Background: an optimization exercise with open tools, aiming at small area and a short achievable clock period. Do not read the settings as production practice.
Only simulation tests tie the RTL to the original design; equivalence was not proved.
Some runs may be left out. An edit can pass the tests and still lose a function that they never use.
Power and IR drop assume default switching activity.

### design/flow/config.mk
export PLATFORM = sky130hd
export DESIGN_NAME = DCPU
export DESIGN_NICKNAME = DCPU
export VERILOG_FILES = /design/flow/design.v
export SDC_FILE = /design/flow/constraint.sdc
export NUM_CORES = 4
export LEC_CHECK = 0
export CAP_MARGIN = 20
export CORE_MARGIN = 2
export CORE_UTILIZATION = 40
export SLEW_MARGIN = 20
### design/flow/constraint.sdc
create_clock -name core_clock -period 5.0 [get_ports {CLK}]
set_input_delay 1.0000 -clock core_clock [delete_from_list [all_inputs] [get_ports {CLK}]]
set_output_delay 1.0000 -clock core_clock [all_outputs]
set_load 0.01 [all_outputs]
### design/flow/design.v
`timescale 1ns / 1ps
module ALU(
  input  wire[3:0]  OPC,   
  input  wire[15:0] IN1,   
  input  wire[15:0] IN2,   
  input  wire       ICF,   
  output wire[15:0] OUT,   
  output reg        OCF,   
  output wire       OZF,   
  output wire       ONF    
);
  reg [15:0] ROUT;
  wire[15:0] ShiftMark; assign ShiftMark = 16'hFFFF;
  assign OZF = (ROUT == 16'b0);
  assign ONF = (OPC[3]) ? (1'b0) : (ROUT[15]);
  assign OUT = (OPC==4'b0000) ? (16'b0) : (ROUT);  
  always @(*) case(OPC)
      4'b0000:begin  
                ROUT        = IN1-IN2;
                OCF         = 0;
              end
      4'b0001:begin  
                ROUT        = 0;
                OCF         = 0;
              end
      4'b0010:begin  
                {OCF,ROUT}  = IN1+IN2+ICF;
              end
      4'b0011:begin  
                ROUT        = 0;
                OCF         = 0;
              end
      4'b0100:begin  
                ROUT        = 0;
                OCF         = 0;
               end
      4'b0101:begin  
                ROUT        = IN1-IN2-ICF;
                OCF         = 0;
              end
      4'b0110:begin  
                {OCF,ROUT}  = IN1+1;
              end
      4'b0111:begin  
                ROUT        = IN2;
                OCF         = 0;
              end
      4'b1000:begin  
                ROUT        = 0;
                OCF         = 0;
              end
      4'b1001:begin  
                ROUT        = IN1^IN2;
                OCF         = 0;
              end
      4'b1010:begin  
                ROUT        = IN1&IN2;
                OCF         = 0;
              end
      4'b1011:begin  
                ROUT        = IN1|IN2;
                OCF         = 0;
              end
      4'b1100:begin  
                {OCF,ROUT}  = IN1 << IN2[3:0]; 
              end
      4'b1101:begin  
                {OCF,ROUT}  = IN1 <<< IN2[3:0];
              end
      4'b1110:begin  
                OCF         = 0;
                {ROUT,OCF}  = {IN1,OCF} >> IN2[3:0];
              end
      4'b1111:begin  
                OCF         = 0;
                if(IN1[15]) {ROUT,OCF}  = {ShiftMark,IN1,OCF} >>> IN2[3:0];
                else        {ROUT,OCF}  = {IN1,OCF} >>> IN2[3:0];
              end
  endcase
endmodule
`timescale 1ns / 1ps
module DCPU(
  input  wire       CLK,           
  input  wire       RST,           
  input  wire       EN,            
  input  wire       Start,         
  output wire[7:0]  InstMemAddr,   
  input  wire[15:0] Inst,          
  output wire[7:0]  DataMemAddr,   
  input  wire[15:0] DataIn,        
  output wire       DataMemWE,     
  output wire[15:0] DataOut        
);
  reg        state;
  reg        next_state;
  reg [7:0]  PC;       
  reg [15:0] GR[0:7];  
  reg [15:0] IDIR;     
  reg [15:0] EXIR;     
  reg [3:0]  EXOP;     
  reg [15:0] MRIR;     
  reg [15:0] WBIR;     
  reg [15:0] EXRA;     
  reg [15:0] EXRB;     
  reg [15:0] EXSD;     
  reg        EXCF;     
  reg [15:0] MRRC;     
  reg        MRCF;     
  reg        MRZF;     
  reg        MRNF;     
  reg        MRDW;     
  reg [15:0] MRSD;     
  reg [15:0] WBRC;     
  reg        PCSt;         
  wire       HazardEX;
  wire       HazardEXL;
  wire       HazardMR;
  wire       HazardMRL;
  wire       HazardWB;
  wire       HazardWBL;
  reg [1:0]  BrSt;         
  wire       HazardCtrl;
  wire[15:0] ALUOUT;
  wire       ALUOCF;
  wire       ALUOZF;
  wire       ALUONF;
  ALU        ALUM(.OPC(EXOP),    
                  .IN1(EXRA),    
                  .IN2(EXRB),    
                  .ICF(EXCF),    
                  .OUT(ALUOUT),  
                  .OCF(ALUOCF),  
                  .OZF(ALUOZF),  
                  .ONF(ALUONF)   
                  );
  assign HazardEX   = EXIR[15];
  assign HazardMR   = MRIR[15];
  assign HazardMRL  = (MRIR[14:11]==4'b0010);
  assign HazardWBX  = WBIR[15]|(WBIR[14:11]==4'b0010);
  assign HazardCtrl = (Inst[15:14]==2'b01)
                    | (Inst[15:11]==5'b00101||
                       Inst[15:11]==5'b00110||
                       Inst[15:11]==5'b00111);
  assign InstMemAddr = PC;
  assign DataMemAddr = MRRC[7:0];
  assign DataMemWE   = MRDW;
  assign DataOut     = MRSD;
  always @(posedge CLK, posedge RST) begin
    if(RST) state <= 1'b0;
    else    state <= next_state;
  end
  always @(*) begin
    case(state)
      1'b0:
        if(EN & Start) next_state <= 1'b1;
        else           next_state <= 1'b0;
      1'b1:
        if(!EN | WBIR[15:11]==5'b00001) next_state <= 1'b0;
        else                         next_state <= 1'b1;
    endcase
  end
  always @(posedge CLK, posedge RST) begin
    if(RST) begin
      IDIR <= 16'b0;   
      PC   <= 8'b0;    
      PCSt <= 1'b0;    
      BrSt <= 2'b0;    
    end
    else begin  
      if(state==1'b1) begin
        if(BrSt==2'b00) IDIR <= Inst;
        else            IDIR <= 16'b0;  
        case(BrSt)
          2'b00: BrSt <= ((HazardCtrl)?(2'b01):(2'b00));
          2'b01: BrSt <= 2'b10;
          2'b10: BrSt <= 2'b11;
          2'b11: BrSt <= 2'b00;
        endcase
        if((MRIR[15:11]==5'b00110)
        || (MRIR[15:11]==5'b00111)
        || (MRIR[15:11]==5'b01000  &&  MRZF)
        || (MRIR[15:11]==5'b01001 && ~MRZF)
        || (MRIR[15:11]==5'b01010  &&  MRNF)
        || (MRIR[15:11]==5'b01011 && ~MRNF)
        || (MRIR[15:11]==5'b01100  &&  MRCF)
        || (MRIR[15:11]==5'b01101 && ~MRCF)
        || (MRIR[15:11]==5'b01110  && ~MRNF)
        || (MRIR[15:11]==5'b01111  &&  MRNF)
        || (MRIR[15:11]==5'b00101  &&  MRZF))
        begin
          PC   <= MRRC[7:0];  
          PCSt <= 1'b0;       
        end
        else begin
          if((Inst==5'b00010)&(~PCSt)) begin
            PC   <= PC;      
            PCSt <= 1'b1;    
          end
          else begin
            if(BrSt==2'b00)
              PC <= PC + 1;  
            else
              PC <= PC;      
            PCSt <= 1'b0;    
          end
        end
      end
      else begin  
        IDIR <= IDIR;       
        PC   <= PC;         
        PCSt <= PCSt;       
        BrSt <= BrSt;       
      end
    end
  end
  always @(posedge CLK, posedge RST) begin
    if(RST) begin
      EXIR  <= 0;        
      EXRA  <= 0;        
      EXRB  <= 0;        
      EXSD  <= 0;        
      EXCF  <= 1'b0;     
      EXOP  <= 4'b0;     
    end
    else begin  
      if(state==1'b1) begin
        EXIR  <= IDIR;
        case(IDIR[15:14])
          2'b00:  begin
                    case(IDIR[13:11])
                      3'b100:   EXOP <= 5'b0000;
                      3'b110:   EXOP <= 5'b0111;
                      default:  EXOP <= 5'b0010;
                    endcase
                  end
          2'b01:  begin
                    EXOP <= 5'b0010;
                  end
          2'b10:  begin
                    if(IDIR[13:11]==3'b000 || IDIR[13:11]==3'b001)
                      EXOP <= 5'b0010;
                    else if(IDIR[13:11]==3'b011 || IDIR[13:11]==3'b100)
                      EXOP <= 5'b0101;
                    else
                      EXOP <= IDIR[14:11];
                  end
          2'b11:  begin
                    if(IDIR[13:11]==3'b000)
                      EXOP <= 5'b0111;
                    else
                      EXOP <= IDIR[14:11];
                  end
        endcase
        if(IDIR[15:11]==5'b10101||IDIR[15:11]==5'b10010)
          EXCF <= MRCF;
        else
          EXCF <= 0;
        if(IDIR[15:11]==5'b00011)
          if      (HazardEX &(IDIR[10:8]==EXIR[10:8])) EXSD <= ALUOUT;
          else if (HazardMR &(IDIR[10:8]==MRIR[10:8])) EXSD <= MRRC;
          else if (HazardMRL&(IDIR[10:8]==MRIR[10:8])) EXSD <= DataIn;
          else if (HazardWBX&(IDIR[10:8]==WBIR[10:8])) EXSD <= WBRC;
          else                                 EXSD <= GR[IDIR[10:8]];
        else
          EXSD <= 0;
        case(IDIR[15:11])
          5'b00010:  begin
                    if      (HazardEX &(IDIR[6:4]==EXIR[10:8])) EXRA <= ALUOUT;
                    else if (HazardMR &(IDIR[6:4]==MRIR[10:8])) EXRA <= MRRC;
                    else if (HazardMRL&(IDIR[6:4]==MRIR[10:8])) EXRA <= DataIn;
                    else if (HazardWBX&(IDIR[6:4]==WBIR[10:8])) EXRA <= WBRC;
                    else                                 EXRA <= GR[IDIR[6:4]];
                    EXRB <= IDIR[3:0];
                  end
          5'b00011: begin
                    if      (HazardEX &(IDIR[6:4]==EXIR[10:8])) EXRA <= ALUOUT;
                    else if (HazardMR &(IDIR[6:4]==MRIR[10:8])) EXRA <= MRRC;
                    else if (HazardMRL&(IDIR[6:4]==MRIR[10:8])) EXRA <= DataIn;
                    else if (HazardWBX&(IDIR[6:4]==WBIR[10:8])) EXRA <= WBRC;
                    else                                 EXRA <= GR[IDIR[6:4]];
                    EXRB <= IDIR[3:0];
                  end
          5'b00101:    begin
                    if      (HazardEX &(IDIR[10:8]==EXIR[10:8])) EXRA <= ALUOUT;
                    else if (HazardMR &(IDIR[10:8]==MRIR[10:8])) EXRA <= MRRC;
                    else if (HazardMRL&(IDIR[10:8]==MRIR[10:8])) EXRA <= DataIn;
                    else if (HazardWBX&(IDIR[10:8]==WBIR[10:8])) EXRA <= WBRC;
                    else                                 EXRA <= GR[IDIR[10:8]];
                    EXRB <= {IDIR[7:4],IDIR[3:0]};
                  end
          5'b00110:  begin
                    if      (HazardEX &(IDIR[10:8]==EXIR[10:8])) EXRA <= ALUOUT;
                    else if (HazardMR &(IDIR[10:8]==MRIR[10:8])) EXRA <= MRRC;
                    else if (HazardMRL&(IDIR[10:8]==MRIR[10:8])) EXRA <= DataIn;
                    else if (HazardWBX&(IDIR[10:8]==WBIR[10:8])) EXRA <= WBRC;
                    else                                 EXRA <= GR[IDIR[10:8]];
                    EXRB <= {IDIR[7:4],IDIR[3:0]};
                  end
          5'b00111:  begin
                    if      (HazardEX &(IDIR[10:8]==EXIR[10:8])) EXRA <= ALUOUT;
                    else if (HazardMR &(IDIR[10:8]==MRIR[10:8])) EXRA <= MRRC;
                    else if (HazardMRL&(IDIR[10:8]==MRIR[10:8])) EXRA <= DataIn;
                    else if (HazardWBX&(IDIR[10:8]==WBIR[10:8])) EXRA <= WBRC;
                    else                                 EXRA <= GR[IDIR[10:8]];
                    EXRB <= {IDIR[7:4],IDIR[3:0]};
                  end
          5'b01000:    begin
                    if      (HazardEX &(IDIR[10:8]==EXIR[10:8])) EXRA <= ALUOUT;
                    else if (HazardMR &(IDIR[10:8]==MRIR[10:8])) EXRA <= MRRC;
                    else if (HazardMRL&(IDIR[10:8]==MRIR[10:8])) EXRA <= DataIn;
                    else if (HazardWBX&(IDIR[10:8]==WBIR[10:8])) EXRA <= WBRC;
                    else                                 EXRA <= GR[IDIR[10:8]];
                    EXRB <= {IDIR[7:4],IDIR[3:0]};
                  end
          5'b01001:   begin
                    if      (HazardEX &(IDIR[10:8]==EXIR[10:8])) EXRA <= ALUOUT;
                    else if (HazardMR &(IDIR[10:8]==MRIR[10:8])) EXRA <= MRRC;
                    else if (HazardMRL&(IDIR[10:8]==MRIR[10:8])) EXRA <= DataIn;
                    else if (HazardWBX&(IDIR[10:8]==WBIR[10:8])) EXRA <= WBRC;
                    else                                 EXRA <= GR[IDIR[10:8]];
                    EXRB <= {IDIR[7:4],IDIR[3:0]};
                  end
          5'b01010:    begin
                    if      (HazardEX &(IDIR[10:8]==EXIR[10:8])) EXRA <= ALUOUT;
                    else if (HazardMR &(IDIR[10:8]==MRIR[10:8])) EXRA <= MRRC;
                    else if (HazardMRL&(IDIR[10:8]==MRIR[10:8])) EXRA <= DataIn;
                    else if (HazardWBX&(IDIR[10:8]==WBIR[10:8])) EXRA <= WBRC;
                    else                                 EXRA <= GR[IDIR[10:8]];
                    EXRB <= {IDIR[7:4],IDIR[3:0]};
                  end
          5'b01011:   begin
                    if      (HazardEX &(IDIR[10:8]==EXIR[10:8])) EXRA <= ALUOUT;
                    else if (HazardMR &(IDIR[10:8]==MRIR[10:8])) EXRA <= MRRC;
                    else if (HazardMRL&(IDIR[10:8]==MRIR[10:8])) EXRA <= DataIn;
                    else if (HazardWBX&(IDIR[10:8]==WBIR[10:8])) EXRA <= WBRC;
                    else                                 EXRA <= GR[IDIR[10:8]];
                    EXRB <= {IDIR[7:4],IDIR[3:0]};
                  end
          5'b01100:    begin
                    if      (HazardEX &(IDIR[10:8]==EXIR[10:8])) EXRA <= ALUOUT;
                    else if (HazardMR &(IDIR[10:8]==MRIR[10:8])) EXRA <= MRRC;
                    else if (HazardMRL&(IDIR[10:8]==MRIR[10:8])) EXRA <= DataIn;
                    else if (HazardWBX&(IDIR[10:8]==WBIR[10:8])) EXRA <= WBRC;
                    else                                 EXRA <= GR[IDIR[10:8]];
                    EXRB <= {IDIR[7:4],IDIR[3:0]};
                  end
          5'b01101:   begin
                    if      (HazardEX &(IDIR[10:8]==EXIR[10:8])) EXRA <= ALUOUT;
                    else if (HazardMR &(IDIR[10:8]==MRIR[10:8])) EXRA <= MRRC;
                    else if (HazardMRL&(IDIR[10:8]==MRIR[10:8])) EXRA <= DataIn;
                    else if (HazardWBX&(IDIR[10:8]==WBIR[10:8])) EXRA <= WBRC;
                    else                                 EXRA <= GR[IDIR[10:8]];
                    EXRB <= {IDIR[7:4],IDIR[3:0]};
                  end
          5'b01110:   begin
                    if      (HazardEX &(IDIR[10:8]==EXIR[10:8])) EXRA <= ALUOUT;
                    else if (HazardMR &(IDIR[10:8]==MRIR[10:8])) EXRA <= MRRC;
                    else if (HazardMRL&(IDIR[10:8]==MRIR[10:8])) EXRA <= DataIn;
                    else if (HazardWBX&(IDIR[10:8]==WBIR[10:8])) EXRA <= WBRC;
                    else                                 EXRA <= GR[IDIR[10:8]];
                    EXRB <= {IDIR[7:4],IDIR[3:0]};
                  end
          5'b01111:    begin
                    if      (HazardEX &(IDIR[10:8]==EXIR[10:8])) EXRA <= ALUOUT;
                    else if (HazardMR &(IDIR[10:8]==MRIR[10:8])) EXRA <= MRRC;
                    else if (HazardMRL&(IDIR[10:8]==MRIR[10:8])) EXRA <= DataIn;
                    else if (HazardWBX&(IDIR[10:8]==WBIR[10:8])) EXRA <= WBRC;
                    else                                 EXRA <= GR[IDIR[10:8]];
                    EXRB <= {IDIR[7:4],IDIR[3:0]};
                  end
          5'b10001:  begin
                    if      (HazardEX &(IDIR[10:8]==EXIR[10:8])) EXRA <= ALUOUT;
                    else if (HazardMR &(IDIR[10:8]==MRIR[10:8])) EXRA <= MRRC;
                    else if (HazardMRL&(IDIR[10:8]==MRIR[10:8])) EXRA <= DataIn;
                    else if (HazardWBX&(IDIR[10:8]==WBIR[10:8])) EXRA <= WBRC;
                    else                                 EXRA <= GR[IDIR[10:8]];
                    EXRB <= {IDIR[7:4],IDIR[3:0]};
                  end
          5'b10100:  begin
                    if      (HazardEX &(IDIR[10:8]==EXIR[10:8])) EXRA <= ALUOUT;
                    else if (HazardMR &(IDIR[10:8]==MRIR[10:8])) EXRA <= MRRC;
                    else if (HazardMRL&(IDIR[10:8]==MRIR[10:8])) EXRA <= DataIn;
                    else if (HazardWBX&(IDIR[10:8]==WBIR[10:8])) EXRA <= WBRC;
                    else                                 EXRA <= GR[IDIR[10:8]];
                    EXRB <= {IDIR[7:4],IDIR[3:0]};
                  end
          5'b10111:  begin
                    if      (HazardEX &(IDIR[10:8]==EXIR[10:8])) EXRA <= ALUOUT;
                    else if (HazardMR &(IDIR[10:8]==MRIR[10:8])) EXRA <= MRRC;
                    else if (HazardMRL&(IDIR[10:8]==MRIR[10:8])) EXRA <= DataIn;
                    else if (HazardWBX&(IDIR[10:8]==WBIR[10:8])) EXRA <= WBRC;
                    else                                 EXRA <= GR[IDIR[10:8]];
                    EXRB <= {IDIR[7:4],IDIR[3:0]};
                  end
          5'b11000:  begin
                    if      (HazardEX &(IDIR[10:8]==EXIR[10:8])) EXRA <= ALUOUT;
                    else if (HazardMR &(IDIR[10:8]==MRIR[10:8])) EXRA <= MRRC;
                    else if (HazardMRL&(IDIR[10:8]==MRIR[10:8])) EXRA <= DataIn;
                    else if (HazardWBX&(IDIR[10:8]==WBIR[10:8])) EXRA <= WBRC;
                    else                                 EXRA <= GR[IDIR[10:8]];
                    EXRB <= {IDIR[7:4],IDIR[3:0],8'b0};
                  end
          default:begin
                    if      (HazardEX &(IDIR[6:4]==EXIR[10:8])) EXRA <= ALUOUT;
                    else if (HazardMR &(IDIR[6:4]==MRIR[10:8])) EXRA <= MRRC;
                    else if (HazardMRL&(IDIR[6:4]==MRIR[10:8])) EXRA <= DataIn;
                    else if (HazardWBX&(IDIR[6:4]==WBIR[10:8])) EXRA <= WBRC;
                    else                                 EXRA <= GR[IDIR[6:4]];
                    if      (HazardEX &(IDIR[2:0]==EXIR[10:8])) EXRB <= ALUOUT;
                    else if (HazardMR &(IDIR[2:0]==MRIR[10:8])) EXRB <= MRRC;
                    else if (HazardMRL&(IDIR[2:0]==MRIR[10:8])) EXRB <= DataIn;
                    else if (HazardWBX&(IDIR[2:0]==WBIR[10:8])) EXRB <= WBRC;
                    else                                 EXRB <= GR[IDIR[2:0]];
                  end
        endcase
      end
      else begin  
        EXIR  <= EXIR;     
        EXRA  <= EXRA;     
        EXRB  <= EXRB;     
        EXSD  <= EXSD;     
        EXCF  <= EXCF;     
      end
    end
  end
  always @(posedge CLK, posedge RST) begin
    if(RST) begin
      MRIR  <= 0;          
      MRRC  <= 0;          
      MRCF  <= 1'b0;       
      MRZF  <= 1'b0;       
      MRNF  <= 1'b0;       
      MRDW  <= 1'b0;       
      MRSD  <= 0;          
    end
    else begin  
      if(state==1'b1) begin
        MRIR  <= EXIR;
        MRRC  <= ALUOUT;
        MRCF  <= ALUOCF;
        MRZF  <= ALUOZF;
        MRNF  <= ALUONF;
        MRDW  <= (EXIR[15:11]==5'b00011);
        MRSD  <= EXSD;
      end
      else begin  
        MRIR  <= MRIR;     
        MRRC  <= MRRC;     
        MRCF  <= MRCF;     
        MRZF  <= MRZF;     
        MRNF  <= MRNF;     
        MRDW  <= MRDW;     
        MRSD  <= MRSD;     
      end
    end
  end
  always @(posedge CLK, posedge RST) begin
    if(RST) begin
      WBIR  <= 0;          
      WBRC  <= 0;          
    end
    else begin  
      if(state==1'b1) begin
        WBIR  <= MRIR;
        if(MRIR[15:11]==5'b00010) WBRC <= DataIn;
        else                   WBRC <= MRRC;
      end
      else begin  
        WBIR  <= 0;        
        WBRC  <= 0;        
      end
    end
  end
  always @(posedge CLK, posedge RST) begin
    if(RST) begin
      GR[0] <= 0;          
      GR[1] <= 0;
      GR[2] <= 0;
      GR[3] <= 0;
      GR[4] <= 0;
      GR[5] <= 0;
      GR[6] <= 0;
      GR[7] <= 0;
    end
    else begin  
      if((state==1'b1) && ((WBIR[15:11]==5'b00010)|WBIR[15]))
      begin
        GR[0] <= (WBIR[10:8]==3'h0) ? (WBRC) : (GR[0]);
        GR[1] <= (WBIR[10:8]==3'h1) ? (WBRC) : (GR[1]);
        GR[2] <= (WBIR[10:8]==3'h2) ? (WBRC) : (GR[2]);
        GR[3] <= (WBIR[10:8]==3'h3) ? (WBRC) : (GR[3]);
        GR[4] <= (WBIR[10:8]==3'h4) ? (WBRC) : (GR[4]);
        GR[5] <= (WBIR[10:8]==3'h5) ? (WBRC) : (GR[5]);
        GR[6] <= (WBIR[10:8]==3'h6) ? (WBRC) : (GR[6]);
        GR[7] <= (WBIR[10:8]==3'h7) ? (WBRC) : (GR[7]);
      end
      else begin  
        GR[0] <= GR[0];    
        GR[1] <= GR[1];
        GR[2] <= GR[2];
        GR[3] <= GR[3];
        GR[4] <= GR[4];
        GR[5] <= GR[5];
        GR[6] <= GR[6];
        GR[7] <= GR[7];
      end
    end
  end
endmodule
### design/flow/run.sh
#!/bin/bash
# synth_recipe.tcl (not shown) runs the flow's synth.tcl, then flattens the netlist and writes it again
# the make line also repeats each setting of config.mk as NAME=value (left out here)
make -C /OpenROAD-flow-scripts/flow DESIGN_CONFIG=/design/flow/config.mk WORK_HOME=/design/flow/orfs CLKGATE_MAP_FILE= SYNTH_SCRIPT=/design/flow/synth_recipe.tcl finish
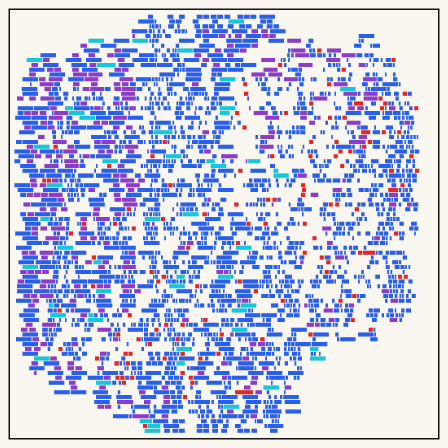
*Cell sizes after repair, run 1*
Key: blue = x1 and smaller [cells 2,109, most used dfrtp_1]; purple = x2 [cells 291, most used mux2_2]; cyan = x6 and larger [cells 52, most used clkbuf_16]; red = x3 and x4 [cells 122, most used buf_4]

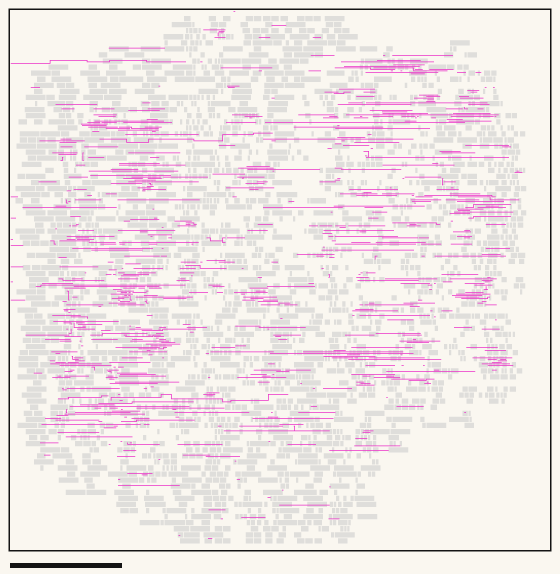
*Signal wires on met3, run 1*
The bar under the picture is 50 microns long.
The wires run mostly horizontal. The longest straight run is 89.2 microns. 380 nets have wire on it. The layer carries 6,870 microns of wire. The layer holds 7.5% of the routed length.

==> reports/metrics.cfg, run 1 <==
[outcome]
status = no timing/DRC/antenna violations

[setup_path]
r2r_end = EXRB[10]
critPathCaptureType = flip-flop
rr_worst_depth = 14
r2r_start = EXRA[0]
path_max_fanout = 10
worstPathArrival_ns = 5.03
setup.worst_path.start_class = flip-flop
cp-startpoint = EXRA[0]

[logic_synthesis]
async_flop_share_pct = 100.0
synth_area_per_cell_sq_um = 8.803
ys_types = 99
synth_ff_type = dfrtp_1
synth_top_area_cell = dfrtp_1
netlist_area_sq_um = 22620
synth_top_cells_by_count = 285 x dfrtp_1, 231 x nand2_1, 198 x nor2_1
yosysMostFrequentCell = dfrtp_1
syn_inst = 2570
yosys_warnings = 4
seq_area_frac_synth_pct = 31.52

[grt]
grt_max_degree = 145
grt_overflow = 0
grt_first_pass_wirelength_mm = 137.0
antenna_found_initial = 1

[route]
num_vias = 21580
drtIter0Drc = 2412
wl_per_cell_microns = 27.46
wirelength_mm = 91.48
drtAntennaViolNets = 0

[sta]
maxSlewViolCount = 0
slew_headroom_pct = 21.45
timing.final.ws_setup_ns = 0.3666
rsz0062_at_grt = false
setup_viol = 0
finalCriticalPeriod_ns = 4.633
tightest_slew_ns = 1.175
setup_tns_ns = 0
fin_crit_sh_pct = 92.67
hold_viol_final = 0
fmax_ghz = 0.2158

[clocking]
cts_htree_levels = 2
path_clk_slew_ns = 0.07
cts_resized = 0
clk_latency_ns = 0.56
cts_sinks = 285
cts_tree = yes
cts_buffer_depth = 3

[min_path]
holdPathStages = 1
holdCritPathClass = flip-flop to flip-flop
holdCritStartpoint = PCSt
holdPathEnd = PCSt

[floorplan]
dieArea_sq_um = 58470
ios = 69
std_cell_rows = 87
die_x_microns = 241.8
core_sq_um = 56170
die_height_microns = 241.8

[final_layout]
instances_no_fill = 3331
nets = 2642
final_layout_size_suffix_gt1_share_pct = 18.07
syn_to_final_growth_pct = 11.88
fin_area_sq_um = 25310

[placement]
post-place-cells = 3267
gp_congestion = 1.015
place.detailed.hpwl_mm = 66.55
preCtsSetupSlack_ns = 0.4797
place_area_sq_um = 24140

[power]
ir_worst_vdd_mv = 0.3168
p_leak_nw = 10.72
p_per_area_nw_per_um2 = 639.0
swShare_pct = 50.54
internal-power_mw = 7.998
p_sw_mw = 8.174
p_clk_share_pct = 16.3
combinationalPowerShare_pct = 61.7

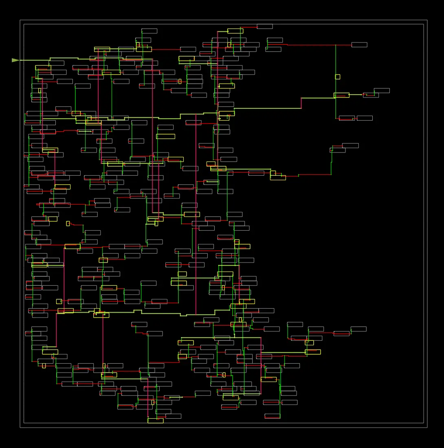
*The clock network, run 1*
clkbuf count: 50
TritonCTS Buffers: 35
Clock Skew: 0.01906 ns

==> run 1: worst max-delay path, cell delays in order, from the launching register on <==
cell,delay (ns)
dfrtp_1,0.50
inv_1,0.18
ha_1,0.23
inv_1,0.07
fa_1,0.43
nor2b_1,0.19
o31ai_1,0.27
xor2_1,0.21
or4_1,0.70
nand3b_1,0.28
mux2_1,0.35
nor4_1,0.45
a21oi_1,0.28
o21ai_1,0.20
o211ai_1,0.13
==> run 1: layer usage <==
metal	vias to the layer above	GRT usage (%)	wire (microns)	part of all wire [%]
met5	-	0	0	0
met2	1193	48.57	41460	45
met4	0	17.81	6105	6.7
li1	9478	-	-	-
met3	270	4.306	6869	7.5
met1	10640	40.00	37050	40
==> run 1: logic make-up after synthesis <==
kind of cell	Yosys count	synth area share [%]
muxes	322	18.62
xor gates and xnor gates	69	2.671
AOI/OAI and AO/OA	759	22.20
DFF	285	31.52
buffers and inverters	334	6.133
adders and majority gates	58	3.307
and+or+nand+nor	743	15.55
==> run 1: final cells by class <==
class	count	area [sq um]
Timing Repair Buffer	184	1589
Multi-Input combinational cell	1951	14120
Clock buffer	50	1023
Tap cell	756	945.9
Fill cell	5507	30860
Clock inverter	13	142.6
Inverter	91	345.3
Antenna cell	1	2.502
Sequential cell	285	7141
==> run 1: per-stage QoR <==
stage | hold WS (ns) | util, %
global route | 0.5328 | 45.06
finish | 0.5049 | 45.06
CTS | 0.5089 | 45.06
global placement | 0.4891 | 42.98
detailed placement | 0.4937 | 42.98
floorplan | 0.4493 | -
==> run 1: layout by cell type, fill, tap and decap left out, drive strengths merged, types with 59 or more instances in the layout <==
master,count
buf,116
clkdlybuf4s50,68
a21oi,189
o21ai,175
nand3,75
mux2i,72
mux4,59
mux2,191
inv,88
nand2,231
nor2,199
dfrtp,285
==> run 1: worst max path at each step <==
| stage | endpoint | slack, ns | cells after the start |
|---|---|---|---|
| 6_report | EXRB[10] | 0.37 | 14 |
| 5_1_grt | EXRB[10] | 0.07 | 14 |
| 4_1_cts | EXSD[10] | 0.45 | 14 |
| 3_5_place_dp | EXRB[10] | 0.48 | 14 |
| 3_3_place_gp | EXSD[10] | 0.59 | 14 |
| 2_1_floorplan | BrSt[0] | 0.22 | 1 |
==> run 1: power by group through the flow <==
| stage | registers (mW) | logic (mW) | clock network (mW) |
|---|---|---|---|
| 2_1_floorplan | 3.13 | 6.84 | 0 |
| 3_3_place_gp | 3.55 | 9.65 | 0 |
| 3_5_place_dp | 3.58 | 9.65 | 0 |
| 4_1_cts | 3.54 | 9.71 | 2.67 |
| 5_1_grt | 3.63 | 10.7 | 2.77 |
| 6_report | 3.56 | 9.98 | 2.63 |
==> run 1: sequential cells by signal, summed over array words and instances (netlist names), 2 cells and up <==
signal  cells
GR        128
EXRA       16
WBIR        8
MRRC       16
IDIR       16
EXIR        8
EXOP        4
EXRB       16
MRSD       16
BrSt        2
EXSD       16
MRIR        8
WBRC       16
PC          8
### The routed nets, run 1

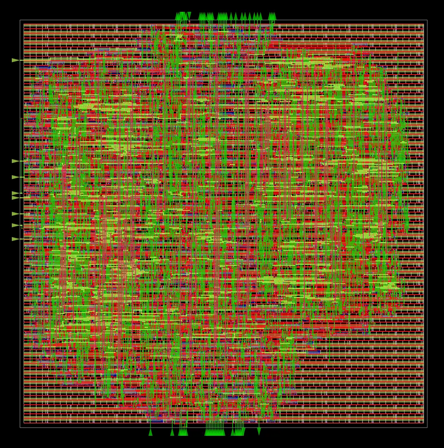

==> run 2: a larger rewrite; changed files in full <==
==> design/flow/design.v <==
module ALU(
  input  wire[3:0]  OPC,
  input  wire[15:0] IN1,
  input  wire[15:0] IN2,
  input  wire       ICF,
  output wire[15:0] OUT,
  output wire       OCF
);
  wire [15:0] b   = IN2 ^ {16{OPC[1]}};
  wire [16:0] sum = {1'b0, IN1} + {1'b0, b} + {16'b0, ICF};
  wire [15:0] lx = IN1 ^ IN2;
  wire [15:0] la = IN1 & IN2;
  wire [3:0]  sa   = IN2[3:0];
  wire        left = ~OPC[1];
  wire [3:0]  k    = sa ^ {4{left}};
  wire [15:0] r1 = k[0] ? {IN1[0],   IN1[15:1]} : IN1;
  wire [15:0] r2 = k[1] ? {r1[1:0],  r1[15:2]}  : r1;
  wire [15:0] r3 = k[2] ? {r2[3:0],  r2[15:4]}  : r2;
  wire [15:0] r4 = k[3] ? {r3[7:0],  r3[15:8]}  : r3;
  wire        fill = OPC[0] & IN1[15];
  wire [15:0] t;    
  wire [15:0] sh;
  genvar j;
  generate
    for (j = 0; j < 16; j = j + 1) begin : g_sh
      assign t[j]  = (j >= sa);
      assign sh[j] = left ? (t[j] & r4[(j+1)%16])
                          : (t[15-j] ? r4[j] : fill);
    end
  endgenerate
  wire        snz = |sa;
  wire selSum = ~OPC[3] & ~OPC[2] & OPC[0];
  wire cEn    = ~OPC[3] & ~OPC[2] & ~OPC[1] & OPC[0];
  wire selX   = ~OPC[3] &  OPC[2] & ~OPC[0];
  wire selA   = ~OPC[3] &  OPC[2] & (OPC[1] | OPC[0]);
  wire selSh  =  OPC[3];
  assign OUT = ({16{selSum}} & sum[15:0])
             | ({16{selX}}   & lx)
             | ({16{selA}}   & la)
             | ({16{selSh}}  & sh);
  assign OCF = (cEn & sum[16])
             | (selSh & snz & (left ? r4[1] : r4[15]));
endmodule
module DCPU(
  input  wire       CLK,
  input  wire       RST,
  input  wire       EN,
  input  wire       Start,
  output wire[7:0]  InstMemAddr,
  input  wire[15:0] Inst,
  output wire[7:0]  DataMemAddr,
  input  wire[15:0] DataIn,
  output wire       DataMemWE,
  output wire[15:0] DataOut
);
  localparam [4:0] NOP  = 5'b00000, HALT = 5'b00001, LOAD = 5'b00010,
                   STORE= 5'b00011, CMP  = 5'b00100, BE   = 5'b00101,
                   JUMP = 5'b00110, JMPR = 5'b00111, BZ   = 5'b01000,
                   BNZ  = 5'b01001, BN   = 5'b01010, BNN  = 5'b01011,
                   BC   = 5'b01100, BNC  = 5'b01101, BB   = 5'b01110,
                   BS   = 5'b01111, ADD  = 5'b10000, ADDI = 5'b10001,
                   ADDC = 5'b10010, SUB  = 5'b10011, SUBI = 5'b10100,
                   SUBB = 5'b10101, INC  = 5'b10110, LDIL = 5'b10111,
                   LDIH = 5'b11000, XOR  = 5'b11001, AND  = 5'b11010,
                   OR   = 5'b11011, SLL  = 5'b11100, SLA  = 5'b11101,
                   SRL  = 5'b11110, SRA  = 5'b11111;
  localparam [3:0] A_ZERO = 4'b0000, A_ADD = 4'b0001, A_SUB = 4'b0011,
                   A_XOR  = 4'b0100, A_AND = 4'b0101, A_OR  = 4'b0110,
                   A_SLL  = 4'b1000, A_SRL = 4'b1010, A_SRA = 4'b1011;
  reg        state;           
  reg [7:0]  PC;
  reg        PCSt;
  reg [1:0]  BrSt;
  reg [15:0] IDIR;
  reg [4:0]  EXop;            
  reg [2:0]  EXrd;            
  reg [3:0]  EXOP;            
  reg        EXCF;            
  reg [15:0] EXRA, EXRB, EXSD;
  reg [4:0]  MRop;
  reg [2:0]  MRrd;
  reg [15:0] MRRC;
  reg        MRCF;
  reg        MRDW;
  reg [15:0] MRSD;
  reg        WBwe;            
  reg        WBhalt;          
  reg [2:0]  WBrd;
  reg [15:0] WBRC;
  reg [15:0] GR [0:7];
  wire [15:0] ALUOUT;
  wire        ALUOCF;
  ALU ALUM(.OPC(EXOP), .IN1(EXRA), .IN2(EXRB), .ICF(EXCF),
           .OUT(ALUOUT), .OCF(ALUOCF));
  assign InstMemAddr = PC;
  assign DataMemAddr = MRRC[7:0];
  assign DataMemWE   = MRDW;
  assign DataOut     = MRSD;
  wire run = state;
  always @(posedge CLK, posedge RST)
    if (RST) state <= 1'b0;
    else if (!state) state <= EN & Start;
    else             state <= EN & ~WBhalt;
  wire ctrlInst = (Inst[15:14] == 2'b01) | (Inst[15:11] == BE) |
                  (Inst[15:11] == JUMP)  | (Inst[15:11] == JMPR);
  wire mrZ = (MRRC == 16'b0);
  wire mrN = MRRC[15];
  wire take = (MRop == JUMP) | (MRop == JMPR) |
              (((MRop == BZ) | (MRop == BE)) &  mrZ) |
              ((MRop == BNZ) & ~mrZ) |
              (((MRop == BN) | (MRop == BS)) &  mrN) |
              (((MRop == BNN) | (MRop == BB)) & ~mrN) |
              ((MRop == BC)  &  MRCF) |
              ((MRop == BNC) & ~MRCF);
  wire stall = (Inst == 16'h0002) & ~PCSt;
  always @(posedge CLK, posedge RST)
    if (RST) begin
      IDIR <= 16'b0; PC <= 8'b0; PCSt <= 1'b0; BrSt <= 2'b0;
    end else if (run) begin
      IDIR <= (BrSt == 2'b00) ? Inst : 16'b0;
      BrSt <= (BrSt == 2'b00) ? {1'b0, ctrlInst} : BrSt + 2'b01;
      if (take) begin
        PC <= MRRC[7:0]; PCSt <= 1'b0;
      end else if (stall) begin
        PCSt <= 1'b1;
      end else begin
        if (BrSt == 2'b00) PC <= PC + 8'd1;
        PCSt <= 1'b0;
      end
    end
  wire [4:0] iop = IDIR[15:11];
  wire [2:0] r1  = IDIR[10:8];
  wire [2:0] r2  = IDIR[6:4];
  wire [2:0] r3  = IDIR[2:0];
  wire d_ls    = (iop == LOAD) | (iop == STORE);
  wire d_store = (iop == STORE);
  wire d_imm8  = (iop == BE) | (iop == JMPR) | (iop[4:3] == 2'b01) |
                 (iop == ADDI) | (iop == SUBI);
  wire d_ldi   = (iop == JUMP) | (iop == LDIL) | (iop == LDIH);
  wire d_inc   = (iop == INC);
  wire regA    = ~d_ldi;
  wire regB    = ~(d_ls | d_imm8 | d_ldi | d_inc);
  wire [2:0] iA = d_imm8  ? r1 : r2;
  wire [2:0] iB = d_store ? r1 : r3;
  wire hEX = EXop[4];
  wire hMR = MRop[4] | (MRop == LOAD);
  wire aEX = hEX & (iA == EXrd);
  wire aMR = hMR & (iA == MRrd);
  wire aWB = WBwe & (iA == WBrd);
  wire bEX = hEX & (iB == EXrd);
  wire bMR = hMR & (iB == MRrd);
  wire bWB = WBwe & (iB == WBrd);
  wire sAEX  = aEX;
  wire sAMRa = ~aEX & aMR &  MRop[4];
  wire sAMRl = ~aEX & aMR & ~MRop[4];
  wire sAWB  = ~aEX & ~aMR & aWB;
  wire sAGR  = ~aEX & ~aMR & ~aWB;
  wire sBEX  = bEX;
  wire sBMRa = ~bEX & bMR &  MRop[4];
  wire sBMRl = ~bEX & bMR & ~MRop[4];
  wire sBWB  = ~bEX & ~bMR & bWB;
  wire sBGR  = ~bEX & ~bMR & ~bWB;
  reg [15:0] grA, grB;
  integer n;
  always @(*) begin
    grA = 16'b0; grB = 16'b0;
    for (n = 0; n < 8; n = n + 1) begin
      grA = grA | ({16{sAGR & (iA == n)}} & GR[n]);
      grB = grB | ({16{sBGR & (iB == n)}} & GR[n]);
    end
  end
  wire [15:0] fwdA = ({16{sAEX}}  & ALUOUT) | ({16{sAMRa}} & MRRC) |
                     ({16{sAMRl}} & DataIn) | ({16{sAWB}}  & WBRC) | grA;
  wire [15:0] fwdB = ({16{sBEX}}  & ALUOUT) | ({16{sBMRa}} & MRRC) |
                     ({16{sBMRl}} & DataIn) | ({16{sBWB}}  & WBRC) | grB;
  wire [15:0] immB = d_ls               ? {12'b0, IDIR[3:0]} :
                     (iop == LDIH)      ? {IDIR[7:0], 8'b0}  :
                     (d_imm8 | d_ldi)   ? {8'b0, IDIR[7:0]}  : 16'b0;
  reg [3:0] dop;
  always @(*)
    case (iop)
      CMP:                    dop = A_ZERO;
      SUB, SUBI, SUBB:        dop = A_SUB;
      XOR:                    dop = A_XOR;
      AND:                    dop = A_AND;
      OR:                     dop = A_OR;
      SLL, SLA:               dop = A_SLL;
      SRL:                    dop = A_SRL;
      SRA:                    dop = A_SRA;
      default:                dop = A_ADD;
    endcase
  wire dcf = ((iop == ADDC) &  MRCF) | ((iop == SUBB) & ~MRCF) |
             (iop == SUB) | (iop == SUBI) | (iop == INC);
  always @(posedge CLK, posedge RST)
    if (RST) begin
      EXop <= 5'b0; EXrd <= 3'b0; EXOP <= A_ZERO; EXCF <= 1'b0;
      EXRA <= 16'b0; EXRB <= 16'b0; EXSD <= 16'b0;
    end else if (run) begin
      EXop <= iop;
      EXrd <= r1;
      EXOP <= dop;
      EXCF <= dcf;
      EXRA <= {16{regA}} & fwdA;
      EXRB <= ({16{regB}} & fwdB) | immB;
      EXSD <= {16{d_store}} & fwdB;
    end
  always @(posedge CLK, posedge RST)
    if (RST) begin
      MRop <= 5'b0; MRrd <= 3'b0; MRRC <= 16'b0; MRCF <= 1'b0;
      MRDW <= 1'b0; MRSD <= 16'b0;
    end else if (run) begin
      MRop <= EXop;
      MRrd <= EXrd;
      MRRC <= ALUOUT;
      MRCF <= ALUOCF;
      MRDW <= (EXop == STORE);
      MRSD <= EXSD;
    end
  always @(posedge CLK, posedge RST)
    if (RST) begin
      WBwe <= 1'b0; WBhalt <= 1'b0; WBrd <= 3'b0; WBRC <= 16'b0;
    end else begin
      WBwe   <= run & hMR;
      WBhalt <= run & (MRop == HALT);
      WBrd   <= MRrd;
      WBRC   <= (MRop == LOAD) ? DataIn : MRRC;
    end
  genvar g;
  generate
    for (g = 0; g < 8; g = g + 1) begin : g_gr
      always @(posedge CLK, posedge RST)
        if (RST)                              GR[g] <= 16'b0;
        else if (run & WBwe & (WBrd == g))    GR[g] <= WBRC;
    end
  endgenerate
endmodule
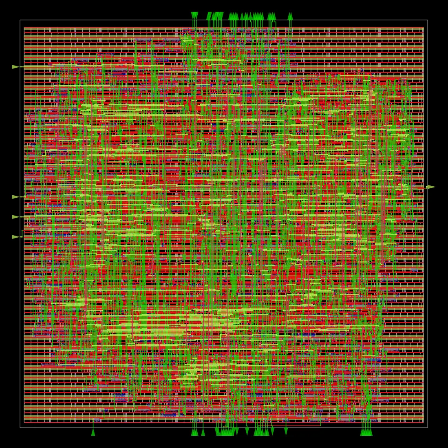
*The routed nets, run 2*
final wirelength: 75.52 mm
GRT Util Overall: 30.22%
met2 wire len: 33.29 mm
DR top layer: met4
met3 WL post-DR: 6.677 mm

==> run 2 against run 1 <==
  * Still clean
  * Core utilization rose by 1.1 points
  * Worst setup slack gained 0.042 ns
  * Flip-flop and latch count fell by 5
  * Cell count down 21%
  * Area after synthesis shrank 16%
  * Critical path type unchanged
  * Critical endpoint is now EXRB[1]
==> reports/metrics.cfg, run 2 <==
[grt]
grt_first_pass_wirelength_mm = 113.0  ; -17%
antenna_found_initial = 0  ; -1
grt_pass1_vias = 16630
grt_overflow = 0  ; unchanged
grt_max_degree = 116  ; -20%

[route]
wl_met1_mm = 32.67  ; -12%
post_drt_via_cell_ratio = 6.675
drtAntennaViolNets = 0  ; unchanged
dr.pass1.iters = 19
num_vias = 17500  ; -19%
drtIter0Drc = 2369  ; -1.8%
drc_errors = 0
wl_per_cell_microns = 28.80  ; +4.9%

[power]
p_leak_nw = 8.865  ; -17%
p_per_area_nw_per_um2 = 588.2  ; -7.9%
ir_worst_vdd_mv = 0.2738  ; -14%

[clocking]
path_clk_slew_ns = 0.07  ; about the same
cts_hold_buf = 0
postCtsSetupBuffers = 0
cts_buffer_depth = 3  ; unchanged
clk_latency_ns = 0.55  ; about the same
cts_resized = 0  ; unchanged
cts_htree_levels = 2  ; unchanged
cts_tree = yes
root_buffer = clkbuf_16

[setup_path]
crit_family = compound AO/OA/AOI/OAI gates
cp_num_buf_inv = 3  ; +1
worstPathArrival_ns = 4.96  ; -0.07 ns
critPathCaptureType = flip-flop
path_class = flip-flop to flip-flop
worstSetupPathDepth = 12  ; -2
crit_chain = buf_12 > nor2b_1 > a22oi_1 > o21ai_0 > nand2_1 > a22o_1 > a2111oi_1 > buf_4 > nand2_1 > a211oi_1 > buf_4 > o221ai_1
worstSetupEndpoint = EXRB[1]
setup.worst_path.start_class = flip-flop
slowest_delay_ns = 0.87  ; +0.17 ns
path_max_fanout = 89  ; +79
cp-startpoint = EXOP[1]
r2r_start = EXOP[1]
r2r_slack_ns = 0.41
rr_worst_depth = 12  ; -2
required_ns = 5.37
slowest_stage = a2111oi_1
r2r_end = EXRB[1]

[sta]
rsz0062_at_grt = false
setup_viol = 0  ; unchanged
fmax_ghz = 0.2178  ; +0.91%
finalCriticalPeriod_ns = 4.592  ; -0.04179 ns
maxSlewViolCount = 0  ; unchanged
hold_viol_final = 0  ; unchanged
fin_crit_sh_pct = 91.83  ; -0.84 points
tightest_slew_ns = 1.183  ; +0.007115 ns
setup_tns_ns = 0  ; unchanged
slew_headroom_pct = 20.88  ; -0.58 points

[logic_synthesis]
syn-num-nets = 2048
ys_seq_elements = 280
synth_area_per_cell_sq_um = 9.587  ; +8.9%
yosys_warnings = 2  ; -2
ys_types = 91  ; -8.1%
synth_top_cells_by_count = 280 x dfrtp_1, 192 x mux2_2, 159 x nand2_1
yosysMostFrequentCell = dfrtp_1
synth_top_area_share_pct = 36.97
synth_edf_count = 0
seq_area_frac_synth_pct = 36.97  ; +5.4 points
async_flop_share_pct = 100.0  ; unchanged
synth_area_leaders = dfrtp_1 37%, mux2_2 11%, nand2_1 3.1%
synth_top_area_cell = dfrtp_1
synth_ff_type = dfrtp_1
syn_inst = 1977  ; -23%
netlist_area_sq_um = 18950  ; -16%

[final_layout]
nets = 2060  ; -22%
final_common_cell = dfrtp_1
regMostFlops = GR
final_core_util_pct = 46.18  ; +1.1 points
final_cell_mix = 276 x dfrtp_1, 192 x mux2_2, 159 x nand2_1
largest_reg_flops = 128  ; unchanged
final_layout_size_suffix_gt1_share_pct = 20.46  ; +2.4 points
syn_to_final_growth_pct = 13.68
fill_cells = 4431  ; -20%

[floorplan]
die_height_microns = 221.7  ; -8.3%
start_util_pct = 40.62
die_x_microns = 221.7  ; -8.3%
dieArea_sq_um = 49140  ; -16%
ios = 69  ; unchanged
core_sq_um = 46650  ; -17%
std_cell_rows = 79  ; -9.2%

[placement]
gp_congestion = 0.9742  ; -4.0%
place.detailed.hpwl_mm = 54.83  ; -18%
io_buffers = 68

[outcome]
status = no timing/DRC/antenna violations

[run]
drv_cap = 0

[min_path]
holdCritPathClass = flip-flop to flip-flop
holdCritStartpoint = EXSD[3]

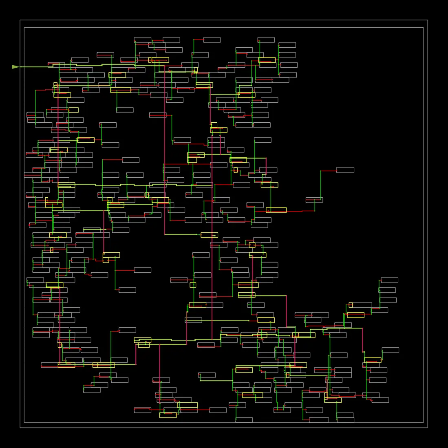
*The clock network, run 2*
P_clk: 2.63 mW
Clock Skew: 0.01276 ns
TritonCTS Buffers: 34
CTS Sinks: 280
num sequential: 280

## run 2: cell types whose count changed after synthesis, moves of 32 or more
cell,before,now
clkbuf_1,169,102
a21oi_1,187,113
nand3_1,74,42
nand2_1,231,159
nor2_1,198,126
a22oi_1,25,61
o211ai_1,58,14
o21ai_0,166,85
mux4_2,59,12
inv_1,84,37
## run 2: logic make-up (layout without fill, tap and decap cells)
logic type / Yosys count / count (layout) / synth area share [%]
compound gates: 594 / 594 / 22.54
xor+xnor: 44 / 44 / 2.291
fa+ha+maj: 35 / 35 / 2.390
buf+inv: 222 / 259 / 5.268
flops: 280 / 280 / 36.97
mux: 257 / 257 / 15.72
other cells: 0 / 1 / 0
simple gates: 545 / 545 / 14.82
## run 2: metrics by stage
step | hold WS (ns) | instance area [sq um] | cells | total power [mW] | setup slack [ns]
after floorplan | 0.4476 | 18960 | 1977 | 7.468 | 0.1369
after global placement | 0.4754 | 20340 | 2558 | 9.778 | 0.2531
after detailed placement | 0.4718 | 20380 | 2560 | 9.853 | 0.5890
after CTS | 0.4871 | 21540 | 2621 | 12.51 | 0.5531
after global routing | 0.5055 | 21540 | 2621 | 13.24 | 0.1784
final | 0.4848 | 21550 | 2622 | 12.67 | 0.4084
## run 2: worst min path at each step
| stage | endpoint | slack (ns) | depth (start not counted) |
|---|---|---|---|
| finish | EXSD[3] | 0.48 | 1 |
| global route | EXSD[3] | 0.51 | 1 |
| CTS | EXSD[3] | 0.49 | 1 |
| detailed placement | EXSD[3] | 0.47 | 1 |
| global placement | EXSD[3] | 0.48 | 1 |
| floorplan | EXSD[6] | 0.45 | 2 |
## run 2: where the power goes
| group | switching (mW) | internal (mW) |
|---|---|---|
| sequential | 1.14 | 2.81 |
| clock | 1.06 | 1.57 |
| combinational | 3.71 | 2.39 |
## run 2: layout make-up
type / count / area, sq um / area share (%)
well taps: 607 / 759.5 / 3.525
diodes: 1 / 2.502 / 0.01161
clock inverters: 20 / 260.3 / 1.208
inverters: 39 / 150.1 / 0.6968
repair buffers: 159 / 1418 / 6.579
flip-flops and latches: 280 / 7017 / 32.56
multi-input cells: 1475 / 11030 / 51.21
clock buffers: 41 / 907.1 / 4.210
## run 2: layer usage
layer  global-route usage (%)  vias up
met3                    5.606      176
met4                    11.33        0
met5                        0        -
li1                         -     7559
met2                    45.70     1010
met1                    42.94     8756
### Signal wires on met3, run 2

The bar under the picture is 50 microns long.
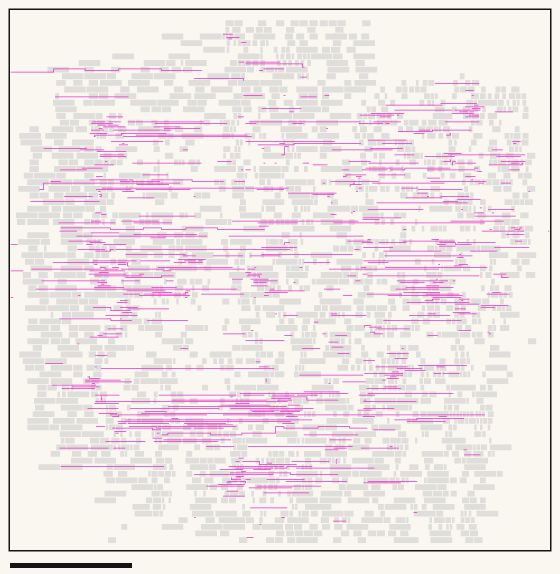

==> run 3: changes to the inputs <==
--- a/design/flow/config.mk
+++ b/design/flow/config.mk
@@ -5,6 +5,7 @@
 export SDC_FILE = /design/flow/constraint.sdc
 export NUM_CORES = 4
 export LEC_CHECK = 0
+export ABC_AREA = 1
 export CAP_MARGIN = 20
 export CORE_MARGIN = 2
 export CORE_UTILIZATION = 40
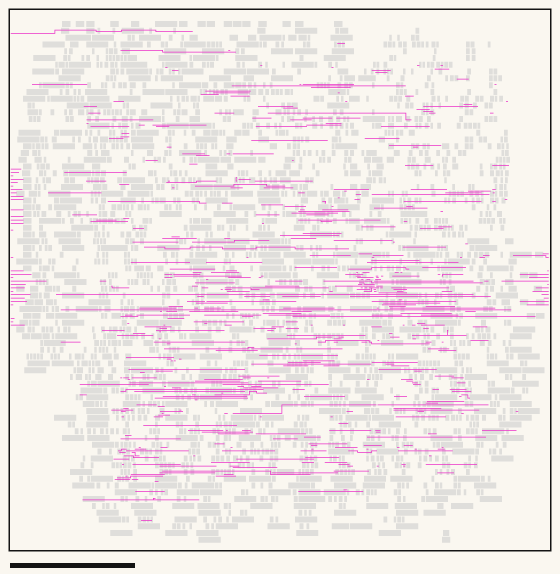
*Signal wires on met3, run 3*
The bar under the picture is 50 microns long.
The layer carries 5,650 microns of wire. 277 nets have wire on it. The longest straight run is 180 microns.

==> run 3 against run 2 <==
  * Still clean
  * Critical path depth up 4
  * Die area decreased by 4.7%
  * Via count rose by 8.0%
  * Count of clock-buffer cells in the layout grew 9
  * Combinational power up 21%
  * Clock power hardly changed
  * Flip-flop and latch count did not move
  * Area after synthesis down 4.8%
  * Worst setup slack improved by 0.69 ns
  * Sequential share of layout area increased by 1.8 points
  * Clock skew is 0.015 ns higher
  * Wire length decreased by 6.1%
  * Critical endpoint is now EXSD[9]
  * Largest cell class unchanged
==> reports/metrics.cfg, run 3 <==
[outcome]
status = no timing/DRC/antenna violations

[setup_path]
required_ns = 5.48  ; +0.11 ns
path_max_fanout = 45  ; -49%
setup.worst_path.start_class = flip-flop
rr_worst_depth = 16  ; +4
worstPathArrival_ns = 4.38  ; -0.58 ns
slowest_stage = nor2_4
slowest_delay_ns = 0.55  ; -0.32 ns
cp_num_buf_inv = 1  ; -2
crit_chain = nor2_4 > nand4_1 > nand2_2 > nand2_1 > nand2_1 > nor2_1 > nand2_4 > nand2_1 > nor2_4 > buf_4 > nand3_1 > o21ai_0 > nor2_1 > nand4_1 > nand2_1 > o21ai_1
r2r_end = EXSD[9]
r2r_slack_ns = 1.10  ; +0.69 ns
r2r_start = IDIR[14]
crit_top_cell = nand2_1
critPathCaptureType = flip-flop
crit_family = simple AND/OR/NAND/NOR gates
path_class = flip-flop to flip-flop

[power]
ir_worst_vdd_mv = 0.3080  ; +13%
internal-power_mw = 6.540  ; -3.3%
swShare_pct = 52.31  ; +5.6 points
seqPwrFrac_pct = 27.1  ; -4.1 points
power_mw = 13.71  ; +8.2%
p_per_area_nw_per_um2 = 672.5  ; +14%
p_leak_nw = 9.768  ; +10%
p_clk_share_pct = 19.2  ; -1.5 points
p_sw_mw = 7.174  ; +21%
combinationalPowerShare_pct = 53.7  ; +5.6 points

[min_path]
holdCritStartpoint = MRrd[1]
holdPathEnd = WBrd[1]
holdCritPathClass = flip-flop to flip-flop
holdPathStages = 0  ; -1

[floorplan]
ios = 69  ; unchanged
core_sq_um = 44410  ; -4.8%
dieArea_sq_um = 46850  ; -4.7%
die_x_microns = 216.4  ; -2.4%
std_cell_rows = 77  ; -2.5%
start_util_pct = 40.65  ; about the same
die_height_microns = 216.4  ; -2.4%

[clocking]
postCtsSetupBuffers = 0  ; unchanged
cts_sinks = 280  ; unchanged
cts_htree_levels = 2  ; unchanged
cts_tree = yes
root_buffer = clkbuf_16
cts_buffer_depth = 3  ; unchanged
path_clk_slew_ns = 0.06  ; about the same
cts_resized = 0  ; unchanged
numCtsBuffers = 35  ; +2.9%
cts_hold_buf = 0  ; unchanged

[logic_synthesis]
synth_area_per_cell_sq_um = 6.828  ; -29%
yosysMostFrequentCell = nand2_1
syn_inst = 2644  ; +34%
synth_area_leaders = dfrtp_1 39%, nand2_1 15%, nand3_1 14%
synth_top_cells_by_count = 701 x nand2_1, 490 x nand3_1, 280 x dfrtp_1
seq_area_frac_synth_pct = 38.81  ; +1.8 points
synth_top_area_share_pct = 38.81  ; +1.8 points
synth_edf_count = 0  ; unchanged
syn-num-nets = 2715  ; +33%
netlist_area_sq_um = 18050  ; -4.8%
ys_seq_elements = 280  ; unchanged
ys_types = 46  ; -49%
synth_top_area_cell = dfrtp_1
async_flop_share_pct = 100.0  ; unchanged
yosys_warnings = 2  ; unchanged
synth_ff_type = dfrtp_1

[sta]
setup_viol = 0  ; unchanged
rsz0062_at_grt = false
finClkSkew_ns = 0.02824  ; +0.01548 ns
maxSlewViolCount = 0  ; unchanged
tightest_slew_ns = 1.180  ; -0.002889 ns
fmax_ghz = 0.2561  ; +18%
hold_viol_final = 0  ; unchanged
finalCriticalPeriod_ns = 3.905  ; -0.6870 ns
fin_crit_sh_pct = 78.09  ; -14 points
slew_headroom_pct = 21.27  ; +0.40 points
setup_tns_ns = 0  ; unchanged

[final_layout]
final_common_cell = nand2_1
final_layout_size_suffix_gt1_share_pct = 5.614  ; -15 points
final_cell_mix = 700 x nand2_1, 490 x nand3_1, 279 x dfrtp_1
largest_reg_flops = 128  ; unchanged
diodes = 0  ; -1
regMostFlops = GR
final_core_util_pct = 45.92  ; -0.26 points
syn_to_final_growth_pct = 12.97
nets = 2716  ; +32%

[route]
wirelength_mm = 70.94  ; -6.1%
wl_per_cell_microns = 21.73  ; -25%
post_drt_via_cell_ratio = 5.791  ; -13%
drc_errors = 0  ; unchanged
num_vias = 18900  ; +8.0%
drtAntennaViolNets = 0  ; unchanged
drtIter0Drc = 2117  ; -11%
dr.pass1.iters = 5  ; -14

[grt]
grt_max_degree = 95  ; -18%
grt_pass1_vias = 17960  ; +8.0%
grt_first_pass_wirelength_mm = 108.5  ; -4.0%
grt_overflow = 0  ; unchanged
antenna_found_initial = 3  ; +3
track_usage_pct = 30.22  ; about the same

[placement]
gp_congestion = 0.9681  ; -0.63%
io_buffers = 68  ; unchanged
place.detailed.hpwl_mm = 51.46  ; -6.1%

[run]
drv_cap = 0  ; unchanged

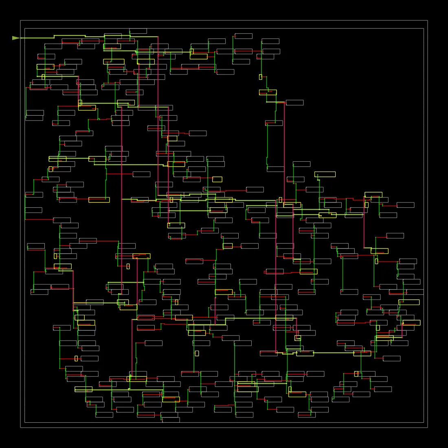
*The clock network, run 3*
P_clk: 2.64 mW
worst skew pair latency: 0.57 ns

==> run 3: changes by cell type after synthesis, moves of 28 or more <==
cell | before | now
mux2_2 | 192 | 1
nand3_1 | 42 | 490
a221oi_1 | 31 | 3
nor2_1 | 126 | 228
inv_1 | 37 | 205
nand2_1 | 159 | 701
a22o_1 | 34 | 4
o21ai_0 | 85 | 233
mux2i_1 | 51 | 0
nand4_1 | 12 | 100
a22oi_1 | 61 | 1
nor3_1 | 43 | 7
==> run 3: cell families (layout without fill, tap and decap cells) <==
kind of cell    Yosys count  after routing  share of synthesized area [%]
mux                       1              1                        0.06237
compound gates          379            379                          10.96
xor+xnor                 22             22                          1.067
flops                   280            280                          38.81
buf+inv                 364            392                          8.449
fa+ha+maj                35             35                          2.509
simple gates           1563           1563                          38.13
==> run 3: metal layers <==
metal / global-route usage [%] / routed length, microns / vias up
met3: 4.996 / 5652 / 201
li1: - / - / 8829
met1: 41.17 / 30370 / 9001
met2: 46.28 / 31150 / 869
met5: 0 / 13 / -
met4: 15.68 / 3757 / 2
==> run 3: worst max-delay path by stage <==
stage                  start        to  slack (ns)  cells after the start
finish              IDIR[14]   EXSD[9]        1.10                     16
global route        IDIR[14]   EXSD[9]        0.78                     16
CTS                 IDIR[14]   EXRA[6]        1.22                     16
detailed placement   EXRB[0]  EXSD[14]        1.24                     20
global placement    IDIR[14]   EXSD[7]        1.31                     16
floorplan                RST   BrSt[0]        0.29                      1
==> run 3: area by class of cell <==
type | instances | area, sq um
Fill cell | 4577 | 24020
Clock inverter | 14 | 210.2
Sequential cell | 280 | 7010
Timing Repair Buffer | 113 | 1069
Inverter | 215 | 812.0
Multi-Input combinational cell | 2000 | 9580
Tap cell | 592 | 740.7
Clock buffer | 50 | 972.2
==> run 3: per-stage QoR <==
stage	hold WS, ns	instances	cell area [sq um]	setup slack [ns]
CTS	0.4232	3263	20360	1.217
global route	0.4324	3264	20390	0.7804
floorplan	0.3744	2644	18060	0.2927
finish	0.4272	3264	20390	1.095
global placement	0.4229	3199	19170	1.305
detailed placement	0.4153	3199	19170	1.237
==> run 3: worst register-to-register path, stage by stage (launching register included) <==
cell	delay [ns]
dfrtp_1	0.45
nor2_4	0.29
nand4_1	0.25
nand2_2	0.20
nand2_1	0.07
nand2_1	0.06
nor2_1	0.06
nand2_4	0.34
nand2_1	0.20
nor2_4	0.55
buf_4	0.53
nand3_1	0.15
o21ai_0	0.13
nor2_1	0.06
nand4_1	0.20
nand2_1	0.17
o21ai_1	0.10
==> run 3: power by group through the flow <==
stage | combinational [mW] | sequential, mW | clock [mW]
after global routing | 8.01 | 3.79 | 2.77
final | 7.37 | 3.71 | 2.64
after global placement | 7.10 | 3.71 | 0
after floorplan | 4.98 | 3.41 | 0
after CTS | 7.16 | 3.69 | 2.68
after detailed placement | 7.13 | 3.72 | 0
### The routed nets, run 3

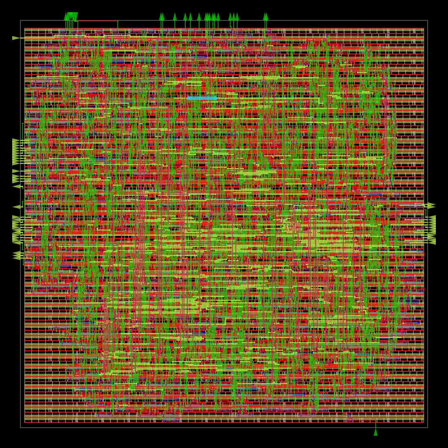

==> run 4: changes to the inputs <==
--- a/design/flow/design.v
+++ b/design/flow/design.v
@@ -6,8 +6,7 @@
   output wire[15:0] OUT,
   output wire       OCF
 );
-  wire [15:0] b   = IN2 ^ {16{OPC[1]}};
-  wire [16:0] sum = {1'b0, IN1} + {1'b0, b} + {16'b0, ICF};
+  wire [16:0] sum = {1'b0, IN1} + {1'b0, IN2} + {16'b0, ICF};
   wire [15:0] lx = IN1 ^ IN2;
   wire [15:0] la = IN1 & IN2;
   wire [3:0]  sa   = IN2[3:0];
@@ -201,7 +200,7 @@
       EXOP <= dop;
       EXCF <= dcf;
       EXRA <= {16{regA}} & fwdA;
-      EXRB <= ({16{regB}} & fwdB) | immB;
+      EXRB <= (({16{regB}} & fwdB) | immB) ^ {16{dop == A_SUB}};
       EXSD <= {16{d_store}} & fwdB;
     end
   always @(posedge CLK, posedge RST)
--- a/design/flow/config.mk
+++ b/design/flow/config.mk
@@ -9,4 +9,5 @@
 export CAP_MARGIN = 20
 export CORE_MARGIN = 2
 export CORE_UTILIZATION = 40
+export SETUP_SLACK_MARGIN = 2
 export SLEW_MARGIN = 20
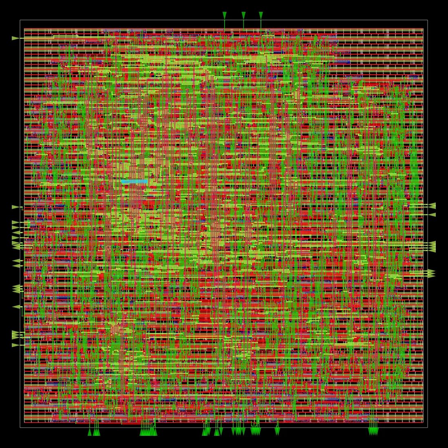
*The routed nets, run 4*
wire per inst: 24.43 microns
met3 WL post-DR: 8.153 mm
DR top layer: met5
met2 wire len: 36.76 mm

==> run 4 against run 3 <==
  * Area after synthesis grew 0.30%
  * Count of clock-buffer cells in the layout is 6 lower
  * Combinational power is 17% higher
  * Fmax increased by 25%
  * Core utilization is 5.7 points higher
  * Final area up 12%
==> reports/metrics.cfg, run 4 <==
[outcome]
status = no timing/DRC/antenna violations

[logic_synthesis]
ys_seq_elements = 280  ; unchanged
synth_edf_count = 0  ; unchanged
netlist_area_sq_um = 18110  ; +0.30%
seq_area_frac_synth_pct = 38.70  ; -0.12 points
yosys_warnings = 2  ; unchanged
async_flop_share_pct = 100.0  ; unchanged
syn-num-nets = 2769  ; +2.0%
syn_inst = 2713  ; +2.6%
synth_top_cells_by_count = 783 x nand2_1, 529 x nand3_1, 280 x dfrtp_1
synth_area_per_cell_sq_um = 6.674  ; -2.2%
yosysMostFrequentCell = nand2_1
synth_top_area_cell = dfrtp_1
ys_types = 48  ; +4.3%
synth_top_area_share_pct = 38.70  ; -0.12 points
synth_area_leaders = dfrtp_1 39%, nand2_1 16%, nand3_1 15%
synth_ff_type = dfrtp_1

[final_layout]
final_cell_mix = 715 x nand2_1, 472 x nand3_1, 263 x dfrtp_1
final_layout_size_suffix_gt1_share_pct = 16.81  ; +11 points
largest_reg_flops = 128  ; unchanged
regMostFlops = GR
final_common_cell = nand2_1
instances_no_fill = 3451  ; +5.7%
fill_cells = 4375  ; -4.4%
final_core_util_pct = 51.58  ; +5.7 points
nets = 2887  ; +6.3%

[setup_path]
critPathCaptureType = flip-flop
required_ns = 5.48  ; about the same
worstPathArrival_ns = 3.61  ; -0.77 ns
slowest_stage = nor2_4
slowest_delay_ns = 0.56  ; about the same
setup.worst_path.start_class = flip-flop
r2r_slack_ns = 1.87  ; +0.77 ns
crit_chain = buf_4 > clkinvlp_4 > o211ai_1 > buf_4 > nand2_4 > o21ai_2 > nand2_1 > nor2_4 > nand4_1 > nor2_1 > nor3_1 > nand3_1 > nand2_1 > nand2_1
path_class = flip-flop to flip-flop
crit_family = simple AND/OR/NAND/NOR gates
rr_worst_depth = 14  ; -2
cp_num_buf_inv = 3  ; +2
r2r_end = EXRA[4]
path_max_fanout = 15  ; -67%
r2r_start = IDIR[11]
crit_top_cell = nand2_1

[route]
dr.pass1.iters = 6  ; +1
drtIter0Drc = 2651  ; +25%
drc_errors = 0  ; unchanged
wirelength_mm = 84.29  ; +19%
num_vias = 20610  ; +9.1%
post_drt_via_cell_ratio = 5.973  ; +3.1%
drtAntennaViolNets = 0  ; unchanged

[sta]
fin_crit_sh_pct = 62.63  ; -15 points
setup_viol = 0  ; unchanged
rsz0062_at_grt = true
finClkSkew_ns = 0.01906  ; -0.009181 ns
tightest_slew_ns = 1.216  ; +0.03602 ns
finalCriticalPeriod_ns = 3.131  ; -0.7731 ns
maxSlewViolCount = 0  ; unchanged
fmax_ghz = 0.3193  ; +25%
setup_tns_ns = 0  ; unchanged
slew_headroom_pct = 18.87  ; -2.4 points
hold_viol_final = 0  ; unchanged

[floorplan]
die_x_microns = 216.8  ; +0.15%
die_height_microns = 216.8  ; +0.15%
dieArea_sq_um = 46990  ; +0.30%
start_util_pct = 40.77  ; +0.12 points
ios = 69  ; unchanged
core_sq_um = 44410  ; unchanged
std_cell_rows = 77  ; unchanged

[clocking]
cts_tree = yes
cts_buffer_depth = 3  ; unchanged
root_buffer = clkbuf_16
numCtsBuffers = 34  ; -2.9%
cts_sinks = 280  ; unchanged
cts_htree_levels = 2  ; unchanged
clk_latency_ns = 0.55  ; -0.02 ns
path_clk_slew_ns = 0.06  ; about the same

[run]
drv_cap = 0  ; unchanged

[grt]
grt_pass1_vias = 19390  ; +7.9%
grt_overflow = 0  ; unchanged
grt_max_degree = 99  ; +4.2%
grt_first_pass_wirelength_mm = 121.8  ; +12%
track_usage_pct = 34.50  ; +4.3 points
antenna_found_initial = 4  ; +1

[power]
p_per_area_nw_per_um2 = 644.2  ; -4.2%
swShare_pct = 49.79  ; -2.5 points
combinationalPowerShare_pct = 58.2  ; +4.5 points
internal-power_mw = 7.411  ; +13%
seqPwrFrac_pct = 24.0  ; -3.1 points
ir_worst_vdd_mv = 0.3557  ; +15%
p_clk_share_pct = 17.9  ; -1.3 points
p_leak_nw = 10.70  ; +9.5%
p_sw_mw = 7.348  ; +2.4%

[min_path]
holdPathStages = 2  ; +2
holdPathEnd = MRSD[15]
holdCritStartpoint = MRSD[15]
holdCritPathClass = flip-flop to flip-flop

[placement]
gp_congestion = 1.021  ; +5.5%
post-place-cells = 3273  ; +2.3%
io_buffers = 68  ; unchanged
place.detailed.hpwl_mm = 56.95  ; +11%

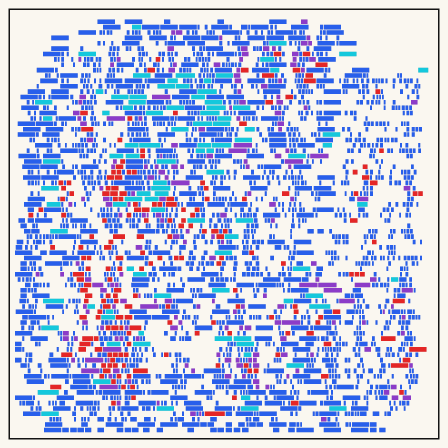
*Cell sizes after repair, run 4*
Key: cyan = x6 and larger [cells 95, most used clkbuf_16]; blue = x1 and smaller [cells 2,376, most used nand2_1]; red = x3 and x4 [cells 191, most used buf_4]; purple = x2 [cells 194, most used nand2_2]
final non-filler cell area: 22,910 sq um
final worst slack: 1.869 ns
Non-Clock Buffer Count: 230
Layout area overhead: 26.52%

## run 4: metrics by stage
step / cell area, sq um / setup slack (ns) / power (mW) / hold slack (ns)
6_report: 22910 / 1.869 / 14.76 / 0.4783
5_1_grt: 22900 / 1.697 / 15.37 / 0.5096
4_1_cts: 21590 / 1.892 / 13.27 / 0.4819
3_5_place_dp: 19280 / 1.020 / 9.515 / 0.4634
3_3_place_gp: 19270 / 1.044 / 9.496 / 0.4620
2_1_floorplan: 18110 / 0.2927 / 7.278 / 0.4135
## run 4: routing by layer
| metal | GRT usage [%] | routed length [microns] | share of wire [%] |
|---|---|---|---|
| met2 | 53.26 | 36760 | 44 |
| met3 | 6.247 | 8153 | 9.7 |
| met4 | 20.71 | 6219 | 7.4 |
| met5 | 0 | 12 | 0.014 |
| met1 | 45.25 | 33150 | 39 |
## run 4: cells by family after synthesis
| family | share of synthesized area, % |
|---|---|
| fa+ha+maj | 1.465 |
| xor+xnor | 0.5252 |
| compound gates | 10.70 |
| simple gates | 39.86 |
| mux | 0.1244 |
| buf+inv | 8.630 |
| flops | 38.70 |
## run 4: repair_timing
item                                    4_1_cts  5_1_grt
cloned                                        7       13
buffers inserted                             55       39
hold buffers                                  0        0
gates resized for setup                     140      177
endpoints found under the setup margin       59       54
pin swaps                                    46      113
endpoints found under the hold margin         0        0
## run 4: power by group through the flow
stage | clock (mW) | sequential [mW] | combinational (mW)
detailed placement | 0 | 3.51 | 6.00
floorplan | 0 | 3.13 | 4.15
CTS | 2.66 | 3.49 | 7.12
finish | 2.64 | 3.54 | 8.59
global placement | 0 | 3.52 | 5.98
global route | 2.75 | 3.58 | 9.04
## run 4: worst max-delay path by stage
stage | start | to | slack, ns | cells after the start
after floorplan | RST | BrSt[0] | 0.29 | 1
after global placement | EXRA[1] | EXRB[8] | 1.04 | 18
after detailed placement | EXRA[1] | EXRB[8] | 1.02 | 18
after CTS | EXRA[0] | EXRB[8] | 1.89 | 21
after global routing | IDIR[11] | EXRA[10] | 1.70 | 20
final | IDIR[11] | EXRA[4] | 1.87 | 14
## run 4: final cells by class
type,instances,area [sq um],share of cell area (%)
inverter,231,897.1,3.916
antenna,3,7.507,0.03277
multi-input combinational,2054,10570,46.14
clock inverter,17,196.4,0.8575
sequential,280,7030,30.69
timing repair buffer,230,2486,10.85
clock buffer,44,979.7,4.276
tap,592,740.7,3.233
## run 4: worst reg2reg max path, cell delays in order, from the launching register on
cell        delay, ns
dfrtp_2          0.40
buf_4            0.14
clkinvlp_4       0.12
o211ai_1         0.27
buf_4            0.19
nand2_4          0.10
o21ai_2          0.23
nand2_1          0.17
nor2_4           0.56
nand4_1          0.29
nor2_1           0.21
nor3_1           0.09
nand3_1          0.14
nand2_1          0.08
nand2_1          0.10
### Signal wires on met3, run 4

The bar under the picture is 50 microns long.
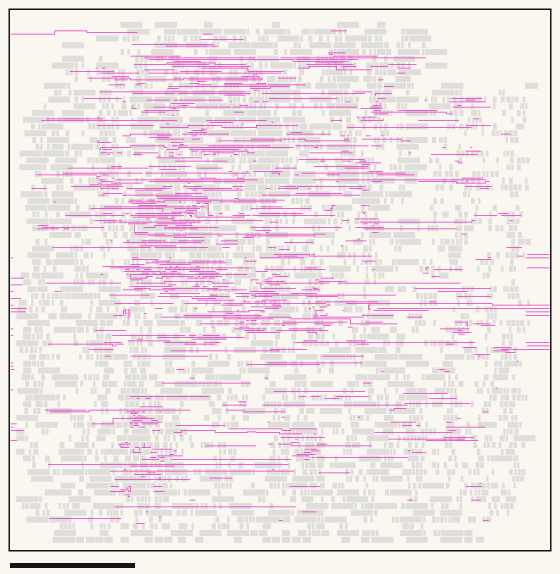

==> run 5: changes to the inputs <==
--- a/design/flow/config.mk
+++ b/design/flow/config.mk
@@ -9,5 +9,5 @@
 export CAP_MARGIN = 20
 export CORE_MARGIN = 2
 export CORE_UTILIZATION = 40
-export SETUP_SLACK_MARGIN = 2
+export SETUP_SLACK_MARGIN = 3
 export SLEW_MARGIN = 20
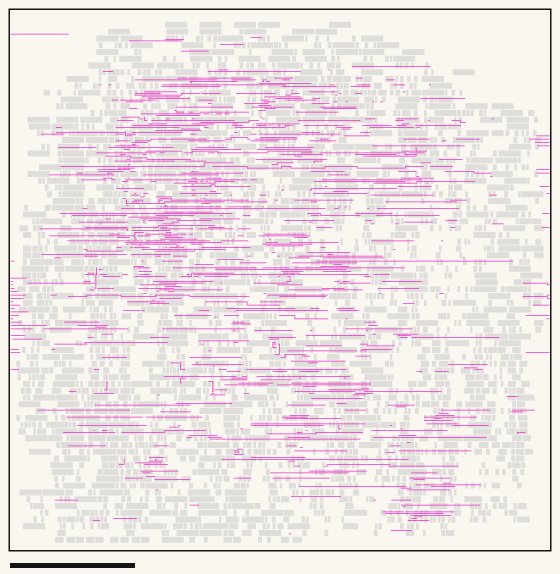
*Signal wires on met3, run 5*
The bar under the picture is 50 microns long.
The layer holds 9.4% of the routed length. The wires run mostly horizontal. 413 nets have wire on it. The layer carries 7,760 microns of wire.

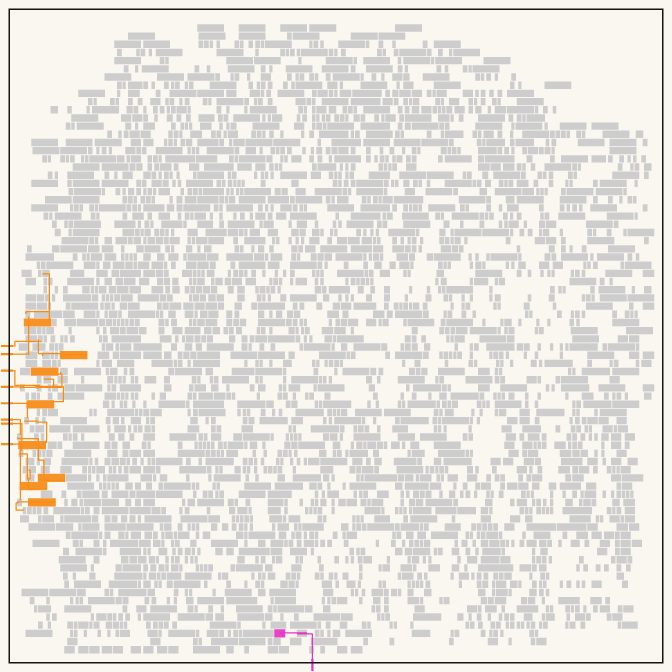
*Wires at chosen ports, followed through buffers, run 5*
Key: orange = InstMemAddr [bits 8, direction output, edge left, end cells 8, buffers 8, wire 280 microns]; magenta = Start [bits 1, direction input, edge bottom, end cells 1, buffers 1, wire 23.1 microns]
IO Pins: 69
port bufs: 68

==> run 5 against run 4 <==
  * Still clean
  * Worst setup slack better by 0.035 ns
  * Core utilization grew 5.0 points
  * Critical endpoint is now EXRB[3]
  * Largest cell class unchanged
  * Final area grew 9.8%
  * Global-route usage shrank 0.43 points
  * Total power is 10% higher
==> reports/metrics.cfg, run 5 <==
[setup_path]
setup.worst_path.start_class = flip-flop
worstPathArrival_ns = 3.54  ; -0.07 ns
path_class = flip-flop to flip-flop
critPathCaptureType = flip-flop
r2r_slack_ns = 1.90  ; +0.03 ns
worstSetupEndpoint = EXRB[3]
r2r_start = IDIR[13]
cp-startpoint = IDIR[13]
r2r_end = EXRB[3]
required_ns = 5.44  ; -0.04 ns
rr_worst_depth = 22  ; +8

[power]
ir_worst_vdd_mv = 0.3440  ; -3.3%
power_mw = 16.25  ; +10%
p_leak_nw = 11.73  ; +9.7%
p_per_area_nw_per_um2 = 645.9  ; +0.26%

[clocking]
root_buffer = clkbuf_16
cts_sinks = 280  ; unchanged
numCtsBuffers = 35  ; +2.9%
cts_htree_levels = 2  ; unchanged
cts_hold_buf = 0  ; unchanged
clk_latency_ns = 0.57  ; +0.02 ns

[final_layout]
seq_area_sq_um = 7057  ; +0.37%
final_cell_mix = 659 x nand2_1, 354 x nand3_1, 248 x dfrtp_1
regMostFlops = GR
diodes = 0  ; -3
nets = 2970  ; +2.9%
syn_to_final_growth_pct = 38.90
final_common_cell = nand2_1
largest_reg_flops = 128  ; unchanged
final_layout_size_suffix_gt1_share_pct = 28.25  ; +11 points
fill_cells = 4159  ; -4.9%

[sta]
fmax_ghz = 0.3229  ; +1.1%
hold_viol_final = 0  ; unchanged
slew_headroom_pct = 41.08  ; +22 points
rsz0062_at_grt = true
whs_ns = 0.4828  ; +0.004507 ns
timing.final.ws_setup_ns = 1.904  ; +0.03499 ns
tightest_slew_ns = 0.8828  ; -0.3328 ns
maxSlewViolCount = 0  ; unchanged
finalCriticalPeriod_ns = 3.096  ; -0.03499 ns
setup_tns_ns = 0  ; unchanged
setup_viol = 0  ; unchanged

[logic_synthesis]
synth_area_leaders = dfrtp_1 39%, nand2_1 16%, nand3_1 15%
syn-num-nets = 2769  ; unchanged
synth_top_cells_by_count = 783 x nand2_1, 529 x nand3_1, 280 x dfrtp_1
yosys_warnings = 2  ; unchanged
synth_top_area_share_pct = 38.70  ; unchanged
synth_top_area_cell = dfrtp_1
yosysMostFrequentCell = nand2_1
netlist_area_sq_um = 18110  ; unchanged
ys_types = 48  ; unchanged
ys_seq_elements = 280  ; unchanged
synth_ff_type = dfrtp_1
async_flop_share_pct = 100.0  ; unchanged

[outcome]
status = no timing/DRC/antenna violations

[floorplan]
die_x_microns = 216.8  ; unchanged
dieArea_sq_um = 46990  ; unchanged
start_util_pct = 40.77  ; unchanged
std_cell_rows = 77  ; unchanged
die_height_microns = 216.8  ; unchanged

[min_path]
holdCritPathClass = flip-flop to flip-flop
holdCritStartpoint = MRrd[1]

[placement]
place.detailed.hpwl_mm = 54.82  ; -3.7%
gp_congestion = 0.9459  ; -7.4%
preCtsSetupSlack_ns = 1.085  ; +0.06476 ns

[route]
drtIter0Drc = 2410  ; -9.1%
wirelength_mm = 82.79  ; -1.8%
drc_errors = 0  ; unchanged
dr.pass1.iters = 6  ; unchanged
wl_per_cell_microns = 23.45  ; -4.0%

[grt]
grt_overflow = 0  ; unchanged
grt_first_pass_wirelength_mm = 121.6  ; -0.10%
track_usage_pct = 34.07  ; -0.43 points
antenna_found_initial = 1  ; -3

[run]
drv_cap = 0  ; unchanged

## run 5: changes by cell type in the layout (fill, tap and decap cells not counted), moves of 15 or more
cell / delta
buf_2: +20
nand2_2: +25
clkdlybuf4s50_1: -33
nand3_1: -118
o21ai_0: -28
buf_6: +46
nand2_1: -56
buf_4: +24
nor2_2: +24
nand2_4: +27
dfrtp_1: -15
o21ai_1: +23
nand3_2: +107
nor2_1: -21
## run 5: how the worst min path moves through the flow
stage                           end  slack (ns)  depth (start not counted)
after global placement    GR[3][11]        0.47                          2
after detailed placement    WBrd[1]        0.47                          0
final                       WBrd[1]        0.48                          0
after floorplan             WBrd[0]        0.41                          0
after global routing       GR[2][3]        0.51                          2
after CTS                   WBrd[1]        0.48                          0
## run 5: worst max-delay path, cell delays in order (launching register included)
cell	delay, ns
dfrtp_2	0.44
nor2_4	0.21
buf_12	0.14
nand3_4	0.14
nand2_4	0.15
nand2_4	0.08
nand2_2	0.06
nand2_2	0.05
nor2_2	0.08
nand2_2	0.12
nand2_4	0.11
nor2_4	0.06
buf_12	0.14
buf_12	0.12
clkbuf_16	0.16
nand3_4	0.06
nand2_2	0.05
nor2_2	0.13
nand4_1	0.22
nand2_1	0.16
nand3_1	0.09
nand3_1	0.13
nand2_1	0.07
## run 5: per-stage QoR
step,instance area [sq um],utilization (%),instances
6_report,25150,56.63,3530
3_3_place_gp,19400,43.67,3266
3_5_place_dp,19410,43.70,3266
4_1_cts,23610,53.15,3475
2_1_floorplan,18350,-,2713
5_1_grt,25150,56.63,3530
## run 5: cell families (layout without fill, tap and decap cells)
logic type	after synthesis	count (layout)	synth area share, %
mux	2	2	0.1244
simple gates	1659	1665	39.86
compound gates	362	362	10.70
xor+xnor	10	10	0.5252
flops	280	280	38.70
fa+ha+maj	20	20	1.465
buf+inv	380	599	8.630
## run 5: power breakdown
part	internal, mW	switching, mW	leakage [nW]
sequential	2.77	0.669	3.78
combinational	4.07	6.18	7.41
clock	1.48	1.07	0.552
## run 5: final cells by class
cell class | count | area share, %
repair buffers | 306 | 13.42
multi-input cells | 2059 | 47.46
flip-flops and latches | 280 | 28.06
well taps | 592 | 2.945
clock buffers | 50 | 4.069
repair inverters | 1 | 0.02985
clock inverters | 11 | 0.3980
inverters | 231 | 3.622
## run 5: timing repair
action,CTS,global route
pin swaps,126,148
cloned,19,11
endpoints found under the setup margin,374,191
resized for setup,560,236
buffers inserted,129,44
## run 5: layer usage
metal  routed length, microns  vias to the layer above  global-route usage (%)
li1                         -                     9431                       -
met1                    33580                    10170                   46.45
met2                    36760                     1243                   52.80
met3                     7757                      287                   5.618
met4                     4579                        2                   15.98
met5                      104                        -                   1.667
### Cell classes on the final placement, run 5

Fill, decap, tap and diode cells in grey.
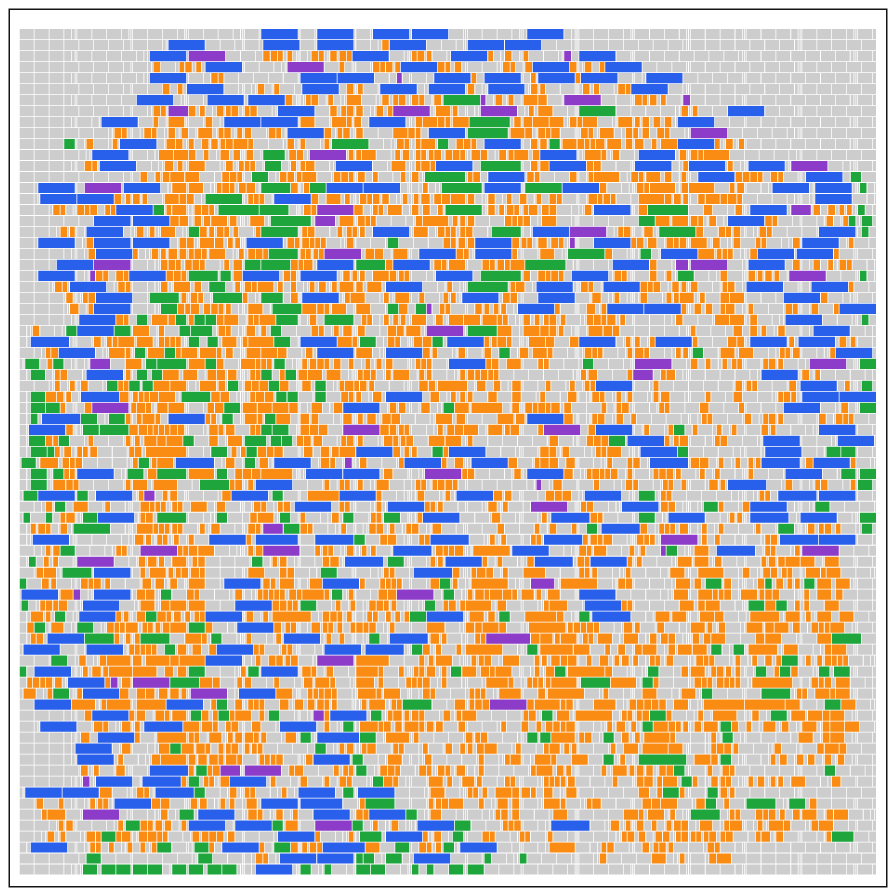

==> run 6: changes to the inputs <==
--- a/design/flow/design.v
+++ b/design/flow/design.v
@@ -6,9 +6,24 @@
   output wire[15:0] OUT,
   output wire       OCF
 );
-  wire [16:0] sum = {1'b0, IN1} + {1'b0, IN2} + {16'b0, ICF};
   wire [15:0] lx = IN1 ^ IN2;
   wire [15:0] la = IN1 & IN2;
+  reg  [15:0] G, P, Gn, Pn;
+  integer i, l;
+  always @(*) begin
+    G = {la[15:1], la[0] | (lx[0] & ICF)};
+    P = lx;
+    for (l = 0; l < 4; l = l + 1) begin
+      Gn = G; Pn = P;
+      for (i = 0; i < 16; i = i + 1)
+        if (i >= (1 << l)) begin
+          Gn[i] = G[i] | (P[i] & G[i - (1 << l)]);
+          Pn[i] = P[i] & P[i - (1 << l)];
+        end
+      G = Gn; P = Pn;
+    end
+  end
+  wire [16:0] sum = {G[15], lx ^ {G[14:0], ICF}};
   wire [3:0]  sa   = IN2[3:0];
   wire        left = ~OPC[1];
   wire [3:0]  k    = sa ^ {4{left}};
@@ -112,6 +127,28 @@
               ((MRop == BC)  &  MRCF) |
               ((MRop == BNC) & ~MRCF);
   wire stall = (Inst == 16'h0002) & ~PCSt;
+  wire [15:0] nI   = (BrSt == 2'b00) ? Inst : 16'b0;
+  wire [4:0]  nop  = nI[15:11];
+  wire        nImm8 = (nop == BE) | (nop == JMPR) | (nop[4:3] == 2'b01) |
+                      (nop == ADDI) | (nop == SUBI);
+  wire [2:0]  nA   = nImm8 ? nI[10:8] : nI[6:4];
+  wire [2:0]  nB   = (nop == STORE) ? nI[10:8] : nI[2:0];
+  wire        wEX  = IDIR[15];
+  wire        wMR  = EXop[4] | (EXop == LOAD);
+  wire        wWB  = MRop[4] | (MRop == LOAD);
+  reg         fAEX, fAMR, fAWB, fBEX, fBMR, fBWB;
+  always @(posedge CLK, posedge RST)
+    if (RST) begin
+      fAEX <= 1'b0; fAMR <= 1'b0; fAWB <= 1'b0;
+      fBEX <= 1'b0; fBMR <= 1'b0; fBWB <= 1'b0;
+    end else if (run) begin
+      fAEX <= wEX & (nA == IDIR[10:8]);
+      fAMR <= wMR & (nA == EXrd);
+      fAWB <= wWB & (nA == MRrd);
+      fBEX <= wEX & (nB == IDIR[10:8]);
+      fBMR <= wMR & (nB == EXrd);
+      fBWB <= wWB & (nB == MRrd);
+    end
   always @(posedge CLK, posedge RST)
     if (RST) begin
       IDIR <= 16'b0; PC <= 8'b0; PCSt <= 1'b0; BrSt <= 2'b0;
@@ -141,24 +178,19 @@
   wire regB    = ~(d_ls | d_imm8 | d_ldi | d_inc);
   wire [2:0] iA = d_imm8  ? r1 : r2;
   wire [2:0] iB = d_store ? r1 : r3;
-  wire hEX = EXop[4];
-  wire hMR = MRop[4] | (MRop == LOAD);
-  wire aEX = hEX & (iA == EXrd);
-  wire aMR = hMR & (iA == MRrd);
-  wire aWB = WBwe & (iA == WBrd);
-  wire bEX = hEX & (iB == EXrd);
-  wire bMR = hMR & (iB == MRrd);
-  wire bWB = WBwe & (iB == WBrd);
-  wire sAEX  = aEX;
-  wire sAMRa = ~aEX & aMR &  MRop[4];
-  wire sAMRl = ~aEX & aMR & ~MRop[4];
-  wire sAWB  = ~aEX & ~aMR & aWB;
-  wire sAGR  = ~aEX & ~aMR & ~aWB;
-  wire sBEX  = bEX;
-  wire sBMRa = ~bEX & bMR &  MRop[4];
-  wire sBMRl = ~bEX & bMR & ~MRop[4];
-  wire sBWB  = ~bEX & ~bMR & bWB;
-  wire sBGR  = ~bEX & ~bMR & ~bWB;
+  wire regAu = regA;
+  wire wbA   = fAWB & WBwe;
+  wire wbB   = fBWB & WBwe;
+  wire sAEX  = regAu & fAEX;
+  wire sAMRa = regAu & ~fAEX & fAMR &  MRop[4];
+  wire sAMRl = regAu & ~fAEX & fAMR & ~MRop[4];
+  wire sAWB  = regAu & ~fAEX & ~fAMR & wbA;
+  wire sAGR  = regAu & ~fAEX & ~fAMR & ~wbA;
+  wire sBEX  = fBEX;
+  wire sBMRa = ~fBEX & fBMR &  MRop[4];
+  wire sBMRl = ~fBEX & fBMR & ~MRop[4];
+  wire sBWB  = ~fBEX & ~fBMR & wbB;
+  wire sBGR  = ~fBEX & ~fBMR & ~wbB;
   reg [15:0] grA, grB;
   integer n;
   always @(*) begin
@@ -199,7 +231,7 @@
       EXrd <= r1;
       EXOP <= dop;
       EXCF <= dcf;
-      EXRA <= {16{regA}} & fwdA;
+      EXRA <= fwdA;
       EXRB <= (({16{regB}} & fwdB) | immB) ^ {16{dop == A_SUB}};
       EXSD <= {16{d_store}} & fwdB;
     end
@@ -219,7 +251,7 @@
     if (RST) begin
       WBwe <= 1'b0; WBhalt <= 1'b0; WBrd <= 3'b0; WBRC <= 16'b0;
     end else begin
-      WBwe   <= run & hMR;
+      WBwe   <= run & wWB;
       WBhalt <= run & (MRop == HALT);
       WBrd   <= MRrd;
       WBRC   <= (MRop == LOAD) ? DataIn : MRRC;
--- a/design/flow/config.mk
+++ b/design/flow/config.mk
@@ -9,5 +9,4 @@
 export CAP_MARGIN = 20
 export CORE_MARGIN = 2
 export CORE_UTILIZATION = 40
-export SETUP_SLACK_MARGIN = 3
 export SLEW_MARGIN = 20
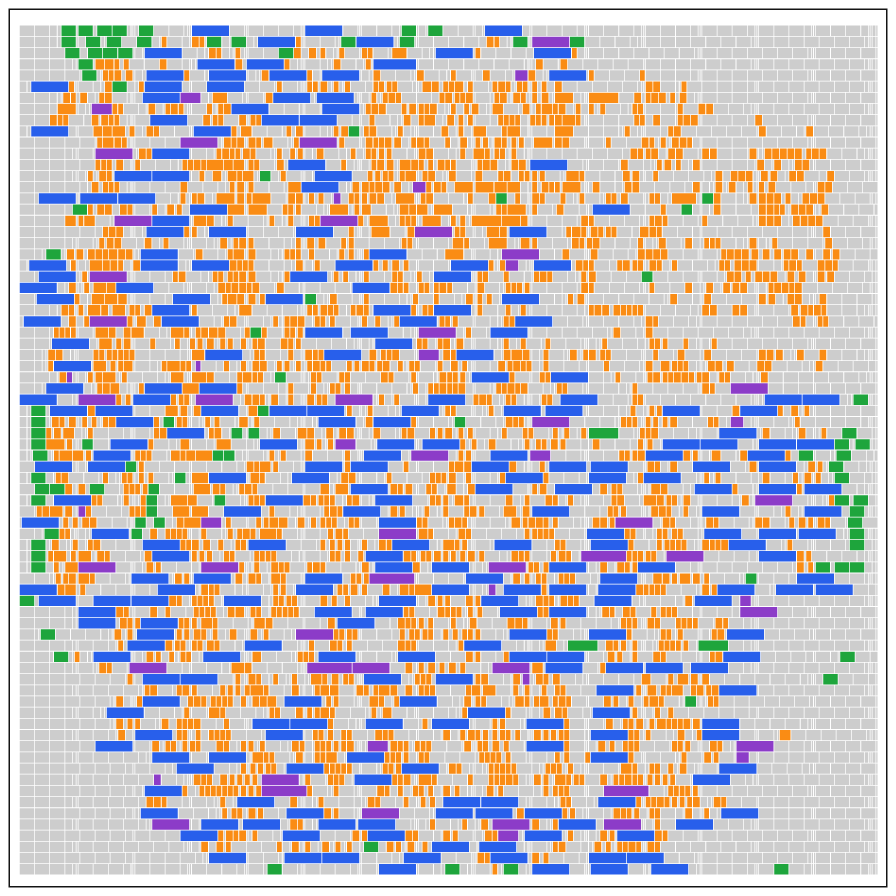
*Cell classes on the final placement, run 6*
Fill, decap, tap and diode cells in grey.
Key: green = remaining buffers and delay cells [cells 99, share of their area 5.0%]; blue = registers [cells 286, share of their area 37%]; orange = remaining logic cells [cells 2,164, share of their area 51%]; purple = clock drivers and dummy loads [cells 61, share of their area 6.4%]
Seq/total area: 36.09%
Core Box Area: 43,170 sq um

==> run 6 against run 5 <==
  * Still clean
  * Register-to-register slack got worse by 0.60 ns
  * Area after synthesis decreased by 3.4%
  * Fmax decreased by 16%
  * Total power decreased by 29%
  * Core utilization decreased by 11 points
  * Final area decreased by 21%
  * Sequential share of layout area increased by 8.0 points
  * Clock power increased by 7%
  * Synthesized cell count decreased by 5.4%
  * Via count decreased by 15%
  * Global-route usage decreased by 4.6 points
  * Wire length decreased by 20%
  * Largest power group unchanged
  * Highest routed layer is now met4
==> reports/metrics.cfg, run 6 <==
[sta]
finalCriticalPeriod_ns = 3.700  ; +0.6038 ns
timing.final.ws_setup_ns = 1.300  ; -0.6038 ns
slew_headroom_pct = 27.08  ; -14 points
rsz0062_at_grt = false
setup_viol = 0  ; unchanged
setup_tns_ns = 0  ; unchanged
hold_viol_final = 0  ; unchanged
fmax_ghz = 0.2703  ; -16%
tightest_slew_ns = 1.091  ; +0.2080 ns

[clocking]
postCtsSetupBuffers = 0  ; -100%
cts_resized = 0  ; -100%
cts_htree_levels = 2  ; unchanged
clk_latency_ns = 0.55  ; -0.02 ns
root_buffer = clkbuf_16
numCtsBuffers = 34  ; -2.9%
cts_hold_buf = 0  ; unchanged
cts_buffer_depth = 3
cts_sinks = 286  ; +2.1%

[final_layout]
regMostFlops = GR
final_layout_size_suffix_gt1_share_pct = 5.096  ; -23 points
final_common_cell = nand2_1
fin_area_sq_um = 19840  ; -21%
final_cell_mix = 904 x nand2_1, 285 x dfrtp_1, 275 x o21ai_0
nets = 2641  ; -11%
diodes = 0  ; unchanged
largest_reg_flops = 128  ; unchanged

[setup_path]
r2r_start = EXOP[1]
slowest_stage = dfrtp_1
setup.worst_path.start_class = flip-flop
slowest_delay_ns = 0.58  ; +0.14 ns
critPathCaptureType = flip-flop
cp-startpoint = EXOP[1]
worstPathArrival_ns = 4.12  ; +0.58 ns
required_ns = 5.42  ; -0.02 ns
rr_worst_depth = 18  ; -18%
crit_family = simple AND/OR/NAND/NOR gates
worstSetupEndpoint = EXRB[13]
r2r_slack_ns = 1.30  ; -0.60 ns
cp_num_buf_inv = 2  ; -2
r2r_end = EXRB[13]
worstSetupPathDepth = 18  ; -18%
crit_top_cell = nand2_1
path_class = flip-flop to flip-flop
crit_chain = clkinv_1 > buf_4 > nand2_1 > nand2_1 > nand2_1 > nand3_1 > nand3_1 > nand3_1 > nand3_1 > nand2_1 > nand3_1 > nand2_1 > nand2_1 > nand2_1 > nand2_1 > nand3_1 > nand3_1 > nand2_1

[route]
drtIter0Drc = 1910  ; -21%
wirelength_mm = 66.53  ; -20%
drc_errors = 0  ; unchanged
wl_per_cell_microns = 20.82  ; -11%
num_vias = 17870
dr.pass1.iters = 7  ; +1

[placement]
place.detailed.hpwl_mm = 46.32  ; -16%
preCtsSetupSlack_ns = 1.403  ; +0.3183 ns
gp_congestion = 0.9571  ; +1.2%
io_buffers = 68  ; unchanged
place_area_sq_um = 18610  ; -4.1%

[logic_synthesis]
synth_top_cells_by_count = 904 x nand2_1, 286 x dfrtp_1, 275 x o21ai_0
async_flop_share_pct = 100.0  ; unchanged
ys_types = 56  ; +17%
yosys_warnings = 3  ; +1
netlist_area_sq_um = 17500  ; -3.4%
synth_ff_type = dfrtp_1
synth_top_area_cell = dfrtp_1
ys_seq_elements = 286  ; +2.1%
syn-num-nets = 2623  ; -5.3%
synth_area_leaders = dfrtp_1 41%, nand2_1 19%, o21ai_0 7.9%
synth_top_area_share_pct = 40.91  ; +2.2 points
yosysMostFrequentCell = nand2_1

[grt]
grt_overflow = 0  ; unchanged
grt_first_pass_wirelength_mm = 100.2  ; -18%
antenna_found_initial = 0  ; -1
track_usage_pct = 29.46  ; -4.6 points
grt_max_degree = 97

[power]
p_per_area_nw_per_um2 = 578.6  ; -10%
p_leak_nw = 9.383  ; -20%
power_mw = 11.48  ; -29%
ir_worst_vdd_mv = 0.3375  ; -1.9%

[floorplan]
std_cell_rows = 76  ; -1.3%
die_height_microns = 213.1  ; -1.7%
die_x_microns = 213.1  ; -1.7%
dieArea_sq_um = 45430  ; -3.3%
start_util_pct = 40.53  ; -0.24 points
ios = 69  ; unchanged

[run]
drv_cap = 0  ; unchanged

[min_path]
holdCritPathClass = flip-flop to flip-flop

[outcome]
status = no timing/DRC/antenna violations

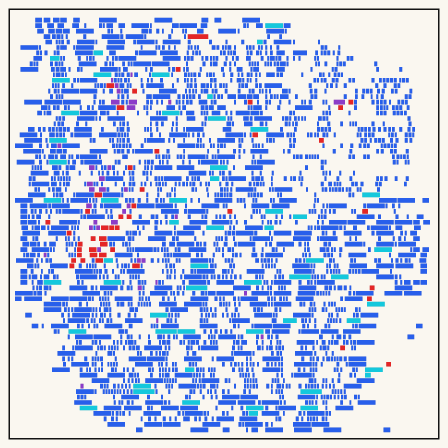
*Cell sizes after repair, run 6*
Key: red = x3 and x4 [cells 44, most used buf_4]; purple = x2 [cells 35, most used nand2_2]; blue = x1 and smaller [cells 2,477, most used nand2_1]; cyan = x6 and larger [cells 54, most used clkbuf_16]

run 6: worst min path at each step:
stage / start / end / slack [ns] / cells after the start
2_1_floorplan: MRrd[1] / WBrd[1] / 0.37 / 0
3_3_place_gp: MRrd[1] / WBrd[1] / 0.42 / 0
3_5_place_dp: MRrd[1] / WBrd[1] / 0.41 / 0
4_1_cts: MRrd[1] / WBrd[1] / 0.43 / 0
5_1_grt: MRrd[1] / WBrd[1] / 0.44 / 0
6_report: MRrd[1] / WBrd[1] / 0.42 / 0
run 6: final cells by class:
class / instances / area, sq um
tap: 585 / 732.0
sequential: 286 / 7161
multi-input combinational: 1931 / 8899
fill: 4490 / 23330
inverter: 233 / 879.6
clock buffer: 45 / 993.5
timing repair buffer: 99 / 950.9
clock inverter: 16 / 226.5
run 6: power breakdown:
part	internal [mW]	switching, mW
clock network	1.67	1.05
registers	2.81	0.647
logic	1.49	3.81
total	5.97	5.51
run 6: worst reg2reg max path, stage by stage (launching register included):
cell      delay (ns)
dfrtp_1         0.58
clkinv_1        0.37
buf_4           0.34
nand2_1         0.39
nand2_1         0.27
nand2_1         0.15
nand3_1         0.10
nand3_1         0.15
nand3_1         0.18
nand3_1         0.15
nand2_1         0.06
nand3_1         0.16
nand2_1         0.14
nand2_1         0.08
nand2_1         0.09
nand2_1         0.08
nand3_1         0.08
nand3_1         0.12
nand2_1         0.06
run 6: kinds of logic after synthesis:
group | after synthesis | synth area share [%]
buffers and inverters | 350 | 8.267
and+or+nand+nor | 1425 | 33.66
AOI/OAI and AO/OA | 471 | 14.85
xor gates and xnor gates | 15 | 0.7939
adders and majority gates | 20 | 1.516
DFF | 286 | 40.91
run 6: stage by stage:
step,utilization (%),hold WS (ns),cells
after floorplan,-,0.3741,2567
after global placement,43.12,0.4180,3133
after detailed placement,43.12,0.4135,3133
after CTS,45.94,0.4250,3194
after global routing,45.96,0.4355,3195
final,45.96,0.4209,3195
run 6: routing by layer:
layer,share of wire [%],GRT usage (%),vias up,routed length (microns)
li1,-,-,8380,-
met5,0,0,-,0
met4,4.6,12.86,0,3093
met2,43,45.32,864,28860
met3,8.7,5.677,156,5760
met1,43,40.42,8474,28820
### The routed nets, run 6

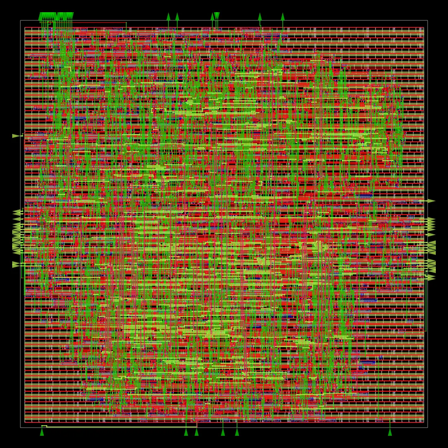

==> run 7: changes to the inputs <==
--- a/design/flow/config.mk
+++ b/design/flow/config.mk
@@ -9,4 +9,5 @@
 export CAP_MARGIN = 20
 export CORE_MARGIN = 2
 export CORE_UTILIZATION = 40
+export SETUP_SLACK_MARGIN = 1.5
 export SLEW_MARGIN = 20
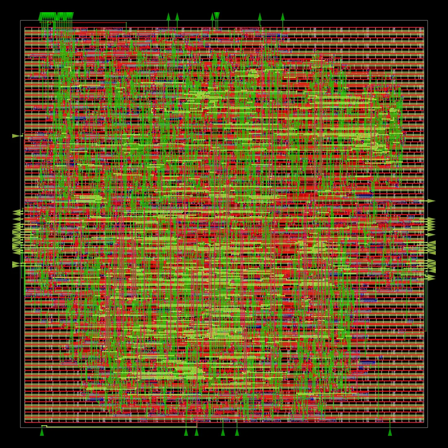
*The routed nets, run 7*
DR top layer: met4
final wirelength: 66.68 mm
M1 WL: 28.62 mm

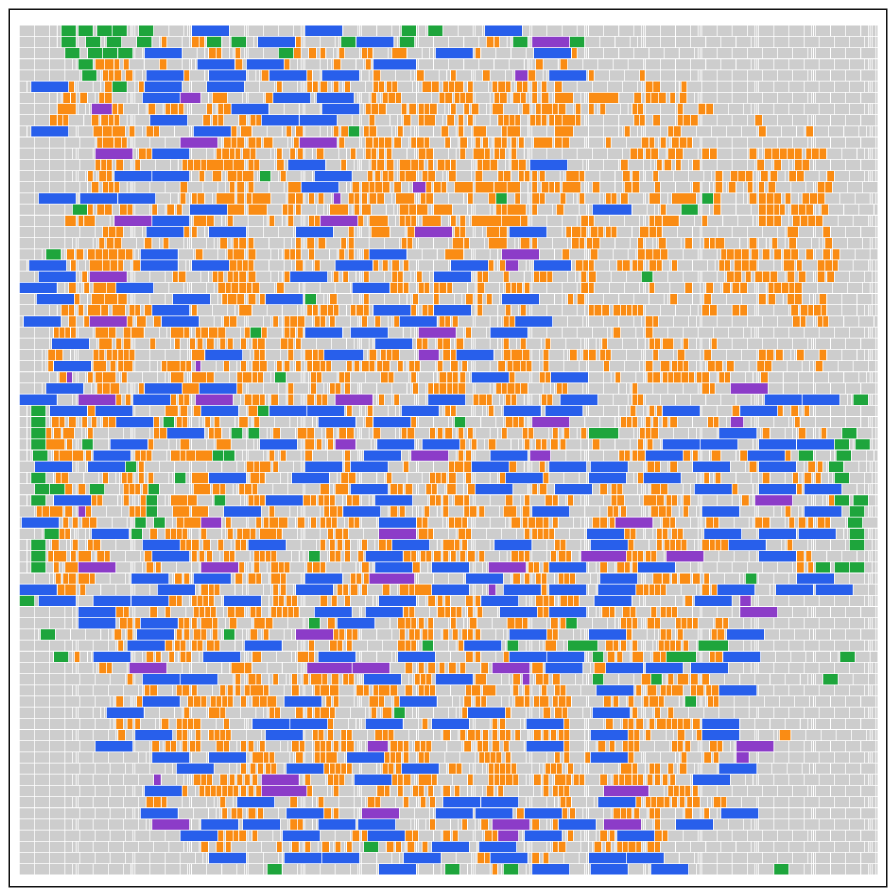
*Cell classes on the final placement, run 7*
Fill, decap, tap and diode cells in grey.
Key: green = remaining buffers and delay cells [cells 110, share of their area 5.5%]; blue = registers [cells 286, share of their area 37%]; orange = remaining logic cells [cells 2,165, share of their area 51%]; purple = clock drivers and dummy loads [cells 61, share of their area 6.3%]

==> run 7 against run 6 <==
  * Area after synthesis unchanged
  * Wire length up 0.23%
  * Die area unchanged
  * Critical path depth fell by 5
  * Synthesized cell count unchanged
  * Count of clock-buffer cells in the layout stayed put
  * Largest power group unchanged
  * Flip-flop and latch count unchanged
  * Largest cell class unchanged
==> reports/metrics.cfg, run 7 <==
[outcome]
status = no timing/DRC/antenna violations

[clocking]
cts_sinks = 286  ; unchanged
root_buffer = clkbuf_16
path_clk_slew_ns = 0.06
cts_buffer_depth = 3  ; unchanged
cts_hold_buf = 0  ; unchanged
clk_latency_ns = 0.55  ; about the same
cts_tree = yes
numCtsBuffers = 34  ; unchanged
cts_htree_levels = 2  ; unchanged

[floorplan]
std_cell_rows = 76  ; unchanged
start_util_pct = 40.53  ; unchanged
die_x_microns = 213.1  ; unchanged
ios = 69  ; unchanged
dieArea_sq_um = 45430  ; unchanged
core_sq_um = 43170  ; unchanged
die_height_microns = 213.1  ; unchanged

[final_layout]
final_layout_size_suffix_gt1_share_pct = 5.950  ; +0.85 points
final_common_cell = nand2_1
nets = 2653  ; +0.45%
regMostFlops = GR
fin_area_sq_um = 19990  ; +0.73%
largest_reg_flops = 128  ; unchanged
syn_to_final_growth_pct = 14.24
final_cell_mix = 902 x nand2_1, 283 x dfrtp_1, 274 x o21ai_0
diodes = 0  ; unchanged

[min_path]
holdCritStartpoint = MRrd[1]
holdPathStages = 0  ; unchanged
holdPathEnd = WBrd[1]
holdCritPathClass = flip-flop to flip-flop

[logic_synthesis]
syn_inst = 2567
async_flop_share_pct = 100.0  ; unchanged
yosys_warnings = 3  ; unchanged
synth_ff_type = dfrtp_1
syn-num-nets = 2623  ; unchanged
synth_top_area_share_pct = 40.91  ; unchanged
synth_edf_count = 0
seq_area_frac_synth_pct = 40.91
synth_top_cells_by_count = 904 x nand2_1, 286 x dfrtp_1, 275 x o21ai_0
synth_area_per_cell_sq_um = 6.816
ys_types = 56  ; unchanged
synth_area_leaders = dfrtp_1 41%, nand2_1 19%, o21ai_0 7.9%
ys_seq_elements = 286  ; unchanged
netlist_area_sq_um = 17500  ; unchanged
synth_top_area_cell = dfrtp_1
yosysMostFrequentCell = nand2_1

[sta]
setup_viol = 0  ; unchanged
maxSlewViolCount = 0
setup_tns_ns = 0  ; unchanged
timing.final.ws_setup_ns = 1.611  ; +0.3108 ns
slew_headroom_pct = 26.77  ; -0.31 points
finalCriticalPeriod_ns = 3.389  ; -0.3108 ns
rsz0062_at_grt = false
whs_ns = 0.4190  ; -0.001855 ns
tightest_slew_ns = 1.095  ; +0.004656 ns
hold_viol_final = 0  ; unchanged
finClkSkew_ns = 0.03013
fin_crit_sh_pct = 67.79
fmax_ghz = 0.2950  ; +9.2%

[setup_path]
path_class = flip-flop to flip-flop
rr_worst_depth = 13  ; -5
worstPathArrival_ns = 3.85  ; -0.27 ns
crit_chain = inv_1 > nand2_1 > nor2_1 > buf_4 > a31oi_2 > nand3_1 > nor2_2 > clkinvlp_4 > o211ai_1 > a21oi_1 > nand2_1 > nor2_1 > a21oi_1
crit_family = simple AND/OR/NAND/NOR gates
cp-startpoint = IDIR[13]
r2r_start = IDIR[13]
cp_num_buf_inv = 3  ; +1
setup.worst_path.start_class = flip-flop
required_ns = 5.46  ; +0.04 ns
r2r_end = EXRA[10]
critPathCaptureType = flip-flop
slowest_delay_ns = 0.56  ; -0.02 ns
slowest_stage = nor2_2
r2r_slack_ns = 1.61  ; +0.31 ns
path_max_fanout = 11

[grt]
antenna_found_initial = 0  ; unchanged
grt-busiest-layer = met2
grt_overflow = 0  ; unchanged
grt_max_degree = 97  ; unchanged
track_usage_pct = 29.46  ; about the same
grt_first_pass_wirelength_mm = 100.2  ; about the same
met3_usage_pct = 5.589  ; -0.088 points
met2_usage_pct = 45.34  ; about the same
grt_use_met1_pct = 40.44  ; about the same
grt_pass1_vias = 16810

[placement]
preCtsSetupSlack_ns = 1.403  ; unchanged
place_area_sq_um = 18610  ; unchanged
io_buffers = 68  ; unchanged
gp_congestion = 0.9571  ; unchanged
place.detailed.hpwl_mm = 46.32  ; unchanged

[route]
dr.pass1.iters = 6  ; -1
post_drt_via_cell_ratio = 5.584
wl_per_cell_microns = 20.79  ; -0.15%
drtAntennaViolNets = 0
drc_errors = 0  ; unchanged
drtIter0Drc = 1890  ; -1.0%
num_vias = 17910  ; +0.18%

[power]
power_mw = 11.58  ; +0.85%
p_leak_nw = 9.404  ; +0.23%
p_per_area_nw_per_um2 = 579.3  ; +0.11%
ir_worst_vdd_mv = 0.3383  ; +0.24%

[run]
drv_cap = 0  ; unchanged

## run 7: how the worst max path moves through the flow
stage	to	slack (ns)	cells past startpoint
after floorplan	BrSt[0]	0.21	1
after global placement	EXRB[4]	1.46	17
after detailed placement	EXRB[4]	1.40	17
after CTS	EXRB[4]	1.54	18
after global routing	EXRB[14]	1.51	18
final	EXRA[10]	1.61	13
## run 7: through the flow
step,utilization [%],cells
2_1_floorplan,-,2567
3_3_place_gp,43.12,3133
3_5_place_dp,43.12,3133
4_1_cts,45.96,3194
5_1_grt,46.30,3207
6_report,46.30,3207
## run 7: cell families (layout without fill, tap and decap cells)
family	Yosys count	after routing	synth area share (%)
simple gates	1425	1425	33.66
compound gates	471	471	14.85
buf+inv	350	405	8.267
flops	286	286	40.91
fa+ha+maj	20	20	1.516
xor+xnor	15	15	0.7939
## run 7: power breakdown
part	switching, mW	internal (mW)
sequential	0.646	2.82
clock	1.06	1.67
combinational	3.84	1.55
total	5.55	6.03
## run 7: final cells by class
cell class / count / area, sq um
clock buffers: 45 / 993.5
clock inverters: 16 / 226.5
fillers: 4492 / 23180
inverters: 233 / 905.9
multi-input cells: 1931 / 8909
flip-flops and latches: 286 / 7163
well taps: 585 / 732.0
repair buffers: 110 / 1050
repair inverters: 1 / 7.507
## run 7: layer usage
layer	share of wire [%]	vias to the layer above
li1	-	8411
met1	43	8476
met2	44	854
met3	8.9	166
met4	4.6	0
met5	0	-
## run 7: repair_timing
item	4_1_cts	5_1_grt
gates cloned	0	1
buffers inserted	0	11
resized for setup	3	12
endpoints found under the setup margin	13	43
### The clock network, run 7

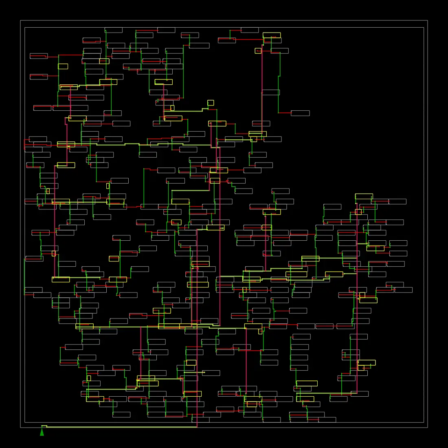

==> run 8: changes to the inputs <==
--- a/design/flow/design.v
+++ b/design/flow/design.v
@@ -136,12 +136,26 @@
   wire        wEX  = IDIR[15];
   wire        wMR  = EXop[4] | (EXop == LOAD);
   wire        wWB  = MRop[4] | (MRop == LOAD);
+  wire        nSt   = (nop == STORE);
+  wire        nLdi  = (nop == JUMP) | (nop == LDIL) | (nop == LDIH);
+  wire        nRegB = ~((nop == LOAD) | nSt | nImm8 | nLdi | (nop == INC));
   reg         fAEX, fAMR, fAWB, fBEX, fBMR, fBWB;
+  reg  [2:0]  IDa, IDb;       
+  reg         IDregA;         
+  reg         IDregB;         
+  reg         IDst;           
   always @(posedge CLK, posedge RST)
     if (RST) begin
       fAEX <= 1'b0; fAMR <= 1'b0; fAWB <= 1'b0;
       fBEX <= 1'b0; fBMR <= 1'b0; fBWB <= 1'b0;
-    end else if (run) begin
+      IDa <= 3'b0; IDb <= 3'b0;
+      IDregA <= 1'b1; IDregB <= 1'b1; IDst <= 1'b0;
+    end else if (run) begin
+      IDa    <= nA;
+      IDb    <= nB;
+      IDregA <= ~nLdi;
+      IDregB <= nRegB;
+      IDst   <= nSt;
       fAEX <= wEX & (nA == IDIR[10:8]);
       fAMR <= wMR & (nA == EXrd);
       fAWB <= wWB & (nA == MRrd);
@@ -174,11 +188,7 @@
                  (iop == ADDI) | (iop == SUBI);
   wire d_ldi   = (iop == JUMP) | (iop == LDIL) | (iop == LDIH);
   wire d_inc   = (iop == INC);
-  wire regA    = ~d_ldi;
-  wire regB    = ~(d_ls | d_imm8 | d_ldi | d_inc);
-  wire [2:0] iA = d_imm8  ? r1 : r2;
-  wire [2:0] iB = d_store ? r1 : r3;
-  wire regAu = regA;
+  wire regAu = IDregA;
   wire wbA   = fAWB & WBwe;
   wire wbB   = fBWB & WBwe;
   wire sAEX  = regAu & fAEX;
@@ -186,24 +196,25 @@
   wire sAMRl = regAu & ~fAEX & fAMR & ~MRop[4];
   wire sAWB  = regAu & ~fAEX & ~fAMR & wbA;
   wire sAGR  = regAu & ~fAEX & ~fAMR & ~wbA;
-  wire sBEX  = fBEX;
-  wire sBMRa = ~fBEX & fBMR &  MRop[4];
-  wire sBMRl = ~fBEX & fBMR & ~MRop[4];
-  wire sBWB  = ~fBEX & ~fBMR & wbB;
-  wire sBGR  = ~fBEX & ~fBMR & ~wbB;
+  wire regBu = 1'b1;
+  wire sBEX  = regBu & fBEX;
+  wire sBMRa = regBu & ~fBEX & fBMR &  MRop[4];
+  wire sBMRl = regBu & ~fBEX & fBMR & ~MRop[4];
+  wire sBWB  = regBu & ~fBEX & ~fBMR & wbB;
+  wire sBGR  = regBu & ~fBEX & ~fBMR & ~wbB;
   reg [15:0] grA, grB;
   integer n;
   always @(*) begin
     grA = 16'b0; grB = 16'b0;
     for (n = 0; n < 8; n = n + 1) begin
-      grA = grA | ({16{sAGR & (iA == n)}} & GR[n]);
-      grB = grB | ({16{sBGR & (iB == n)}} & GR[n]);
+      grA = grA | ({16{IDa == n}} & GR[n]);
+      grB = grB | ({16{IDb == n}} & GR[n]);
     end
   end
   wire [15:0] fwdA = ({16{sAEX}}  & ALUOUT) | ({16{sAMRa}} & MRRC) |
-                     ({16{sAMRl}} & DataIn) | ({16{sAWB}}  & WBRC) | grA;
+                     ({16{sAMRl}} & DataIn) | ({16{sAWB}}  & WBRC) | ({16{sAGR}} & grA);
   wire [15:0] fwdB = ({16{sBEX}}  & ALUOUT) | ({16{sBMRa}} & MRRC) |
-                     ({16{sBMRl}} & DataIn) | ({16{sBWB}}  & WBRC) | grB;
+                     ({16{sBMRl}} & DataIn) | ({16{sBWB}}  & WBRC) | ({16{sBGR}} & grB);
   wire [15:0] immB = d_ls               ? {12'b0, IDIR[3:0]} :
                      (iop == LDIH)      ? {IDIR[7:0], 8'b0}  :
                      (d_imm8 | d_ldi)   ? {8'b0, IDIR[7:0]}  : 16'b0;
@@ -232,8 +243,8 @@
       EXOP <= dop;
       EXCF <= dcf;
       EXRA <= fwdA;
-      EXRB <= (({16{regB}} & fwdB) | immB) ^ {16{dop == A_SUB}};
-      EXSD <= {16{d_store}} & fwdB;
+      EXRB <= (({16{IDregB}} & fwdB) | immB) ^ {16{dop == A_SUB}};
+      EXSD <= {16{IDst}} & fwdB;
     end
   always @(posedge CLK, posedge RST)
     if (RST) begin
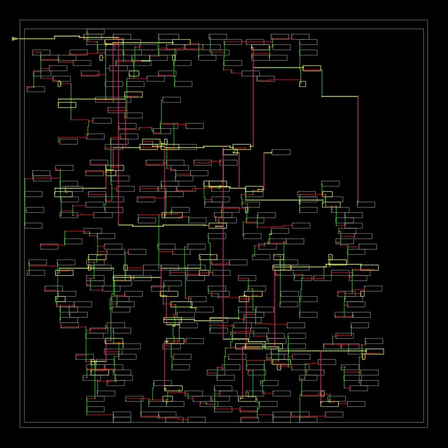
*The clock network, run 8*
worst skew pair latency: 0.54 ns
P_clk: 2.62 mW
clkbuf count: 54
num sequential: 295
CTS Sinks: 295

==> run 8 against run 7 <==
  * Still clean
  * Global-route usage is 1.1 points lower
  * Area after synthesis shrank 1.7%
  * Die area is 1.7% lower
  * Worst hold slack got worse by 0.0051 ns
  * Fmax hardly changed
  * Largest power group unchanged
==> reports/metrics.cfg, run 8 <==
[outcome]
status = no timing/DRC/antenna violations

[power]
seqPwrFrac_pct = 31.9  ; +2.0 points
p_per_area_nw_per_um2 = 574.8  ; -0.77%
ir_worst_vdd_mv = 0.2799  ; -17%
combinationalPowerShare_pct = 44.6  ; -2.0 points
internal-power_mw = 5.967  ; -1.1%
p_clk_share_pct = 23.5  ; about the same
power_mw = 11.15  ; -3.7%
swShare_pct = 46.51  ; -1.4 points
p_sw_mw = 5.188  ; -6.5%
p_leak_nw = 8.812  ; -6.3%

[logic_synthesis]
synth_area_leaders = dfrtp_1 43%, nand2_1 14%, o21ai_0 8.8%
synth_edf_count = 0  ; unchanged
yosys_warnings = 3  ; unchanged
seq_area_frac_synth_pct = 42.94  ; +2.0 points
synth_ff_type = dfrtp_1
yosysMostFrequentCell = nand2_1
async_flop_share_pct = 100.0  ; unchanged
synth_top_area_share_pct = 42.63  ; +1.7 points
ys_seq_elements = 295  ; +3.1%
synth_area_per_cell_sq_um = 7.287  ; +6.9%
syn_inst = 2360  ; -8.1%
synth_top_area_cell = dfrtp_1
syn-num-nets = 2416  ; -7.9%
netlist_area_sq_um = 17200  ; -1.7%
ys_types = 51  ; -8.9%
synth_top_cells_by_count = 647 x nand2_1, 304 x o21ai_0, 293 x dfrtp_1

[sta]
hold_viol_final = 0  ; unchanged
setup_tns_ns = 0  ; unchanged
rsz0062_at_grt = false
tightest_slew_ns = 1.033  ; -0.06238 ns
fin_crit_sh_pct = 67.80  ; about the same
finClkSkew_ns = 0.01815  ; -0.01197 ns
setup_viol = 0  ; unchanged
fmax_ghz = 0.2950  ; about the same
finalCriticalPeriod_ns = 3.390  ; +0.0005000 ns
maxSlewViolCount = 0  ; unchanged
slew_headroom_pct = 30.60  ; +3.8 points

[setup_path]
path_class = flip-flop to flip-flop
crit_family = simple AND/OR/NAND/NOR gates
critPathCaptureType = flip-flop
slowest_stage = clkinv_1
rr_worst_depth = 10  ; -3
path_max_fanout = 10  ; -1
required_ns = 5.42  ; -0.04 ns
crit_chain = nand3_1 > clkinv_1 > a221oi_1 > a21oi_1 > nor3_1 > nand2_1 > nand2_1 > nand3_1 > nand3_1 > nand2_1
setup.worst_path.start_class = flip-flop
r2r_slack_ns = 1.61  ; about the same
worstPathArrival_ns = 3.81  ; -0.04 ns
cp_num_buf_inv = 1  ; -2
r2r_start = IDb[2]
slowest_delay_ns = 0.57  ; about the same
r2r_end = EXRB[13]

[grt]
grt_first_pass_wirelength_mm = 97.02  ; -3.1%
track_usage_pct = 28.31  ; -1.1 points
grt_overflow = 0  ; unchanged
grt_pass1_vias = 16380  ; -2.6%
grt_max_degree = 116  ; +20%
antenna_found_initial = 0  ; unchanged

[final_layout]
final_cell_mix = 642 x nand2_1, 303 x o21ai_0, 290 x dfrtp_1
nets = 2417  ; -8.9%
syn_to_final_growth_pct = 12.83
diodes = 0  ; unchanged
final_common_cell = nand2_1
regMostFlops = GR
final_layout_size_suffix_gt1_share_pct = 4.188  ; -1.8 points
largest_reg_flops = 128  ; unchanged

[run]
drv_cap = 0  ; unchanged

[route]
dr.pass1.iters = 8  ; +2
drtIter0Drc = 1910  ; +1.1%
wl_per_cell_microns = 21.52  ; +3.5%
post_drt_via_cell_ratio = 5.881  ; +5.3%
drtAntennaViolNets = 0  ; unchanged
num_vias = 17210  ; -3.9%
wirelength_mm = 62.98  ; -5.6%
drc_errors = 0  ; unchanged

[min_path]
holdPathEnd = WBrd[2]
holdCritPathClass = flip-flop to flip-flop
holdCritStartpoint = MRrd[2]
holdPathStages = 0  ; unchanged

[placement]
io_buffers = 68  ; unchanged
place.detailed.hpwl_mm = 44.55  ; -3.8%
gp_congestion = 1.015  ; +6.0%

[floorplan]
core_sq_um = 42230  ; -2.2%
die_x_microns = 211.4  ; -0.84%
ios = 69  ; unchanged
dieArea_sq_um = 44670  ; -1.7%
start_util_pct = 40.73  ; +0.20 points
std_cell_rows = 75  ; -1.3%
die_height_microns = 211.4  ; -0.84%

[clocking]
cts_htree_levels = 2  ; unchanged
cts_tree = yes
numCtsBuffers = 35  ; +2.9%
path_clk_slew_ns = 0.06  ; about the same
cts_buffer_depth = 3  ; unchanged
cts_hold_buf = 0  ; unchanged
root_buffer = clkbuf_16

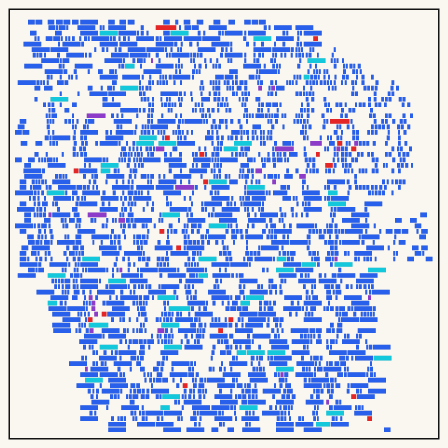
*Cell sizes after repair, run 8*
Key: purple = x2 [cells 28, most used nand2_2]; blue = x1 and smaller [cells 2,288, most used nand2_1]; red = x3 and x4 [cells 20, most used buf_4]; cyan = x6 and larger [cells 52, most used clkbuf_16]

[run 8: worst max path at each step]
stage	startpoint	end	slack (ns)	depth (start not counted)
floorplan	RST	BrSt[0]	0.08	1
global placement	Inst[14]	fAWB	1.32	10
detailed placement	Inst[13]	fAWB	1.40	11
CTS	EXOP[1]	EXRB[14]	1.53	16
global route	EXOP[1]	EXRB[6]	1.51	16
finish	IDb[2]	EXRB[13]	1.61	10
[run 8: stage by stage]
stage          worst slack, ns  instances  hold slack, ns  area, sq um  utilization, %
2_1_floorplan          0.08451       2360          0.3741        17200               -
3_3_place_gp             1.320       2862          0.3887        18170           43.04
3_5_place_dp             1.400       2863          0.3950        18210           43.13
4_1_cts                  1.526       2927          0.4080        19390           45.91
5_1_grt                  1.511       2927          0.4432        19400           45.95
6_report                 1.610       2927          0.4139        19400           45.95
[run 8: worst register-to-register path, delay by kind of cell (launching register included)]
| kind | cells | cell delay [ns] |
|---|---|---|
| compound gates | 2 | 0.61 |
| simple gates | 7 | 1.56 |
| buf+inv | 1 | 0.57 |
| flops | 1 | 0.54 |
[run 8: repair_timing]
item / in CTS / in global routing
buffers inserted: 0 / 0
endpoints found under the setup margin: 0 / 30
resized for setup: 0 / 5
[run 8: power groups by stage]
stage	clock network (mW)	logic (mW)	registers, mW
floorplan	0	3.43	3.28
global placement	0	4.78	3.58
detailed placement	0	4.83	3.58
CTS	2.65	4.85	3.55
global route	2.76	5.46	3.63
finish	2.62	4.97	3.56
[run 8: area by class of cell]
type | instances | area (sq um)
fillers | 4310 | 22820
clock buffers | 54 | 1080
clock inverters | 10 | 96.34
inverters | 254 | 960.9
well taps | 539 | 674.4
flip-flops and latches | 295 | 7391
multi-input cells | 1690 | 8349
repair buffers | 85 | 853.3
[run 8: logic make-up after synthesis]
| logic type | after synthesis | synth area share (%) |
|---|---|---|
| fa+ha+maj | 20 | 1.542 |
| simple gates | 1074 | 26.18 |
| buf+inv | 375 | 8.643 |
| flops | 295 | 42.94 |
| compound gates | 578 | 19.62 |
| xor+xnor | 18 | 1.070 |
[run 8: metal layers]
layer,track usage [%],vias to the layer above,share of wire (%)
met3,4.347,179,8.4
met4,14.04,0,5.4
met1,40.52,8198,43
li1,-,7974,-
met5,0,-,0
met2,41.71,863,43

## Gallery

Cell sizes after repair.
(a)
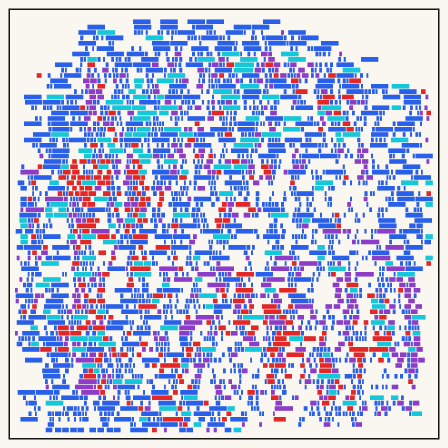
(b)
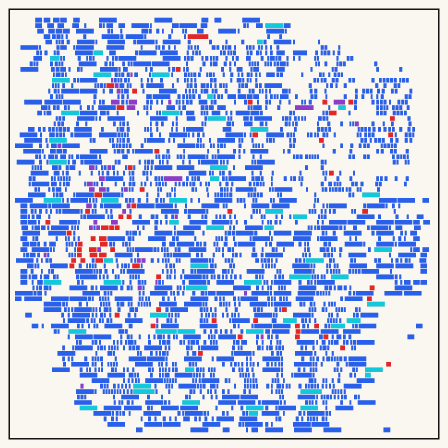
(c)
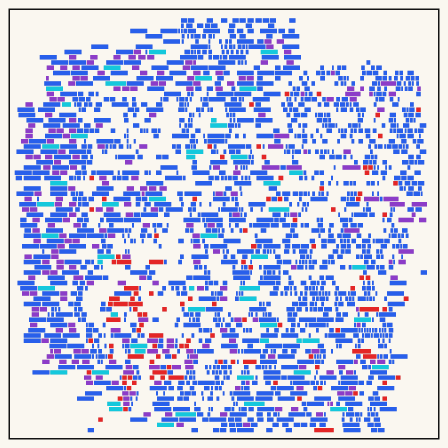
(d)
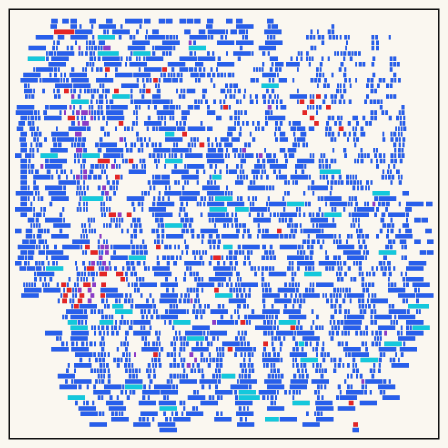
run 7 -> (b)
run 5 -> (a)
run 3 -> (d)
run 2 -> (c)
Of these, fewest cells: (c)

Key to (c):
Key: blue = x1 and smaller [cells 1,602, most used dfrtp_1]; cyan = x6 and larger [cells 52, most used clkbuf_16]; purple = x2 [cells 254, most used mux2_2]; red = x3 and x4 [cells 106, most used buf_4]

## afterwards: timing with drivers on the ports
No port has a modelled driver above. Below, the same layouts with a new extraction and two added sets of constraints. Step 1: set_driving_cell puts a clkbuf_16 on CLK and a buf_2 on each other input, an assumption about the parent block. Step 2 also shifts input and output timing later by t, the mid clock arrival at the registers, as if the neighbouring blocks saw the same clock. Three values: ideal, step 1, step 2; two values: the first two.
run	t (ns)	slack for setup (ns)	slew at the worst register clock pin (ns)	worst data-port slew with drivers (ns)	pins driven straight from the clock port
run 1	0.608	0.367 / 0.367 / 0.367	0.07 / 0.07	0.08	1
run 2	0.601	0.408 / 0.408 / 0.408	0.07 / 0.07	0.05	1
run 3	0.617	1.095 / 1.095 / 1.095	0.06 / 0.06	0.04	1
run 4	0.594	1.869 / 1.869 / 1.869	0.06 / 0.06	0.16	1
run 5	0.620	1.904 / 1.904 / 1.904	0.07 / 0.07	0.06	1
run 6	0.589	1.300 / 1.300 / 1.300	0.07 / 0.07	0.05	1
run 7	0.591	1.611 / 1.611 / 1.611	0.07 / 0.07	0.05	1
run 8	0.585	1.610 / 1.610 / 1.376	0.06 / 0.06	0.05	1
After both steps every run listed still meets setup and hold. The setup slack of run 8, which loses most, moves by 0.000 ns with the drivers and by -0.234 ns with both steps.
